What follows belongs to an exercise in optimizing a design on an open flow for small area; a production flow would make more cautious choices.
In this exercise RTL edits were held to simulation tests only and were not proved equivalent to the original.
Not every run is shown, and edits may drop behaviour that the tests do not exercise.
Power figures rest on the tool's default switching activity, not on a simulated workload.

$ cat flow/config.mk
export PLATFORM = sky130hd
export DESIGN_NAME = alu_top
export DESIGN_NICKNAME = alu_top
export VERILOG_FILES = /design/flow/design.v
export SDC_FILE = /design/flow/constraint.sdc
export NUM_CORES = 4
export LEC_CHECK = 0
export CAP_MARGIN = 20
export CORE_MARGIN = 2
export CORE_UTILIZATION = 40
export SLEW_MARGIN = 20
$ cat flow/run.sh
#!/bin/bash
# synth_recipe.tcl (not shown) runs the flow's synth.tcl, then flattens the netlist and writes it again
# the make line also repeats each setting of config.mk as NAME=value (left out here)
make -C /OpenROAD-flow-scripts/flow DESIGN_CONFIG=/design/flow/config.mk WORK_HOME=/design/flow/orfs CLKGATE_MAP_FILE= SYNTH_SCRIPT=/design/flow/synth_recipe.tcl finish
$ cat flow/design.v
module alu_top
(
	input wire clk
	,input wire [31:0] input1In
	,input wire [31:0] input2In
	,input wire [3:0] opType
	,output reg [31:0] resultOut
);
	reg [31:0] a_q;
	reg [31:0] b_q;
	reg [3:0] op_q;
	wire [31:0] alu_y;
	always @(posedge clk)
	begin
		a_q<=input1In;
		b_q<=input2In;
		op_q<=opType;
		resultOut<=alu_y;
	end
	aluRv32i aluRv32iInst
	(
		.input1In (a_q)
		,.input2In (b_q)
		,.opType   (op_q)
		,.resultOut(alu_y)
	);
endmodule

module aluRv32i
#(
	parameter INT32W=32
	,parameter OPW=4
)
(	
	input wire [INT32W-1:0] 	input1In
	,input wire [INT32W-1:0] 	input2In
	,input wire [OPW-1:0]		opType
	,output reg [INT32W-1:0]	resultOut
);
	localparam ADD_TYPE=4'd0;
	localparam AND_TYPE=4'd1;
	localparam ORR_TYPE=4'd2;
	localparam XOR_TYPE=4'd3;
	localparam SLL_TYPE=4'd4;
	localparam SRL_TYPE=4'd5;
	localparam SRA_TYPE=4'd6;
	localparam SLT_TYPE=4'd7;
	localparam SLU_TYPE=4'd8;
	wire signed [INT32W-1:0] input2InSigned;
	wire signed [INT32W-1:0] input1InSigned;
	assign input1InSigned=input1In;
	assign input2InSigned=input2In;
	always @(*)
	begin
		case(opType)
			ADD_TYPE:
				resultOut=input1In+input2In;
			AND_TYPE:
				resultOut=input1In&input2In;
			ORR_TYPE:
				resultOut=input1In|input2In;
			XOR_TYPE:
				resultOut=input1In^input2In;
			SLL_TYPE:
				resultOut=input1In<<input2In[4:0];
			SRL_TYPE:
				resultOut=input1In>>input2In[4:0];
			SRA_TYPE:
				resultOut=input1InSigned>>>input2In;
			SLT_TYPE:
				resultOut=input1InSigned<input2InSigned;
			SLU_TYPE:
				resultOut=input1In<input2In;
			default:
				resultOut=0;
		endcase
	end
endmodule
$ cat flow/constraint.sdc
create_clock -name core_clock -period 5.0 [get_ports {clk}]
set_input_delay 1.0000 -clock core_clock [delete_from_list [all_inputs] [get_ports {clk}]]
set_output_delay 1.0000 -clock core_clock [all_outputs]
set_load 0.01 [all_outputs]
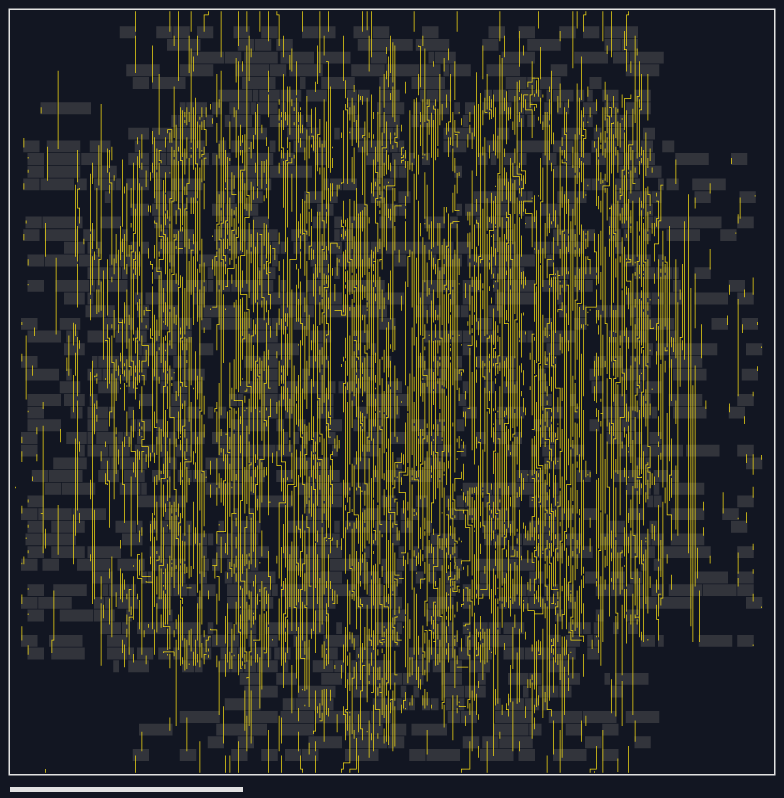
**Above:** run 1 (M2 wires).
Bar = 50 um.
nets with wire on the layer = 1176
longest straight run = 76.8 um
share of all routed wire = 42%
wire length on this layer = 18600 um
DRT Wirelength: 44160 um
vias after detailed routing: 11080

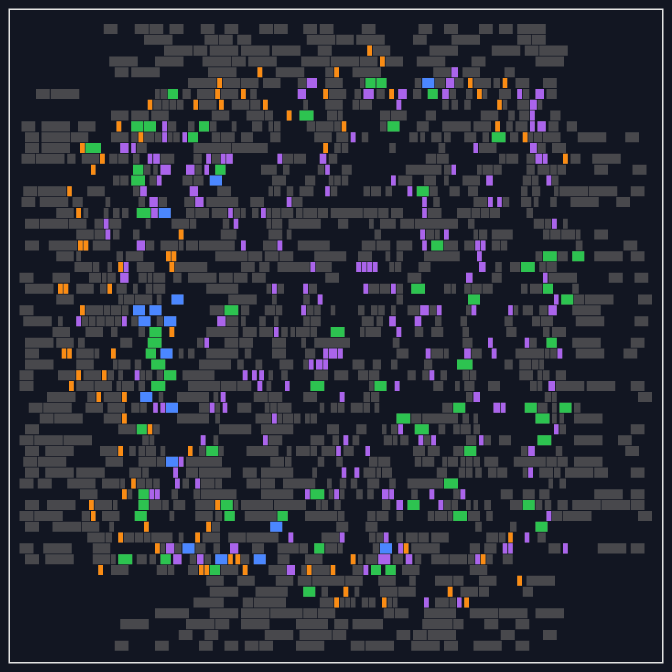
**Above:** run 1 (logic cells by family).
blue -> XOR/XNOR gates  # cells 17, most used xnor2_1
orange -> inverters  # cells 82, most used inv_1, where widely spread
purple -> NAND gates  # cells 176, most used nand2_1
green -> AND-OR and OR-AND gates  # cells 66, most used a21o_1, where widely spread

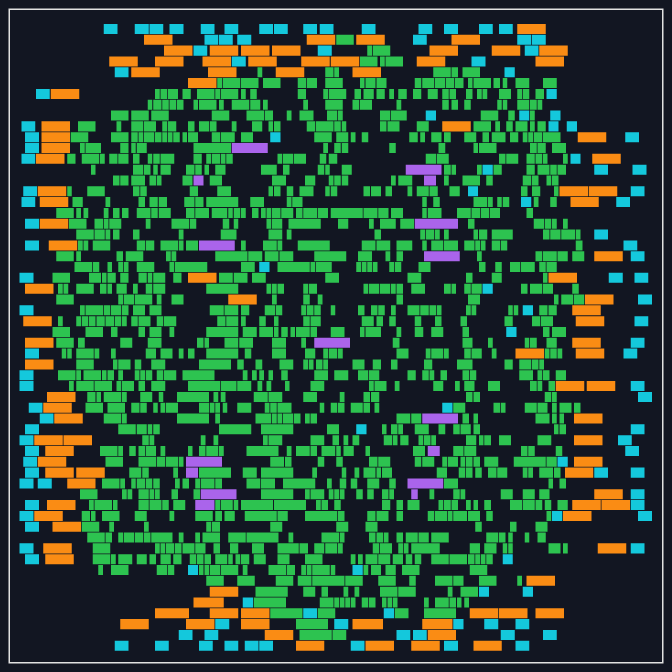
**Above:** run 1 (placement by cell class).
green -> all other logic  # cells 1113
orange -> flip-flops  # cells 100
purple -> clock drivers and dummy loads  # cells 16
cyan -> other buffers and delay cells  # cells 128
cell area after layout: 11790 sq um
total core area: 25110 sq um
sequential portion of the cell area: 0.1704
number of rows created at floorplan: 58
Util after Layout: 0.4697

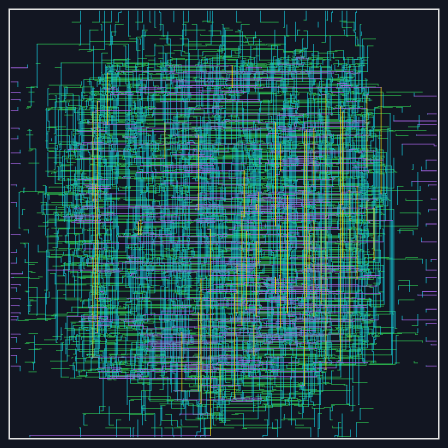
**Above:** run 1 (wiring by layer).
purple -> met3  # wire length 5610 um
green -> met1  # wire length 18400 um
cyan -> met2  # wire length 18600 um
yellow -> met4  # wire length 1540 um

==> results.txt, run 1 <==
----------------------------------------------------
[Run status]
  Run status ... no timing/DRC/antenna violations

[Clock tree]
  Clock tree from TritonCTS ... done
  Post-CTS setup buffers ... 0
  Hold buffer count at CTS ... 0
  Number of H-tree levels ... 3
  TritonCTS Buffers ... 9

[GRT]
  Pin count of the biggest net entering global routing ... 72
  Via count of the first global-routing pass ... approximately 10000
  Met2 Usage GRT ... 0.4809
  Antenna violations before repair ... 1
  Global routing usage on met3 ... 0.08081

[Layout]
  Fraction of layout cells with a size suffix above 1 ... 0.08032
  Number of filler cells placed in the layout ... 2582
  Most frequent cells in the layout ... nand2_1 (127), nor2_1 (123), a21oi_1 (107)
  Layout Cells excl Fill ... ~1700
  Total number of nets in the final design ... ~1500

[Place]
  Dpl cells ... between 1500 and 2000
  Post-Place Worst Slack ... 1.290 ns
  DP HPWL ... 33680 um
  Count of buffers inserted at the top-level ports ... 100

[Critical path]
  Worst Setup Start Kind ... flip-flop
  Biggest fanout along the worst timing path ... 37
  Worst endpoint required time ... about 5.3 ns

[Drt]
  Highest signal layer in the routed design ... met4
  Total routed wire length on the met1 layer ... 18420 um
  Met3 Wirelength ... 5614 um
  Wire per inst ... approximately 26 um

[Yosys]
  Adder-cell share of the synthesized area ... 0.1206
  Xor and xnor area share after synthesis ... 0.01456
  Post-synthesis sequential element count ... 100
  Area of the mapped netlist ... just over 10000 sq um
  Largest family of logic cells by synthesized area ... compound AO/OA/AOI/OAI gates
  EDFF count, synth ... 0
  Synth Area per Inst ... 7.806 sq um
  Prevailing post-synth register cell ... dfxtp_1
  Number of distinct library cell variants in the gate-level netlist after synthesis ... 70
  Post-Syn Nets ... 1477

[Power]
  Comb power frac ... 0.372
  Pwr top ... combinational cells
  Power density of the placed cells ... 228.2 nW/um^2
  Final Total Pwr ... 0.002692 W
  Switching power share of the total ... 0.3846

[Timing]
  Min Tclk post-route ... 3.777 ns
  Max Transition Viols Final ... 0
  Clock skew ... 0.01068 ns
  Final setup violation count ... 0
  Final total negative setup slack ... 0 ns
  Final worst setup slack ... 1.223 ns
  Final critical-path share of the clock period ... 0.7554
  Achievable frequency ... 264.8 MHz

[Run]
  Number of max-cap violations ... 0

[Die]
  Horizontal die dimension ... around 160 um
  Initial standard-cell utilization of the core ... 0.4073

----------------------------------------------------
## run 1: worst paths after layout
check,startpoint,endpoint,slack [ns],cells after the start
worst max-delay path,b_q[2],resultOut[30],1.22,10
worst min-delay path,b_q[5],resultOut[3],0.70,2
worst max register to register,b_q[2],resultOut[30],1.22,10
worst min register to register,b_q[5],resultOut[3],0.70,2
## run 1: worst max-delay path, cell delays in order, from the launching register on
cell	delay [ns]
dfxtp_2	0.33
inv_2	0.58
ha_1	0.41
a21o_1	0.24
a221oi_2	0.42
o221ai_2	0.26
a41o_1	0.31
a311oi_4	0.34
o21bai_2	0.12
and3_1	0.18
or4_1	0.46
## run 1: sequential cells by signal, summed over array words and instances (netlist names)
signal and count:
a_q 32, resultOut 32, op_q 4, b_q 32
## run 1: layout make-up
type | instances | area, sq um | share of cell area
diodes | 1 | 2.502 | 0.0002122
clock buffers | 10 | 239.0 | 0.02026
flip-flops and latches | 100 | 2009 | 0.1704
clock inverters | 6 | 68.82 | 0.005835
repair buffers | 128 | 1211 | 0.1027
inverters | 82 | 307.8 | 0.02610
multi-input cells | 1031 | 7542 | 0.6395
well taps | 330 | 412.9 | 0.03501
==> run 1 -> run 2 <==
==> flow/design.v (replaced) <==
module alu_top
(
	input wire clk
	,input wire [31:0] input1In
	,input wire [31:0] input2In
	,input wire [3:0] opType
	,output reg [31:0] resultOut
);
	reg [31:0] a_q;
	reg [31:0] b_q;
	reg [3:0] op_q;
	wire [31:0] alu_y;
	always @(posedge clk)
	begin
		a_q<=input1In;
		b_q<=input2In;
		op_q<=opType;
		resultOut<=alu_y;
	end
	aluRv32i aluRv32iInst
	(
		.input1In (a_q)
		,.input2In (b_q)
		,.opType   (op_q)
		,.resultOut(alu_y)
	);
endmodule

module aluRv32i
#(
	parameter INT32W=32
	,parameter OPW=4
)
(
	input wire [INT32W-1:0] 	input1In
	,input wire [INT32W-1:0] 	input2In
	,input wire [OPW-1:0]		opType
	,output reg [INT32W-1:0]	resultOut
);
	wire [31:0] a = input1In;
	wire [31:0] b = input2In;
	wire [3:0]  op = opType;
	wire grpAL = ~op[3] & ~op[2];                     
	wire grpSH = ~op[3] & op[2] & ~(op[1] & op[0]);   
	wire isSLT = ~op[3] & op[2] & op[1] & op[0];      
	wire isSLU = op[3] & ~op[2] & ~op[1] & ~op[0];    
	wire [31:0] p = a ^ b;
	wire [31:0] g = a & b;
	wire [32:0] c;
	assign c[0] = 1'b0;
	genvar i;
	generate
		for (i = 0; i < 32; i = i + 1) begin : rc
			assign c[i+1] = g[i] | (p[i] & c[i]);
		end
	endgenerate
	wire enP = grpAL & ~(~op[1] & op[0]);         
	wire enC = grpAL & ~op[1] & ~op[0];           
	wire enG = grpAL & (op[1] ^ op[0]);           
	wire [31:0] al = (p & {32{enP}}) ^ ((c[31:0] & {32{enC}}) | (g & {32{enG}}));
	wire left  = ~op[1] & ~op[0];                 
	wire arith = op[1] & ~op[0];                  
	wire [31:0] arev;
	generate
		for (i = 0; i < 32; i = i + 1) begin : ra
			assign arev[i] = a[31-i];
		end
	endgenerate
	wire [31:0] s0 = (left ? arev : a) & {32{grpSH}};
	wire fill = grpSH & arith & a[31];
	wire big = arith & (|b[31:5]);
	wire [4:0] sa = b[4:0] | {5{big}};
	wire [31:0] s1 = sa[0] ? {fill, s0[31:1]} : s0;
	wire [31:0] s2 = sa[1] ? {{2{fill}}, s1[31:2]} : s1;
	wire [31:0] s3 = sa[2] ? {{4{fill}}, s2[31:4]} : s2;
	wire [31:0] s4 = sa[3] ? {{8{fill}}, s3[31:8]} : s3;
	wire [31:0] s5 = sa[4] ? {{16{fill}}, s4[31:16]} : s4;
	wire [31:0] s5rev;
	generate
		for (i = 0; i < 32; i = i + 1) begin : rs
			assign s5rev[i] = s5[31-i];
		end
	endgenerate
	wire [31:0] sh = left ? s5rev : s5;
	wire sgn = ~op[3];
	wire [31:0] dv = {sgn ? a[31] : b[31], b[30:0]};
	wire [31:0] d1, v1;
	assign d1 = p;
	assign v1 = dv;
	wire [15:0] d2, v2;
	wire [7:0] d3, v3;
	wire [3:0] d4, v4;
	wire [1:0] d5, v5;
	generate
		for (i = 0; i < 16; i = i + 1) begin : t2
			assign d2[i] = d1[2*i+1] | d1[2*i];
			assign v2[i] = d1[2*i+1] ? v1[2*i+1] : v1[2*i];
		end
		for (i = 0; i < 8; i = i + 1) begin : t3
			assign d3[i] = d2[2*i+1] | d2[2*i];
			assign v3[i] = d2[2*i+1] ? v2[2*i+1] : v2[2*i];
		end
		for (i = 0; i < 4; i = i + 1) begin : t4
			assign d4[i] = d3[2*i+1] | d3[2*i];
			assign v4[i] = d3[2*i+1] ? v3[2*i+1] : v3[2*i];
		end
		for (i = 0; i < 2; i = i + 1) begin : t5
			assign d5[i] = d4[2*i+1] | d4[2*i];
			assign v5[i] = d4[2*i+1] ? v4[2*i+1] : v4[2*i];
		end
	endgenerate
	wire lt = (d5[1] ? v5[1] : (d5[0] & v5[0])) & (isSLT | isSLU);
	always @(*)
	begin
		resultOut = al | sh;
		resultOut[0] = al[0] | sh[0] | lt;
	end
endmodule
--- a/flow/config.mk
+++ b/flow/config.mk
@@ -6,4 +6,5 @@
 export NUM_CORES = 4
 export LEC_CHECK = 0
+export ABC_AREA = 1
 export CAP_MARGIN = 20
 export CORE_MARGIN = 2
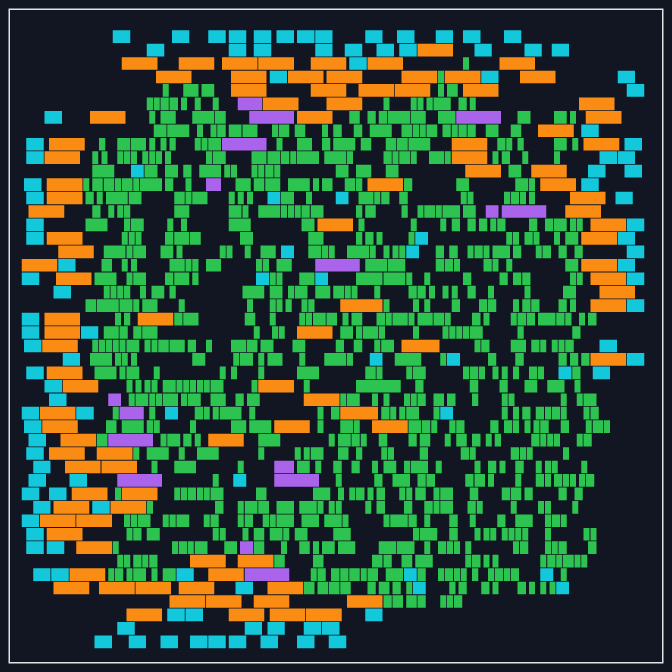
**Above:** run 2 (placement by cell class).
green -> all other logic  # cells 820
purple -> clock drivers and dummy loads  # cells 16
cyan -> other buffers and delay cells  # cells 118
orange -> flip-flops  # cells 100

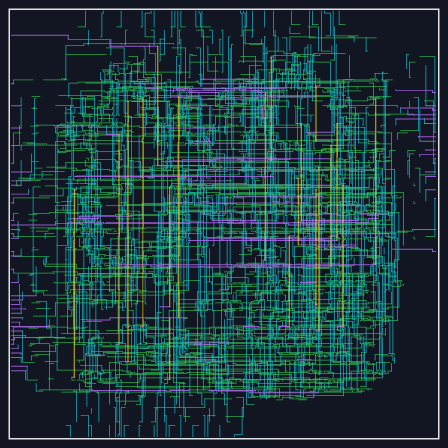
**Above:** run 2 (wiring by layer).
green -> met1  # wire length 9320 um
yellow -> met4  # wire length 866 um
cyan -> met2  # wire length 9990 um
purple -> met3  # wire length 1770 um

==> run 2 against run 1 <==
Flip-flop and latch count unchanged. First-iteration DRC count down 65%. Combinational power down 36%. Final cell count down 25%. Largest cell class unchanged. Via count down 39%. Global-route usage down 7.4 points. Die area down 35%. Critical path depth up 49. Count of clock-buffer cells in the layout up 1.
==> results.txt, run 2 <==
----------------------------------------------------
[Layout]
  Number of filler cells placed in the layout ... 1650 (-36%)
  Total inserted antenna cells ... 0 (-1)
  Area taken by flip-flops and latches ... 2008 sq um (about the same)
  Total number of nets in the final design ... 1154 (-24%)
  Most frequent cells in the layout ... nand2_1 (233), o21ai_0 (115), inv_1 (107)
  Cell area after layout ... 8127 sq um (-31%)
  Util after Layout ... 0.5097 (+0.04003)
  Relative area change from synthesis to final layout ... 24.26%
  Fraction of layout cells with a size suffix above 1 ... 0.06641 (-0.01391)
  Leading cell type in the layout, fill and taps excluded ... nand2_1
  Biggest regs ... a_q (32), b_q (32), resultOut (32)
  Layout Cells excl Fill ... 1270 (-25%)
  Multi-input gate area ... 4000 sq um (-47%)

[Timing]
  Final total negative setup slack ... 0 ns (unchanged)
  Achievable frequency ... 215.8 MHz (-19%)
  Min Tclk post-route ... 4.635 ns (+0.8577 ns)
  Slew headroom ... 0.3172
  Hold Worst Slack ... between 0.7 and 0.8 ns
  Final setup violation count ... 0 (unchanged)
  Setup repair after global routing missed its margin ... yes
  Final worst setup slack ... 0.3655 ns (-0.8577 ns)
  Final Hold Vio Count ... 0
  Final critical-path share of the clock period ... 0.9269 (+0.1715)
  Max Transition Viols Final ... 0 (unchanged)
  Clock skew ... 0.009399 ns (-0.001286 ns)

[Min path]
  Worst min path class ... flip-flop to flip-flop

[Run status]
  Run status ... no timing/DRC/antenna violations

[Place]
  Post-Place Worst Slack ... 0.3982 ns (-0.8920 ns)
  Count of buffers inserted at the top-level ports ... 100 (unchanged)
  Routability cong. ... about 0.92
  DP HPWL ... 17860 um (-47%)
  Dpl cells ... 1249 (-25%)

[Yosys]
  Multiplexer share of the synthesized area ... 0.03214
  Top area cells in the synthesized netlist ... dfxtp_1 (31%), nand2_1 (14%), o21ai_0 (8.8%)
  Prevailing post-synth register cell ... dfxtp_1
  Synth Area per Inst ... 6.735 sq um (-14%)
  Adder-cell share of the synthesized area ... 0.06887 (-0.05177)
  Number of distinct library cell variants in the gate-level netlist after synthesis ... 40 (-43%)
  Post-synthesis sequential element count ... 100 (unchanged)
  Synth Area in Simple Gates ... 0.2409
  Count leader, synth ... nand2_1
  Largest family of logic cells by synthesized area ... simple AND/OR/NAND/NOR gates
  Commonest cells post-synth ... nand2_1 (247), o21ai_0 (115), inv_1 (108), dfxtp_1 (100), nor2_1 (68)
  Cell type with the highest aggregate area in the netlist ... dfxtp_1
  Post-Syn Nets ... 1076 (-27%)
  EDFF count, synth ... 0 (unchanged)
  Sequential share of the synthesized area ... 0.3061
  Xor and xnor area share after synthesis ... 0.02812 (+0.01356)
  Area of the mapped netlist ... 6540 sq um (-36%)
  Async set or reset register ratio after synthesis ... 0
  Area share of the largest cell type after synthesis ... 0.3061

[Clock tree]
  Total clock sinks ... 100
  Clock latency at the later pin of the worst-skew pair ... 0.35 ns
  Clock tree root driver cell ... clkbuf_16
  Post-CTS setup buffers ... 0 (unchanged)
  Hold buffer count at CTS ... 0 (unchanged)
  Maximum number of buffers from clock root to sink ... 2
  Clock tree from TritonCTS ... done
  Number of H-tree levels ... 3 (unchanged)
  TritonCTS Buffers ... 9 (unchanged)

[Critical path]
  Worst endpoint required time ... 5.25 ns (about the same)
  Endpoint class of the critical path ... flip-flop
  Biggest fanout along the worst timing path ... 4 (-89%)
  Count of buffer and inverter cells on the critical path ... 0 (-1)
  Worst Setup Start Kind ... flip-flop
  Master of the slowest instance on the critical path ... dfxtp_4
  Data arrival time of the critical path ... between 4 and 5 ns
  Category of cells accounting for the largest share of critical-path delay ... simple AND/OR/NAND/NOR gates
  Maximum cell stage delay along the critical path ... 0.36 ns (-0.22 ns)
  Most repeated library cell on the critical path ... nand2_1

[GRT]
  Global routing usage on met3 ... 0.06075 (-0.02006)
  Met2 Usage GRT ... 0.4109 (-0.07002)
  Via count of the first global-routing pass ... 6295 (-37%)
  Most crowded layer after global routing ... met2
  First-pass GRT wire length ... 33900 um
  Antenna violations before repair ... 0 (-1)
  GR Overflow Total ... 0
  Pin count of the biggest net entering global routing ... 41 (-43%)

[Die]
  Number of rows created at floorplan ... 46 (-21%)
  Vertical extent of the die ... 131.9 um
  Die Outline Area ... 17390 sq um
  Initial standard-cell utilization of the core ... 0.4102 (+0.002953)
  Total core area ... 15940 sq um (-37%)
  Horizontal die dimension ... 131.9 um (-20%)

[Drt]
  Drc violations ... 0
  Vias after detailed routing ... 6714 (-39%)
  Drt first-iter violations ... around 610
  DRT Wirelength ... 21950 um (-50%)
  Wire per inst ... 17.28 um (-34%)

[Run]
  Number of max-cap violations ... 0 (unchanged)

[Power]
  Power density of the placed cells ... 275.3 nW/um^2 (+21%)
  Final Total Pwr ... 0.002237 W (-17%)
  Cell leakage power ... 3.666 nW

----------------------------------------------------
==> run 2: power breakdown <==
| group | leakage (nW) | total (W) | internal (W) | switching [W] |
|---|---|---|---|---|
| Clock | 0.136 | 0.000687 | 0.000370 | 0.000317 |
| Combinational | 2.69 | 0.000639 | 0.000274 | 0.000365 |
| Sequential | 0.842 | 0.000911 | 0.000868 | 0.0000430 |
==> run 2: layout make-up <==
type / instances / area share
clock inverters: 5 / 0.005235
flip-flops and latches: 100 / 0.2471
well taps: 216 / 0.03326
inverters: 111 / 0.05127
repair buffers: 118 / 0.1398
multi-input cells: 709 / 0.4922
clock buffers: 11 / 0.03110
==> run 2: final timing paths <==
kind | start | end | slack [ns] | depth (start not counted)
max | b_q[1] | resultOut[28] | 0.37 | 59
min | op_q[3] | resultOut[0] | 0.79 | 3
min reg2reg | op_q[3] | resultOut[0] | 0.79 | 3
max reg2reg | b_q[1] | resultOut[28] | 0.37 | 59
==> run 2: layer usage <==
metal | wire length [um] | share of wire
met5 | 0 | 0
met4 | 865 | 0.039
met3 | 1773 | 0.081
met2 | 9986 | 0.45
met1 | 9324 | 0.42
==> run 3: a larger rewrite; changed files in full <==
removed: flow/run.sh
==> flow/design.v <==
module alu_top
(
	input wire clk
	,input wire [31:0] input1In
	,input wire [31:0] input2In
	,input wire [3:0] opType
	,output reg [31:0] resultOut
);
	reg [31:0] a_q;
	reg [31:0] b_q;
	reg [3:0] op_q;
	wire [31:0] alu_y;
	always @(posedge clk)
	begin
		a_q<=input1In;
		b_q<=input2In;
		op_q<=opType;
		resultOut<=alu_y;
	end
	aluRv32i aluRv32iInst
	(
		.input1In (a_q)
		,.input2In (b_q)
		,.opType   (op_q)
		,.resultOut(alu_y)
	);
endmodule

module aluRv32i
#(
	parameter INT32W=32
	,parameter OPW=4
)
(
	input wire [INT32W-1:0] 	input1In
	,input wire [INT32W-1:0] 	input2In
	,input wire [OPW-1:0]		opType
	,output reg [INT32W-1:0]	resultOut
);
	wire [31:0] a = input1In;
	wire [31:0] b = input2In;
	wire [3:0]  op = opType;
	wire grpAL = ~op[3] & ~op[2];                     
	wire grpSH = ~op[3] & op[2] & ~(op[1] & op[0]);   
	wire isSLT = ~op[3] & op[2] & op[1] & op[0];      
	wire isSLU = op[3] & ~op[2] & ~op[1] & ~op[0];    
	wire [31:0] p = a ^ b;
	wire [31:0] g = a & b;
	wire [31:0] lc, lp, c;
	assign lc[0] = 1'b0;
	assign lp[0] = 1'b1;
	assign lc[1] = g[0] | (p[0] & lc[0]);
	assign lp[1] = p[0] & lp[0];
	assign lc[2] = g[1] | (p[1] & lc[1]);
	assign lp[2] = p[1] & lp[1];
	assign lc[3] = g[2] | (p[2] & lc[2]);
	assign lp[3] = p[2] & lp[2];
	assign lc[4] = g[3] | (p[3] & lc[3]);
	assign lp[4] = p[3] & lp[3];
	assign lc[5] = g[4] | (p[4] & lc[4]);
	assign lp[5] = p[4] & lp[4];
	assign lc[6] = g[5] | (p[5] & lc[5]);
	assign lp[6] = p[5] & lp[5];
	assign lc[7] = g[6] | (p[6] & lc[6]);
	assign lp[7] = p[6] & lp[6];
	assign lc[8] = g[7] | (p[7] & lc[7]);
	assign lp[8] = p[7] & lp[7];
	assign lc[9] = g[8] | (p[8] & lc[8]);
	assign lp[9] = p[8] & lp[8];
	assign c[0] = lc[0];
	assign c[1] = lc[1];
	assign c[2] = lc[2];
	assign c[3] = lc[3];
	assign c[4] = lc[4];
	assign c[5] = lc[5];
	assign c[6] = lc[6];
	assign c[7] = lc[7];
	assign c[8] = lc[8];
	assign c[9] = lc[9];
	assign lc[10] = 1'b0;
	assign lp[10] = 1'b1;
	assign lc[11] = g[10] | (p[10] & lc[10]);
	assign lp[11] = p[10] & lp[10];
	assign lc[12] = g[11] | (p[11] & lc[11]);
	assign lp[12] = p[11] & lp[11];
	assign lc[13] = g[12] | (p[12] & lc[12]);
	assign lp[13] = p[12] & lp[12];
	assign lc[14] = g[13] | (p[13] & lc[13]);
	assign lp[14] = p[13] & lp[13];
	wire cb1 = g[9] | (p[9] & c[9]);
	assign c[10] = lc[10] | (lp[10] & cb1);
	assign c[11] = lc[11] | (lp[11] & cb1);
	assign c[12] = lc[12] | (lp[12] & cb1);
	assign c[13] = lc[13] | (lp[13] & cb1);
	assign c[14] = lc[14] | (lp[14] & cb1);
	assign lc[15] = 1'b0;
	assign lp[15] = 1'b1;
	assign lc[16] = g[15] | (p[15] & lc[15]);
	assign lp[16] = p[15] & lp[15];
	assign lc[17] = g[16] | (p[16] & lc[16]);
	assign lp[17] = p[16] & lp[16];
	assign lc[18] = g[17] | (p[17] & lc[17]);
	assign lp[18] = p[17] & lp[17];
	assign lc[19] = g[18] | (p[18] & lc[18]);
	assign lp[19] = p[18] & lp[18];
	wire cb2 = g[14] | (p[14] & c[14]);
	assign c[15] = lc[15] | (lp[15] & cb2);
	assign c[16] = lc[16] | (lp[16] & cb2);
	assign c[17] = lc[17] | (lp[17] & cb2);
	assign c[18] = lc[18] | (lp[18] & cb2);
	assign c[19] = lc[19] | (lp[19] & cb2);
	assign lc[20] = 1'b0;
	assign lp[20] = 1'b1;
	assign lc[21] = g[20] | (p[20] & lc[20]);
	assign lp[21] = p[20] & lp[20];
	assign lc[22] = g[21] | (p[21] & lc[21]);
	assign lp[22] = p[21] & lp[21];
	assign lc[23] = g[22] | (p[22] & lc[22]);
	assign lp[23] = p[22] & lp[22];
	assign lc[24] = g[23] | (p[23] & lc[23]);
	assign lp[24] = p[23] & lp[23];
	assign lc[25] = g[24] | (p[24] & lc[24]);
	assign lp[25] = p[24] & lp[24];
	wire cb3 = g[19] | (p[19] & c[19]);
	assign c[20] = lc[20] | (lp[20] & cb3);
	assign c[21] = lc[21] | (lp[21] & cb3);
	assign c[22] = lc[22] | (lp[22] & cb3);
	assign c[23] = lc[23] | (lp[23] & cb3);
	assign c[24] = lc[24] | (lp[24] & cb3);
	assign c[25] = lc[25] | (lp[25] & cb3);
	assign lc[26] = 1'b0;
	assign lp[26] = 1'b1;
	assign lc[27] = g[26] | (p[26] & lc[26]);
	assign lp[27] = p[26] & lp[26];
	assign lc[28] = g[27] | (p[27] & lc[27]);
	assign lp[28] = p[27] & lp[27];
	assign lc[29] = g[28] | (p[28] & lc[28]);
	assign lp[29] = p[28] & lp[28];
	assign lc[30] = g[29] | (p[29] & lc[29]);
	assign lp[30] = p[29] & lp[29];
	assign lc[31] = g[30] | (p[30] & lc[30]);
	assign lp[31] = p[30] & lp[30];
	wire cb4 = g[25] | (p[25] & c[25]);
	assign c[26] = lc[26] | (lp[26] & cb4);
	assign c[27] = lc[27] | (lp[27] & cb4);
	assign c[28] = lc[28] | (lp[28] & cb4);
	assign c[29] = lc[29] | (lp[29] & cb4);
	assign c[30] = lc[30] | (lp[30] & cb4);
	assign c[31] = lc[31] | (lp[31] & cb4);
	wire enC = grpAL & ~op[1] & ~op[0];           
	wire enG = grpAL & (op[1] ^ op[0]);           
	wire enX = ~grpAL | (~op[1] & op[0]);         
	wire [31:0] al = p ^ ((c & {32{enC}}) | (g & {32{enG}}) | (p & {32{enX}}));
	wire left  = ~op[1] & ~op[0];                 
	wire arith = op[1] & ~op[0];                  
	wire [31:0] arev, s5rev;
	genvar i;
	generate
		for (i = 0; i < 32; i = i + 1) begin : ra
			assign arev[i] = a[31-i];
		end
	endgenerate
	wire [31:0] s0 = (left ? arev : a) & {32{grpSH}};
	wire fill = grpSH & arith & a[31];
	wire big = arith & (|b[31:5]);
	wire [4:0] sa = b[4:0] | {5{big}};
	wire [31:0] s1 = sa[0] ? {fill, s0[31:1]} : s0;
	wire [31:0] s2 = sa[1] ? {{2{fill}}, s1[31:2]} : s1;
	wire [31:0] s3 = sa[2] ? {{4{fill}}, s2[31:4]} : s2;
	wire [31:0] s4 = sa[3] ? {{8{fill}}, s3[31:8]} : s3;
	wire [31:0] s5 = sa[4] ? {{16{fill}}, s4[31:16]} : s4;
	generate
		for (i = 0; i < 32; i = i + 1) begin : rs
			assign s5rev[i] = s5[31-i];
		end
	endgenerate
	wire [31:0] sh = left ? s5rev : s5;
	wire sgn = ~op[3];
	wire [31:0] dv = {sgn ? a[31] : b[31], b[30:0]};
	wire [15:0] d2, v2;
	wire [7:0] d3, v3;
	wire [3:0] d4, v4;
	wire [1:0] d5, v5;
	generate
		for (i = 0; i < 16; i = i + 1) begin : t2
			assign d2[i] = p[2*i+1] | p[2*i];
			assign v2[i] = p[2*i+1] ? dv[2*i+1] : dv[2*i];
		end
		for (i = 0; i < 8; i = i + 1) begin : t3
			assign d3[i] = d2[2*i+1] | d2[2*i];
			assign v3[i] = d2[2*i+1] ? v2[2*i+1] : v2[2*i];
		end
		for (i = 0; i < 4; i = i + 1) begin : t4
			assign d4[i] = d3[2*i+1] | d3[2*i];
			assign v4[i] = d3[2*i+1] ? v3[2*i+1] : v3[2*i];
		end
		for (i = 0; i < 2; i = i + 1) begin : t5
			assign d5[i] = d4[2*i+1] | d4[2*i];
			assign v5[i] = d4[2*i+1] ? v4[2*i+1] : v4[2*i];
		end
	endgenerate
	wire lt = (d5[1] ? v5[1] : (d5[0] & v5[0])) & (isSLT | isSLU);
	always @(*)
	begin
		resultOut = al | sh;
		resultOut[0] = al[0] | sh[0] | lt;
	end
endmodule
==> flow/flow/run.sh <==
#!/bin/bash
# The standard layout with three changes to how it is made:
#  - synthesis maps the logic with ABC's area-oriented mapper (flow/area.abc)
#    in place of ORFS's area script; everything else in synthesis is the standard flow's
#  - the port buffers are the smallest buffer
#  - the clock tree uses small buffers and no dummy loads
set -euo pipefail
here=$(pwd)
# synthesis script: the standard flow's, with the ABC script swapped
{
  echo 'proc synth {args} { yosys synth -nofsm -noshare {*}$args }'
  echo "proc abc {args} {"
  echo "  set i [lsearch -exact \$args -script]"
  echo "  if {\$i >= 0} { set args [lreplace \$args [expr {\$i+1}] [expr {\$i+1}] $here/flow/area.abc] }"
  echo "  yosys abc {*}\$args"
  echo "}"
  tail -n +2 synth_recipe.tcl
} > own_synth.tcl
sed "s#SYNTH_SCRIPT=[^ ]*#SYNTH_SCRIPT=$here/own_synth.tcl#" standard.sh > own_standard.sh
grep -q "SYNTH_SCRIPT=$here/own_synth.tcl" own_standard.sh
export BUFFER_PORTS_ARGS="-buffer_cell sky130_fd_sc_hd__buf_1"
export CTS_ARGS="-sink_clustering_enable -sink_clustering_size 10 -repair_clock_nets -dont_use_dummy_load -buf_list {sky130_fd_sc_hd__clkbuf_4 sky130_fd_sc_hd__clkbuf_8}"
bash own_standard.sh > standard.log 2>&1
==> flow/flow/area.abc <==
strash
dc2
&get -n
&st
&syn2
&dch
&put
amap
topo
==> flow/standard.sh <==
#!/bin/bash
# synth_recipe.tcl (not shown) runs the flow's synth.tcl, then flattens the netlist and writes it again
# the make line also repeats each setting of config.mk as NAME=value (left out here)
make -C /OpenROAD-flow-scripts/flow DESIGN_CONFIG=/design/flow/config.mk WORK_HOME=/design/flow/orfs CLKGATE_MAP_FILE= SYNTH_SCRIPT=/design/flow/synth_recipe.tcl "${@:-finish}"
==> flow/config.mk <==
export PLATFORM = sky130hd
export DESIGN_NAME = alu_top
export DESIGN_NICKNAME = alu_top
export VERILOG_FILES = /design/flow/design.v
export SDC_FILE = /design/flow/constraint.sdc
export NUM_CORES = 4
export LEC_CHECK = 0
export ABC_AREA = 1
export CAP_MARGIN = 20
export CORE_MARGIN = 2
export CORE_UTILIZATION = 55
export SLEW_MARGIN = 20
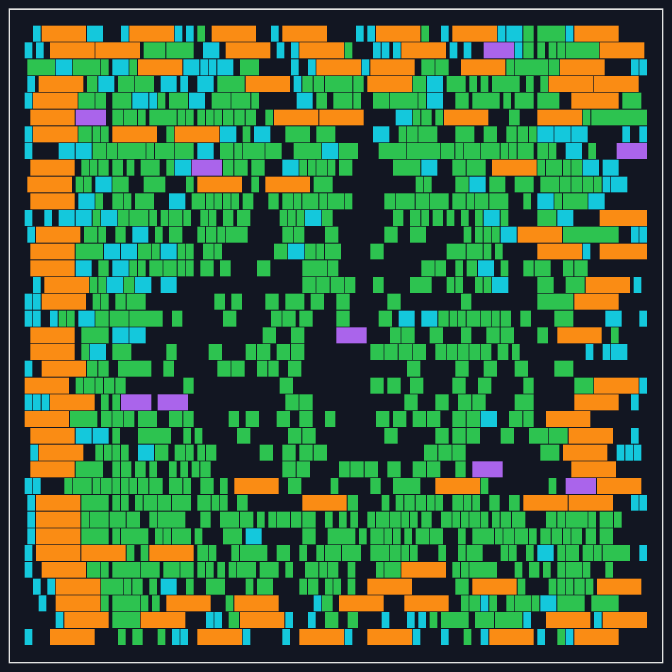
**Above:** run 3 (placement by cell class).
green -> all other logic  # cells 657
orange -> flip-flops  # cells 100
purple -> cells driving clock nets  # cells 9
cyan -> other buffers and delay cells  # cells 174
number of rows created at floorplan: 37
sequential portion of the cell area: 0.2830
Util after Layout: 0.6958
cell area after layout: 7087 sq um

==> run 3 against run 2 <==
Now fails the layout checks on negative setup slack. Synthesized cell count is 22% lower. Area after synthesis down 13%. Clock power shrank 39%. Die area fell by 36%. Highest routed layer unchanged.
==> results.txt, run 3 <==
----------------------------------------------------
[Run status]
  Run status ... failed layout checks
  Layout Check Fails ... negative setup slack

[Critical path]
  Worst endpoint required time ... 5.28 ns (+0.03 ns)
  Data arrival time of the critical path ... 7.15 ns (+2.27 ns)
  Setup slack, reg-to-reg ... -1.87 ns (-2.24 ns)
  Maximum cell stage delay along the critical path ... 0.35 ns (about the same)
  Biggest fanout along the worst timing path ... 2 (-2)

[Timing]
  Final critical-path share of the clock period ... 1.374 (+0.4471)
  Achievable frequency ... 145.6 MHz (-33%)
  Final Hold Vio Count ... 0 (unchanged)
  Final worst setup slack ... -1.870 ns (-2.235 ns)
  Setup repair after global routing missed its margin ... yes
  Slew headroom ... 0.2871 (-0.03012)
  Clock skew ... 0.02158 ns (+0.01218 ns)
  Final setup violation count ... 11 (+11)
  Max Transition Viols Final ... 0 (unchanged)
  Min Tclk post-route ... 6.870 ns (+2.235 ns)
  Hold Worst Slack ... 0.6876 ns (-0.09933 ns)

[GRT]
  Most crowded layer after global routing ... met2
  First-pass GRT wire length ... 30700 um (-9.4%)
  Pin count of the biggest net entering global routing ... 35 (-15%)
  Global routing usage on met3 ... 0.05937 (-0.001377)

[Layout]
  Most frequent cells in the layout ... nor2_1 (128), o22ai_1 (115), buf_1 (100)
  Layout Cells excl Fill ... 1076 (-15%)
  Area taken by flip-flops and latches ... 2006 sq um (-0.12%)
  Number of non-clock buffers in the layout ... 174 (+47%)
  Inverters excl. clock ... 77 (-31%)
  Clock-cell share ... 0.01748 (-0.01886)
  Multi-input gate share of the layout cell area ... 0.5032 (+0.01095)
  Number of filler cells placed in the layout ... 849 (-49%)
  Relative area change from synthesis to final layout ... 24.21% (about the same)

[Yosys]
  Post-synthesis sequential element count ... 100 (unchanged)
  Async set or reset register ratio after synthesis ... 0 (unchanged)
  Synth Area per Inst ... 7.537 sq um (+12%)
  Sequential share of the synthesized area ... 0.3509 (+0.04477)
  Commonest cells post-synth ... nor2_1 (139), o22ai_1 (115), dfxtp_1 (100), o21ai_0 (91), clkinv_1 (77)
  Top area cells in the synthesized netlist ... dfxtp_1 (35%), o22ai_1 (13%), nor2_1 (9.1%)

[Drt]
  Total routed wire length on the met1 layer ... 8460 um (-9.3%)
  Wire length on met2 ... 9316 um (-6.7%)
  Met3 Wirelength ... 2130 um (+20%)

[Power]
  Cell leakage power ... 2.586 nW (-29%)
  Power attributed to the clock group ... 0.000416 W (-39%)
  Comb power frac ... 0.320 (+0.034)
  Combinational gate power ... 0.000620 W (-3%)
  Proportion of power drawn by the clock network ... 0.215 (-0.092)

[Run]
  Number of max-cap violations ... 0 (unchanged)

[Die]
  Die Outline Area ... 11200 sq um (-36%)
  Number of well taps ... 136 (-37%)
  Initial standard-cell utilization of the core ... 0.5602 (+0.1500)
  Horizontal die dimension ... 105.9 um (-20%)

[Place]
  Dpl cells ... 1043 (-16%)
  Count of buffers inserted at the top-level ports ... 100 (unchanged)

[Clock tree]
  Total clock sinks ... 100 (unchanged)
  Clock tree root driver cell ... clkbuf_8
  Maximum number of buffers from clock root to sink ... 2 (unchanged)
  Clock latency at the later pin of the worst-skew pair ... 0.39 ns (+0.04 ns)

----------------------------------------------------
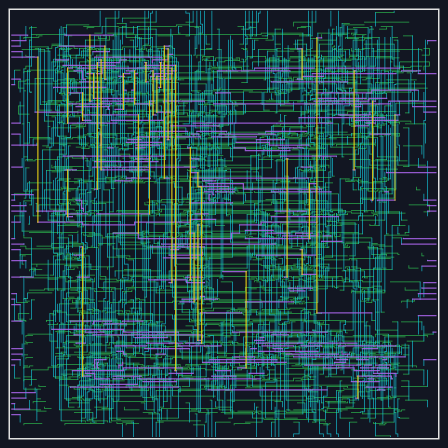
**Above:** run 3 (wiring by layer).
green -> met1  # wire length 8460 um
yellow -> met4  # wire length 827 um
purple -> met3  # wire length 2130 um
cyan -> met2  # wire length 9320 um
overall routing resource usage: 0.3484
vias after detailed routing: 7027
wire per inst: 19.27 um
DRT Wirelength: 20730 um

[run 3: kinds of logic after synthesis]
family	synth area share
buf+inv	0.05066
simple gates	0.1649
compound gates	0.3546
fa+ha+maj	0.07895
flops	0.3509
[run 3: final timing paths]
check                     from            end  depth (start not counted)
setup / recovery        b_q[1]  resultOut[31]                         57
hold / removal    input2In[22]        b_q[22]                          1
setup reg to reg        b_q[1]  resultOut[31]                         57
hold reg to reg        a_q[17]  resultOut[17]                          3
[run 3: per-stage QoR]
| stage | area, sq um | setup TNS [ns] |
|---|---|---|
| 2_1_floorplan | 5739 | -0.4292 |
| 3_3_place_gp | 6663 | -7.123 |
| 3_5_place_dp | 6663 | -9.852 |
| 4_1_cts | 6890 | -8.482 |
| 5_1_grt | 7087 | -18.49 |
| 6_report | 7087 | -12.78 |
[run 3: what timing repair did]
item	4_1_cts	5_1_grt
endpoints found under the setup margin	11	14
gates resized for setup	8	29
gates cloned	0	0
pin swaps	9	14
hold buffers	0	0
buffers inserted	11	13
[run 3: critical path: cells and delay by family, from the launching register on]
family / cells / cell delay (ns)
AND/OR/NAND/NOR: 50 / 4.94
flip-flops: 1 / 0.35
adder cells (fa/ha/maj): 1 / 0.26
AO/OA/AOI/OAI: 6 / 1.22
==> run 3 -> run 4 <==
==> flow/flow/area.abc (replaced) <==
strash
dch
amap
topo
==> run 4 against run 3 <==
The run now finishes clean. Hold slack improved by 0.0018 ns. Area after synthesis up 1.1%. Utilization is 4.3 points lower. Clock power about the same. Non-clock buffer count is 49 lower. Wire length up 2.4%.
==> results.txt, run 4 <==
----------------------------------------------------
[Yosys]
  Multiplexer share of the synthesized area ... 0 (unchanged)
  Xor and xnor area share after synthesis ... 0 (unchanged)
  Post-synthesis sequential element count ... 100 (unchanged)
  Top area cells in the synthesized netlist ... dfxtp_1 (35%), o22a_1 (9.1%), ha_1 (7.8%)
  Synth Area per Inst ... 8.443 sq um (+12%)
  Largest family of logic cells by synthesized area ... compound AO/OA/AOI/OAI gates
  Adder-cell share of the synthesized area ... 0.07811 (-0.0008393)
  Commonest cells post-synth ... dfxtp_1 (100), nor2_1 (85), o22a_1 (60), o21ai_0 (53), o22ai_1 (49)
  Sequential share of the synthesized area ... 0.3471 (-0.003730)

[Place]
  Instance area at placement ... 6502 sq um (-2.4%)
  Count of buffers inserted at the top-level ports ... 100 (unchanged)
  Dpl cells ... 943 (-9.6%)

[Critical path]
  Startpoint of the worst register-to-register path ... a_q[1]
  Worst endpoint required time ... 5.31 ns (+0.03 ns)
  Biggest fanout along the worst timing path ... 5 (+3)
  Critical path endpoint ... resultOut[28]
  Launch point of the critical path ... a_q[1]
  Worst r2r path cells ... 32 (-44%)
  Worst reg2reg endpoint ... resultOut[28]
  Maximum cell stage delay along the critical path ... 0.41 ns (+0.06 ns)
  Setup slack, reg-to-reg ... 0.43 ns (+2.30 ns)

[GRT]
  Overall routing resource usage ... 0.3723 (+0.02388)
  Pin count of the biggest net entering global routing ... 65 (+86%)
  Most crowded layer after global routing ... met2

[Min path]
  Worst Hold Path Cells ... 1 (unchanged)
  Worst-case hold path end point ... b_q[20]

[Clock tree]
  Clock tree root driver cell ... clkbuf_8
  Total clock sinks ... 100 (unchanged)
  Clock latency at the later pin of the worst-skew pair ... 0.39 ns (about the same)
  Maximum number of buffers from clock root to sink ... 2 (unchanged)

[Die]
  Die Outline Area ... 11320 sq um (+1.0%)
  Horizontal die dimension ... 106.4 um (+0.51%)

[Timing]
  Min Tclk post-route ... 4.567 ns (-2.303 ns)
  Final setup violation count ... 0 (-11)
  Achievable frequency ... 219.0 MHz (+50%)
  Final critical-path share of the clock period ... 0.9134 (-0.4606)
  Slew headroom ... 0.2778 (-0.009314)
  Final worst setup slack ... 0.4331 ns (+2.303 ns)
  Hold Worst Slack ... 0.6894 ns (+0.001848 ns)
  Final total negative setup slack ... 0 ns (+12.78 ns)
  Max Transition Viols Final ... 0 (unchanged)

[Power]
  Proportion of power drawn by the clock network ... 0.230 (+0.015)
  Cell leakage power ... 2.224 nW (-14%)
  Comb power frac ... 0.274 (-0.046)
  Combinational gate power ... 0.000497 W (-20%)

[Layout]
  Most frequent cells in the layout ... buf_1 (100), dfxtp_1 (99), nor2_1 (79)
  Relative area change from synthesis to final layout ... 15.90%
  Layout Cells excl Fill ... 953 (-11%)

[Run]
  Number of max-cap violations ... 0 (unchanged)

[Drt]
  Wire per inst ... 22.27 um (+16%)

[Run status]
  Run status ... no timing/DRC/antenna violations

----------------------------------------------------
==> run 4: cell count changes after synthesis, sizes merged, moves of 14 or more <==
cell	change
nand2	-14
clkinv	-35
o21ai	-38
a31oi	+29
o22ai	-66
a21oi	+17
o22a	+55
nor2	-54
==> run 4: cell type report <==
| class | instances | area [sq um] |
|---|---|---|
| Multi-Input combinational cell | 541 | 3666 |
| Fill cell | 871 | 3547 |
| Timing Repair Buffer | 125 | 563.0 |
| Tap cell | 136 | 170.2 |
| Clock buffer | 9 | 123.9 |
| Inverter | 42 | 157.7 |
| Sequential cell | 100 | 2003 |
==> run 4: what timing repair did <==
action / in CTS / in global routing
gates resized for setup: 0 / 11
setup buffers: 0 / 1
hold buffers: 0 / 0
endpoints found under the setup margin: 0 / 7
==> run 4: metal layers <==
metal	wire length, um	vias to the layer above
li1	-	3066
met3	2520	73
met4	741	0
met1	8399	3055
met2	9561	476
met5	0	-
==> run 4: critical path: cells and delay by family, from the launching register on <==
family / cells / cell delay (ns)
simple gates: 22 / 2.28
compound gates: 8 / 1.44
flops: 1 / 0.41
fa+ha+maj: 1 / 0.24
buf+inv: 1 / 0.15
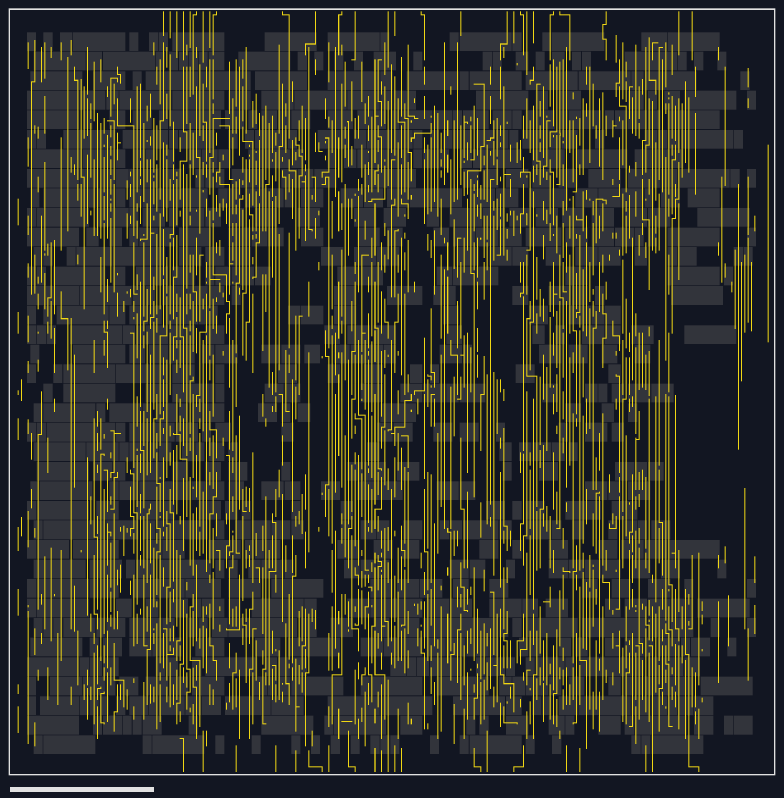
**Above:** run 4 (M2 wires).
Bar = 20 um.
share of all routed wire = 45%
nets with wire on the layer = 810
main direction = vertical
wire length on this layer = 9560 um

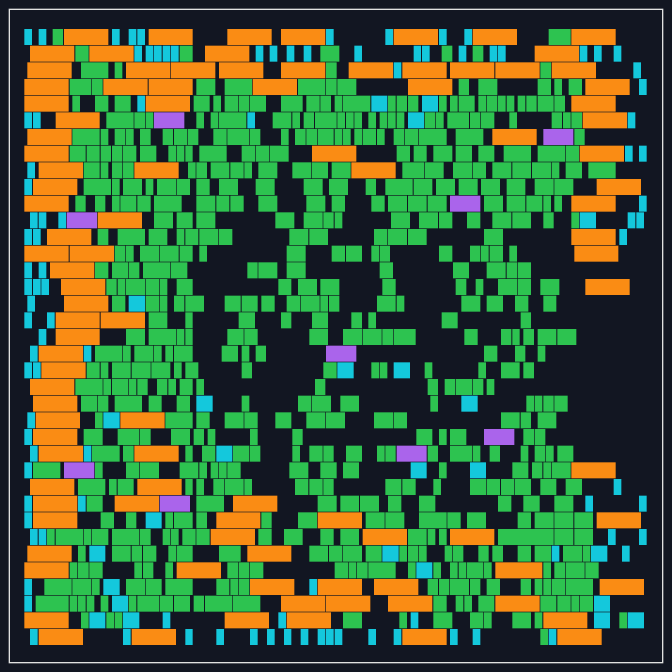
**Above:** run 4 (placement by cell class).
cyan -> other buffers and delay cells  # cells 125
purple -> cells driving clock nets  # cells 9
orange -> flip-flops  # cells 100
green -> all other logic  # cells 583
Util after Layout: 0.6533
sequential portion of the cell area: 0.2997
cell area after layout: 6684 sq um

==> run 4 -> run 5 <==
--- a/flow/design.v
+++ b/flow/design.v
@@ -161,5 +161,5 @@
 		end
 	endgenerate
-	wire [31:0] s0 = (left ? arev : a) & {32{grpSH}};
+	wire [31:0] s0 = left ? arev : a;
 	wire fill = grpSH & arith & a[31];
 	wire big = arith & (|b[31:5]);
@@ -175,5 +175,5 @@
 		end
 	endgenerate
-	wire [31:0] sh = left ? s5rev : s5;
+	wire [31:0] sh = (s5rev & {32{grpSH & left}}) | (s5 & {32{grpSH & ~left}});
 	wire sgn = ~op[3];
 	wire [31:0] dv = {sgn ? a[31] : b[31], b[30:0]};
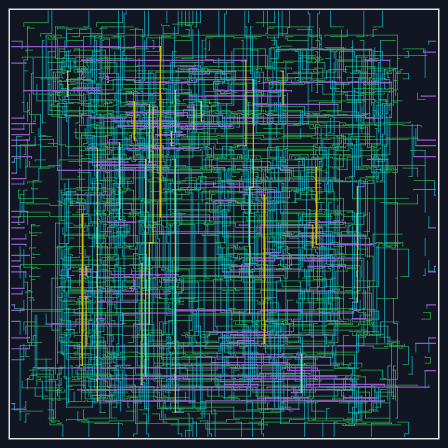
**Above:** run 5 (wiring by layer).
cyan -> met2  # wire length 8790 um
yellow -> met4  # wire length 617 um
purple -> met3  # wire length 2180 um
green -> met1  # wire length 8400 um

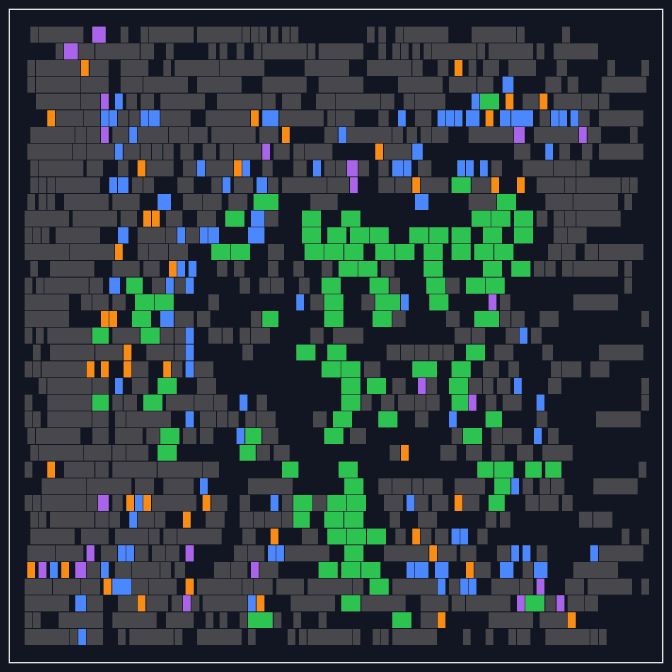
**Above:** run 5 (logic cells by family).
orange -> inverters  # cells 44, most used clkinv_1, where widely spread
green -> AND-OR and OR-AND gates  # cells 104, most used o22a_1
purple -> NAND gates  # cells 22, most used nand2_1, where widely spread
blue -> NOR gates  # cells 92, most used nor2_1, where widely spread
multi-input gate share of the layout cell area: 0.5423
Layout Cells excl Fill: 943

==> run 5 against run 4 <==
Design area fell by 0.66%. Still clean on timing, DRC and antenna. Largest power group unchanged. Clock skew up 0.0030 ns. Highest routed layer unchanged. Critical path type unchanged. Die area shrank 0.75%. Clock power shrank 3%.
==> results.txt, run 5 <==
----------------------------------------------------
[Timing]
  Final critical-path share of the clock period ... 0.9322 (+0.01880)
  Slew headroom ... 0.3021 (+0.02437)
  Final worst setup slack ... 0.3391 ns (-0.09401 ns)
  Max Transition Viols Final ... 0 (unchanged)
  Min Tclk post-route ... 4.661 ns (+0.09401 ns)
  Final total negative setup slack ... 0 ns (unchanged)
  Achievable frequency ... 214.6 MHz (-2.0%)
  Pin slew with the least headroom to its limit ... 1.047 ns
  Final setup violation count ... 0 (unchanged)
  Hold Worst Slack ... 0.6992 ns (+0.009771 ns)

[Die]
  Number of rows created at floorplan ... 37
  Die Outline Area ... 11230 sq um (-0.75%)
  Count of boundary I/O pins ... 101
  Horizontal die dimension ... 106.0 um (-0.38%)
  Initial standard-cell utilization of the core ... 0.5593
  Total core area ... 10230 sq um
  Vertical extent of the die ... 106.0 um

[Clock tree]
  Number of H-tree levels ... 3
  Post-CTS setup buffers ... 0 (unchanged)
  Hold buffer count at CTS ... 0 (unchanged)
  TritonCTS Buffers ... 9
  Clock tree root driver cell ... clkbuf_8
  Clock latency at the later pin of the worst-skew pair ... 0.38 ns (about the same)
  Total clock sinks ... 100 (unchanged)
  Post-CTS Resized ... 0 (unchanged)
  Maximum number of buffers from clock root to sink ... 2 (unchanged)
  Clock slew at the register clock pins of the worst setup and hold paths ... 0.09 ns

[Critical path]
  Setup slack, reg-to-reg ... 0.34 ns (-0.09 ns)
  Master of the slowest instance on the critical path ... ha_1
  Count of buffer and inverter cells on the critical path ... 1 (unchanged)
  Worst r2r path cells ... 30 (-6.3%)
  Endpoint class of the critical path ... flip-flop
  Maximum cell stage delay along the critical path ... 0.37 ns (-0.04 ns)
  Launch point of the critical path ... a_q[1]
  Worst endpoint required time ... 5.31 ns (about the same)
  Critical path endpoint ... resultOut[28]
  Startpoint of the worst register-to-register path ... a_q[1]
  Data arrival time of the critical path ... 4.97 ns
  Stages on the worst setup path ... 30 (-6.3%)
  Category of cells accounting for the largest share of critical-path delay ... simple AND/OR/NAND/NOR gates
  Startpoint-to-endpoint class of the critical path ... flip-flop to flip-flop
  Worst reg2reg endpoint ... resultOut[28]
  Biggest fanout along the worst timing path ... 6 (+1)
  Worst Setup Start Kind ... flip-flop

[GRT]
  Pin count of the biggest net entering global routing ... 35 (-46%)
  Overall routing resource usage ... 0.3565 (-0.01576)
  Via count of the first global-routing pass ... 5877
  Antenna violations before repair ... 0
  Most crowded layer after global routing ... met2
  GR Overflow Total ... 0
  Grt met1 use ... 0.4824
  Global routing usage on met3 ... 0.1018
  First-pass GRT wire length ... 30920 um
  Met2 Usage GRT ... 0.5498

[Yosys]
  Synth Area per Inst ... 8.527 sq um (+0.99%)
  Total of warnings raised by yosys ... 2
  Post-synthesis sequential element count ... 100 (unchanged)
  Sequential share of the synthesized area ... 0.3499 (+0.002733)
  Post-Syn Nets ... ~780
  Cell type with the highest aggregate area in the netlist ... dfxtp_1
  Number of distinct library cell variants in the gate-level netlist after synthesis ... 36
  Area of the mapped netlist ... 5722 sq um
  Synthesized instance count ... 671
  Commonest cells post-synth ... dfxtp_1 (100), o22a_1 (83), o21ai_0 (75), nor2_1 (73), o22ai_1 (50)
  Top area cells in the synthesized netlist ... dfxtp_1 (35%), o22a_1 (13%), ha_1 (7.9%)
  Async set or reset register ratio after synthesis ... 0
  Count leader, synth ... dfxtp_1
  EDFF count, synth ... 0
  Area share of the largest cell type after synthesis ... 0.3499

[Layout]
  Total inserted antenna cells ... 0
  Most frequent cells in the layout ... dfxtp_1 (100), buf_1 (100), o22a_1 (83)
  Total number of nets in the final design ... between 900 and 1000
  Number of filler cells placed in the layout ... 934 (+7.2%)
  Cell area after layout ... 6640 sq um (-0.66%)
  Fraction of layout cells with a size suffix above 1 ... 0.05948
  Relative area change from synthesis to final layout ... 16.05%
  Util after Layout ... 0.6490 (-0.004280)

[Drt]
  Drc violations ... 0
  First-pass DRT Iterations ... 5
  Wire per inst ... 21.19 um (-4.8%)
  Drt first-iter violations ... 552
  Wire length on met2 ... 8786 um (-8.1%)
  Vias after detailed routing ... ~6400
  Highest signal layer in the routed design ... met4
  Post-detailed-route count of antenna-violating nets ... 0
  Met3 Wirelength ... 2176 um (-14%)
  Vias per Instance ... between 6 and 7
  DRT Wirelength ... 19980 um
  Total routed wire length on the met1 layer ... 8403 um (about the same)

[Power]
  Sequential logic power ... 0.000897 W
  Proportion of power drawn by the clock network ... 0.215 (-0.015)
  Relative contribution of sequential cells to total power ... 0.475
  Comb power frac ... 0.310 (+0.036)
  Power attributed to the clock group ... 0.000405 W
  Final Total Pwr ... 0.001886 W
  Cell leakage power ... 2.304 nW (+3.6%)
  Power density of the placed cells ... 284.1 nW/um^2
  Pwr top ... sequential cells
  Combinational gate power ... 0.000584 W (+18%)
  Largest voltage drop on the vdd net ... approximately 0.25 mV

[Place]
  Dpl cells ... 934 (-0.95%)
  Post-Place Worst Slack ... 0.07118 ns
  Count of buffers inserted at the top-level ports ... 100 (unchanged)
  Instance area at placement ... 6477 sq um (-0.38%)
  DP HPWL ... between 15000 and 20000 um

[Run]
  Number of max-cap violations ... 0 (unchanged)

[Min path]
  Worst min path class ... input port to flip-flop

[Run status]
  Run status ... no timing/DRC/antenna violations

----------------------------------------------------
run 5: logic make-up (layout without fill, tap and decap cells):
| group | count (synthesis) | count (layout) | share of synthesized area |
|---|---|---|---|
| AO/OA/AOI/OAI | 364 | 364 | 0.4439 |
| AND/OR/NAND/NOR | 127 | 127 | 0.09862 |
| flip-flops | 100 | 100 | 0.3499 |
| buffers and inverters | 44 | 180 | 0.02887 |
| adder cells (fa/ha/maj) | 36 | 36 | 0.07872 |
run 5: worst min path at each step:
stage / start / endpoint / slack [ns] / depth (start not counted)
floorplan: b_q[14] / resultOut[14] / 0.63 / 2
global placement: b_q[22] / resultOut[22] / 0.68 / 2
detailed placement: b_q[29] / resultOut[29] / 0.70 / 2
CTS: input1In[6] / a_q[6] / 0.68 / 1
global route: input2In[20] / b_q[20] / 0.69 / 1
finish: input1In[6] / a_q[6] / 0.70 / 1
run 5: layout make-up:
| class | count | area (sq um) | share of cell area |
|---|---|---|---|
| clock buffer | 9 | 123.9 | 0.01865 |
| inverter | 44 | 165.2 | 0.02487 |
| multi-input combinational | 527 | 3601 | 0.5423 |
| sequential | 100 | 2002 | 0.3015 |
| tap | 136 | 170.2 | 0.02563 |
| timing repair buffer | 127 | 578.1 | 0.08705 |
==> run 5 -> run 6 <==
--- a/flow/flow/run.sh
+++ b/flow/flow/run.sh
@@ -20,4 +20,4 @@
 grep -q "SYNTH_SCRIPT=$here/own_synth.tcl" own_standard.sh
 export BUFFER_PORTS_ARGS="-buffer_cell sky130_fd_sc_hd__buf_1"
-export CTS_ARGS="-sink_clustering_enable -sink_clustering_size 10 -repair_clock_nets -dont_use_dummy_load -buf_list {sky130_fd_sc_hd__clkbuf_4 sky130_fd_sc_hd__clkbuf_8}"
+export CTS_ARGS="-sink_clustering_enable -sink_clustering_size 20 -repair_clock_nets -dont_use_dummy_load -buf_list sky130_fd_sc_hd__clkbuf_8"
 bash own_standard.sh > standard.log 2>&1
==> flow/flow/area.abc (replaced) <==
strash
dch -f
amap -F 4 -A 8
topo
stime -c
buffer -c
upsize -c -D 3600
dnsize -c -D 3600
--- a/flow/config.mk
+++ b/flow/config.mk
@@ -9,4 +9,4 @@
 export CAP_MARGIN = 20
 export CORE_MARGIN = 2
-export CORE_UTILIZATION = 55
+export CORE_UTILIZATION = 70
 export SLEW_MARGIN = 20
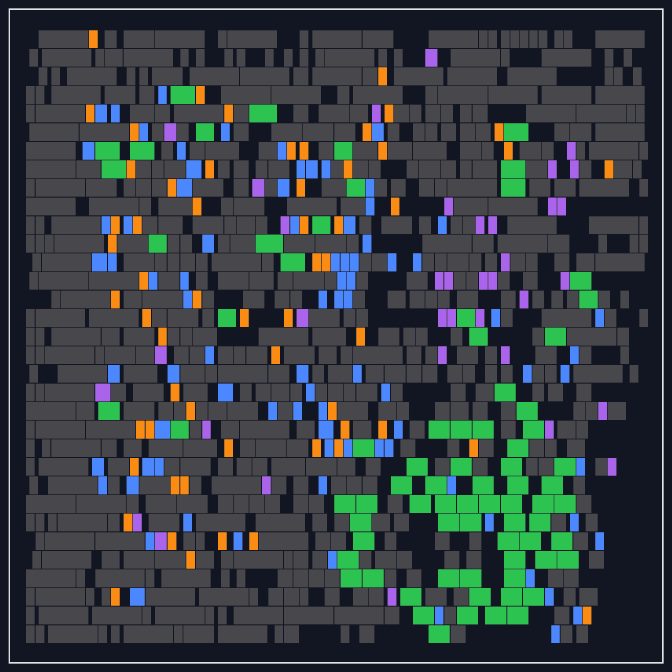
**Above:** run 6 (logic cells by family).
green -> AND-OR and OR-AND gates  # cells 76, most used o22a_1
blue -> NOR gates  # cells 83, most used nor2_1
orange -> inverters  # cells 58, most used inv_1
purple -> NAND gates  # cells 36, most used nand2_1
Layout Cells excl Fill: 911
multi-input gate share of the layout cell area: 0.5415

==> run 6 against run 5 <==
Still clean. Hold slack improved by 0.0035 ns. Critical endpoint is now resultOut[31]. Final cell count fell by 3.4%. Largest power group unchanged. Wire length rose by 5.9%.
==> results.txt, run 6 <==
----------------------------------------------------
[Run status]
  Run status ... no timing/DRC/antenna violations

[Critical path]
  Startpoint-to-endpoint class of the critical path ... flip-flop to flip-flop
  Category of cells accounting for the largest share of critical-path delay ... compound AO/OA/AOI/OAI gates
  Master of the slowest instance on the critical path ... ha_1
  Data arrival time of the critical path ... 4.91 ns (-0.06 ns)
  Stages on the worst setup path ... 25 (-17%)
  Biggest fanout along the worst timing path ... 6 (unchanged)
  Count of buffer and inverter cells on the critical path ... 1 (unchanged)
  Maximum cell stage delay along the critical path ... 0.36 ns (about the same)
  Launch point of the critical path ... a_q[1]
  Startpoint of the worst register-to-register path ... a_q[1]
  Worst Setup Start Kind ... flip-flop
  Worst r2r path cells ... 25 (-17%)
  Endpoint class of the critical path ... flip-flop
  Critical path endpoint ... resultOut[31]
  Setup slack, reg-to-reg ... 0.31 ns (-0.03 ns)
  Worst endpoint required time ... 5.22 ns (-0.09 ns)
  Worst reg2reg endpoint ... resultOut[31]

[Layout]
  Cell area after layout ... 6412 sq um (-3.4%)
  Number of filler cells placed in the layout ... 585 (-37%)
  Most frequent cells in the layout ... dfxtp_1 (100), buf_1 (100), o22ai_1 (88)
  Relative area change from synthesis to final layout ... 9.673%
  Total inserted antenna cells ... 0 (unchanged)
  Util after Layout ... 0.7844 (+0.1353)
  Total number of nets in the final design ... 913 (-0.11%)
  Fraction of layout cells with a size suffix above 1 ... 0.03226 (-0.02722)

[Yosys]
  Cell type with the highest aggregate area in the netlist ... dfxtp_1
  Area of the mapped netlist ... 5847 sq um (+2.2%)
  Commonest cells post-synth ... dfxtp_1 (100), o22ai_1 (89), o21ai_0 (68), nor2_1 (64), o22a_1 (56)
  Number of distinct library cell variants in the gate-level netlist after synthesis ... 40 (+11%)
  Count leader, synth ... dfxtp_1
  Post-synthesis sequential element count ... 100 (unchanged)
  Post-Syn Nets ... 836 (+7.7%)
  Top area cells in the synthesized netlist ... dfxtp_1 (34%), o22ai_1 (9.5%), o22a_1 (8.4%)
  EDFF count, synth ... 0 (unchanged)
  Total of warnings raised by yosys ... 2 (unchanged)
  Area share of the largest cell type after synthesis ... 0.3424 (-0.007487)
  Sequential share of the synthesized area ... 0.3424 (-0.007487)
  Synthesized instance count ... 731 (+8.9%)
  Async set or reset register ratio after synthesis ... 0 (unchanged)
  Synth Area per Inst ... 7.998 sq um (-6.2%)

[Die]
  Initial standard-cell utilization of the core ... 0.7152 (+0.1559)
  Number of rows created at floorplan ... 33 (-11%)
  Count of boundary I/O pins ... 101 (unchanged)
  Die Outline Area ... 9099 sq um (-19%)
  Vertical extent of the die ... 95.39 um (-10%)
  Horizontal die dimension ... 95.39 um (-10%)
  Total core area ... 8175 sq um (-20%)

[Clock tree]
  Post-CTS setup buffers ... 0 (unchanged)
  Number of H-tree levels ... 3 (unchanged)
  Hold buffer count at CTS ... 0 (unchanged)
  Clock slew at the register clock pins of the worst setup and hold paths ... 0.10 ns (about the same)
  Clock latency at the later pin of the worst-skew pair ... 0.38 ns (about the same)
  Total clock sinks ... 100 (unchanged)
  TritonCTS Buffers ... 9 (unchanged)
  Post-CTS Resized ... 0 (unchanged)
  Clock tree root driver cell ... clkbuf_8
  Maximum number of buffers from clock root to sink ... 2 (unchanged)

[GRT]
  Overall routing resource usage ... 0.4679 (+0.1114)
  Antenna violations before repair ... 0 (unchanged)
  First-pass GRT wire length ... 31900 um (+3.2%)
  Pin count of the biggest net entering global routing ... 40 (+14%)
  GR Overflow Total ... 0 (unchanged)
  Via count of the first global-routing pass ... 6141 (+4.5%)

[Timing]
  Final setup violation count ... 0 (unchanged)
  Hold Worst Slack ... 0.7027 ns (+0.003528 ns)
  Final worst setup slack ... 0.3099 ns (-0.02925 ns)
  Slew headroom ... 0.3973 (+0.09514)
  Achievable frequency ... 213.2 MHz (-0.62%)
  Pin slew with the least headroom to its limit ... 0.9031 ns (-0.1437 ns)
  Final critical-path share of the clock period ... 0.9380 (+0.005849)
  Min Tclk post-route ... 4.690 ns (+0.02925 ns)
  Max Transition Viols Final ... 0 (unchanged)
  Final total negative setup slack ... 0 ns (unchanged)

[Place]
  Dpl cells ... 901 (-3.5%)
  Post-Place Worst Slack ... 0.5406 ns (+0.4694 ns)
  Instance area at placement ... 6266 sq um (-3.3%)
  DP HPWL ... 15370 um (+1.3%)
  Count of buffers inserted at the top-level ports ... 100 (unchanged)

[Drt]
  Vias after detailed routing ... 6897 (+7.2%)
  Wire per inst ... 23.22 um (+9.6%)
  Drt first-iter violations ... 1409 (+160%)
  DRT Wirelength ... 21160 um (+5.9%)
  Vias per Instance ... 7.571 (+11%)
  First-pass DRT Iterations ... 9 (+4)
  Post-detailed-route count of antenna-violating nets ... 0 (unchanged)
  Drc violations ... 0 (unchanged)

[Power]
  Comb power frac ... 0.306 (-0.004)
  Power density of the placed cells ... 299.4 nW/um^2 (+5.4%)
  Cell leakage power ... 2.451 nW (+6.4%)
  Pwr top ... sequential cells
  Sequential logic power ... 0.000907 W (+1%)
  Power attributed to the clock group ... 0.000424 W (+5%)
  Largest voltage drop on the vdd net ... 0.2755 mV (+9.0%)
  Relative contribution of sequential cells to total power ... 0.472 (-0.003)
  Final Total Pwr ... 0.001920 W (+1.8%)
  Int Pwr ... about 0.0012 W
  Proportion of power drawn by the clock network ... 0.221 (+0.006)
  Combinational gate power ... 0.000589 W (+0.9%)

[Min path]
  Worst-case hold path end point ... b_q[11]
  Worst Hold Path Cells ... 1 (unchanged)
  Start point of the worst min-delay path ... input2In[11]
  Worst min path class ... input port to flip-flop

[Run]
  Number of max-cap violations ... 0 (unchanged)

----------------------------------------------------
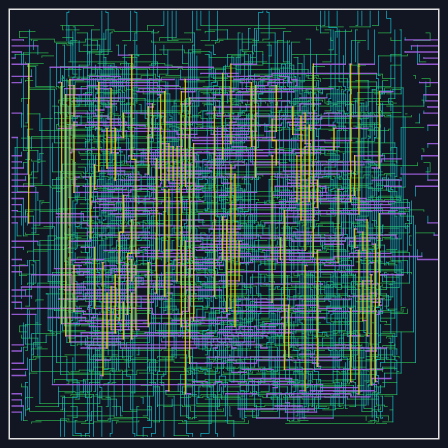
**Above:** run 6 (wiring by layer).
cyan -> met2  # wire length 8750 um
purple -> met3  # wire length 3340 um
green -> met1  # wire length 7330 um
yellow -> met4  # wire length 1740 um

## run 6: cell count changes in the layout (fill, tap and decap cells not counted), sizes merged, moves of 13 or more
cell / before / now
o22ai: 50 / 89
nand2: 16 / 29
o22a: 83 / 56
clkinv: 44 / 5
buf: 127 / 112
inv: 0 / 53
## run 6: routing by layer
| layer | track usage | wire length [um] | up-vias |
|---|---|---|---|
| met4 | 0.3131 | 1739 | 0 |
| met5 | 0 | 0 | - |
| met1 | 0.5658 | 7330 | 3007 |
| met2 | 0.7001 | 8750 | 699 |
| met3 | 0.1636 | 3336 | 181 |
| li1 | - | - | 3010 |
## run 6: final cells by class
cell class	count	area (sq um)	share of cell area
Timing Repair Buffer	112	465.4	0.07259
Clock buffer	9	123.9	0.01932
Inverter	58	217.7	0.03395
Sequential cell	100	2002	0.3122
Tap cell	105	131.4	0.02049
Multi-Input combinational cell	527	3472	0.5415
## run 6: kinds of logic (layout without fill, tap and decap cells)
kind of cell / Yosys count / after routing / share of synthesized area
and+or+nand+nor: 127 / 127 / 0.09266
buffers and inverters: 104 / 179 / 0.06677
adders and majority gates: 36 / 36 / 0.07704
AOI/OAI and AO/OA: 364 / 364 / 0.4211
DFF: 100 / 100 / 0.3424
==> run 6 -> run 7 <==
--- a/flow/flow/run.sh
+++ b/flow/flow/run.sh
@@ -1,13 +1,16 @@
 #!/bin/bash
-# The standard layout with three changes to how it is made:
-#  - synthesis maps the logic with ABC's area-oriented mapper (flow/area.abc)
-#    in place of ORFS's area script; everything else in synthesis is the standard flow's
-#  - the port buffers are the smallest buffer
-#  - the clock tree uses small buffers and no dummy loads
+# The standard layout (standard.sh) with these changes to how it is made:
+#  - synthesis: the standard flow's own script, except that Yosys's extract_fa is skipped
+#    (the adder logic stays plain gates for ABC) and ABC runs flow/area.abc:
+#    area-oriented mapping (amap), then ABC's own buffering and sizing
+#  - the port buffers are the smallest buffer (buf_1)
+#  - the clock tree uses clkbuf_8 only and no dummy loads
+# Each tool's output goes to the ORFS logs under orfs/logs; make's own output
+# goes to standard.log.
 set -euo pipefail
 here=$(pwd)
-# synthesis script: the standard flow's, with the ABC script swapped
 {
   echo 'proc synth {args} { yosys synth -nofsm -noshare {*}$args }'
+  echo 'proc extract_fa {args} { puts "extract_fa skipped by flow/run.sh" }'
   echo "proc abc {args} {"
   echo "  set i [lsearch -exact \$args -script]"
==> run 7 against run 6 <==
Still clean. Global-route usage decreased by 3.2 points. Critical path depth shrank 2. Die area is 2.3% lower. Power is 3.7% lower. Area after synthesis decreased by 2.4%. Setup slack improved by 0.10 ns. First-iteration DRC count fell by 1.1%. Fmax up 2.3%. Final cell count grew 3.4%. Design area decreased by 2.7%. Sequential power barely moved. Via count is 1.9% higher. Largest power group unchanged.
==> results.txt, run 7 <==
----------------------------------------------------
[Timing]
  Pin slew with the least headroom to its limit ... 1.180 ns (+0.2764 ns)
  Final setup violation count ... 0 (unchanged)
  Slew headroom ... 0.2076 (-0.1897)
  Final critical-path share of the clock period ... 0.9172 (-0.02083)
  Final worst setup slack ... 0.4140 ns (+0.1042 ns)
  Max Transition Viols Final ... 0 (unchanged)
  Achievable frequency ... 218.1 MHz (+2.3%)

[Drt]
  Drc violations ... 0 (unchanged)
  Highest signal layer in the routed design ... met5
  Met3 Wirelength ... 3346 um (+0.30%)
  Wire length on met2 ... 8185 um (-6.5%)
  Drt first-iter violations ... 1394 (-1.1%)
  Total routed wire length on the met1 layer ... 6926 um (-5.5%)
  Vias per Instance ... 7.458 (-1.5%)
  Wire per inst ... 20.80 um (-10%)
  First-pass DRT Iterations ... 16 (+7)
  Post-detailed-route count of antenna-violating nets ... 0 (unchanged)

[Yosys]
  Area share of the largest cell type after synthesis ... 0.3510 (+0.008562)
  Total of warnings raised by yosys ... 2 (unchanged)
  Synth Area per Inst ... 7.447 sq um (-6.9%)
  Async set or reset register ratio after synthesis ... 0 (unchanged)
  Sequential share of the synthesized area ... 0.3510 (+0.008562)
  Area of the mapped netlist ... 5704 sq um (-2.4%)
  Commonest cells post-synth ... o21ai_0 (105), o22ai_1 (105), dfxtp_1 (100), nor2_1 (68)
  Top area cells in the synthesized netlist ... dfxtp_1 (35%), o22ai_1 (12%), o21ai_0 (9.2%)
  Synth Area in Simple Gates ... 0.1077 (+0.01504)
  Number of distinct library cell variants in the gate-level netlist after synthesis ... 37 (-7.5%)
  EDFF count, synth ... 0 (unchanged)
  Synthesized instance count ... 766 (+4.8%)
  Post-Syn Nets ... 835 (-0.12%)
  Post-synthesis sequential element count ... 100 (unchanged)

[Critical path]
  Biggest fanout along the worst timing path ... 6 (unchanged)
  Worst Setup Start Kind ... flip-flop
  Count of buffer and inverter cells on the critical path ... 2 (+1)
  Launch point of the critical path ... a_q[1]
  Master of the slowest instance on the critical path ... dfxtp_1
  Maximum cell stage delay along the critical path ... 0.39 ns (+0.03 ns)
  Startpoint of the worst register-to-register path ... a_q[1]
  Data arrival time of the critical path ... 4.86 ns (-0.05 ns)
  Worst endpoint required time ... 5.28 ns (+0.06 ns)
  Category of cells accounting for the largest share of critical-path delay ... compound AO/OA/AOI/OAI gates
  Endpoint class of the critical path ... flip-flop
  Startpoint-to-endpoint class of the critical path ... flip-flop to flip-flop

[Place]
  Count of buffers inserted at the top-level ports ... 100 (unchanged)
  Instance area at placement ... 6117 sq um (-2.4%)
  Post-Place Worst Slack ... 0.5815 ns (+0.04088 ns)
  Dpl cells ... 933 (+3.6%)

[GRT]
  Most crowded layer after global routing ... met2
  Pin count of the biggest net entering global routing ... 36 (-10%)
  Overall routing resource usage ... 0.4363 (-0.03159)
  First-pass GRT wire length ... 29880 um (-6.3%)
  Antenna violations before repair ... 0 (unchanged)
  Via count of the first global-routing pass ... 6042 (-1.6%)
  Grt met1 use ... 0.5632 (-0.002616)

[Run status]
  Run status ... no timing/DRC/antenna violations

[Power]
  Power density of the placed cells ... 296.4 nW/um^2 (-1.0%)
  Final Total Pwr ... 0.001850 W (-3.7%)
  Cell leakage power ... 2.287 nW (-6.7%)

[Clock tree]
  Clock slew at the register clock pins of the worst setup and hold paths ... 0.10 ns (about the same)
  Post-CTS Resized ... 0 (unchanged)
  Number of H-tree levels ... 3 (unchanged)
  Post-CTS setup buffers ... 0 (unchanged)
  Hold buffer count at CTS ... 0 (unchanged)
  Maximum number of buffers from clock root to sink ... 2 (unchanged)
  Clock tree root driver cell ... clkbuf_8
  Total clock sinks ... 100 (unchanged)
  TritonCTS Buffers ... 9 (unchanged)

[Layout]
  Total inserted antenna cells ... 0 (unchanged)
  Most frequent cells in the layout ... o21ai_0 (105), o22ai_1 (105), dfxtp_1 (100), buf_1 (100), nor2_1 (65)
  Relative area change from synthesis to final layout ... 9.410%
  Total number of nets in the final design ... 911 (-0.22%)
  Fraction of layout cells with a size suffix above 1 ... 0.02976 (-0.002496)
  Layout Cells excl Fill ... 942 (+3.4%)

[Min path]
  Start point of the worst min-delay path ... input2In[30]

[Run]
  Number of max-cap violations ... 0 (unchanged)

[Die]
  Die Outline Area ... 8887 sq um (-2.3%)
  Horizontal die dimension ... 94.27 um (-1.2%)
  Count of boundary I/O pins ... 101 (unchanged)
  Initial standard-cell utilization of the core ... 0.7306 (+0.01543)

----------------------------------------------------
run 7: cell types whose count changed in the layout (fill, tap and decap cells not counted), moves of 7 or more:
cell     previous run  this run
a31oi_1            21        14
ha_1               36         0
nand2_1            29        57
nor3_1             13         5
o21a_1              4        11
o21ai_0            68       105
o22ai_1            88       105
run 7: path summary, 6_finish.rpt:
| path | endpoint | slack [ns] | depth (start not counted) |
|---|---|---|---|
| hold / removal | b_q[30] | 0.70 | 1 |
| setup reg to reg | resultOut[31] | 0.41 | 23 |
| hold reg to reg | resultOut[31] | 0.78 | 3 |
| setup / recovery | resultOut[31] | 0.41 | 23 |
run 7: logic make-up after synthesis:
family | Yosys count
AND/OR/NAND/NOR | 150
flip-flops | 100
AO/OA/AOI/OAI | 410
buffers and inverters | 106
run 7: area by class of cell:
cell class,count,area [sq um],share of cell area
multi-input cells,560,3312,0.5307
flip-flops and latches,100,2002,0.3208
repair buffers,109,442.9,0.07097
inverters,62,232.7,0.03729
well taps,102,127.6,0.02045
clock buffers,9,123.9,0.01985
run 7: power breakdown:
part           internal (W)  switching [W]  total (W)
sequential         0.000856      0.0000482   0.000904
combinational      0.000188       0.000346   0.000535
clock              0.000162       0.000249   0.000411
total               0.00121       0.000643    0.00185
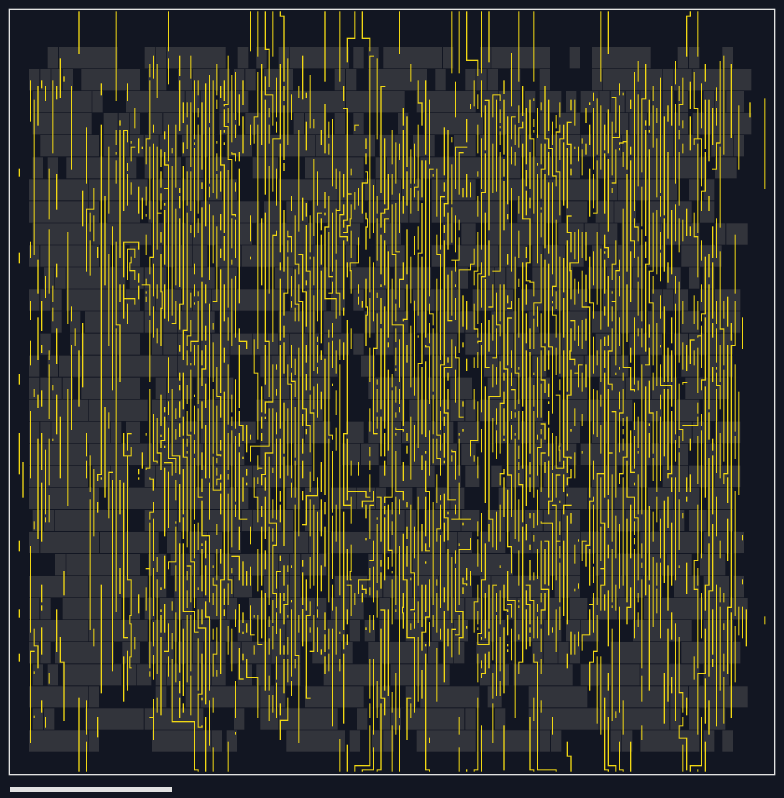
**Above:** run 7 (M2 wires).
Bar = 20 um.
longest straight run = 43.1 um
main direction = vertical
wire length on this layer = 8190 um
share of all routed wire = 42%
nets with wire on the layer = 826
met2 Usage GRT: 0.6548
DRT Wirelength: 19590 um
vias after detailed routing: 7025

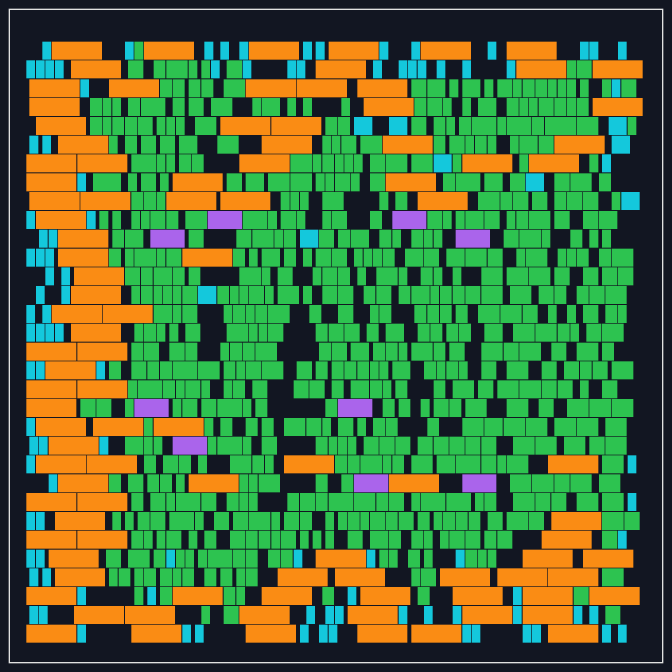
**Above:** run 7 (placement by cell class).
purple -> cells driving clock nets  # cells 9
orange -> flip-flops  # cells 100
cyan -> other buffers and delay cells  # cells 109
green -> all other logic  # cells 622
number of rows created at floorplan: 32
sequential portion of the cell area: 0.3208
Util after Layout: 0.7994
cell area after layout: 6241 sq um
total core area: 7807 sq um

afterwards: timing with drivers on the ports:
The results above use ideal ports. As a check the final layouts listed here were re-extracted and re-timed, cells and wires unchanged. Step 1, drivers: a clkbuf_16 drives clk and a buf_2 each remaining input, both assumed. Step 2 also shifts input and output timing later by t, the mid clock arrival at the registers, as if the neighbouring blocks saw the same clock. Slacks: ideal ports / drivers / drivers and shift; pairs: ideal ports / drivers.
run	t, ns	slack for setup (ns)	latest minus earliest clock arrival (ns)	worst register clock-pin slew, ns	pins driven straight from the clock port
run 1	0.410	1.223 / 1.223 / 1.223	0.011 / 0.011	0.08 / 0.08	1
run 2	0.390	0.365 / 0.365 / 0.365	0.010 / 0.010	0.07 / 0.07	1
run 3	0.417	-1.870 / -1.870 / -1.870	0.022 / 0.023	0.09 / 0.09	1
run 4	0.415	0.433 / 0.433 / 0.433	0.026 / 0.026	0.10 / 0.10	1
run 5	0.403	0.339 / 0.339 / 0.339	0.029 / 0.029	0.09 / 0.09	1
run 6	0.397	0.310 / 0.310 / 0.310	0.030 / 0.030	0.10 / 0.10	1
run 7	0.401	0.414 / 0.414 / 0.414	0.031 / 0.030	0.10 / 0.10	1
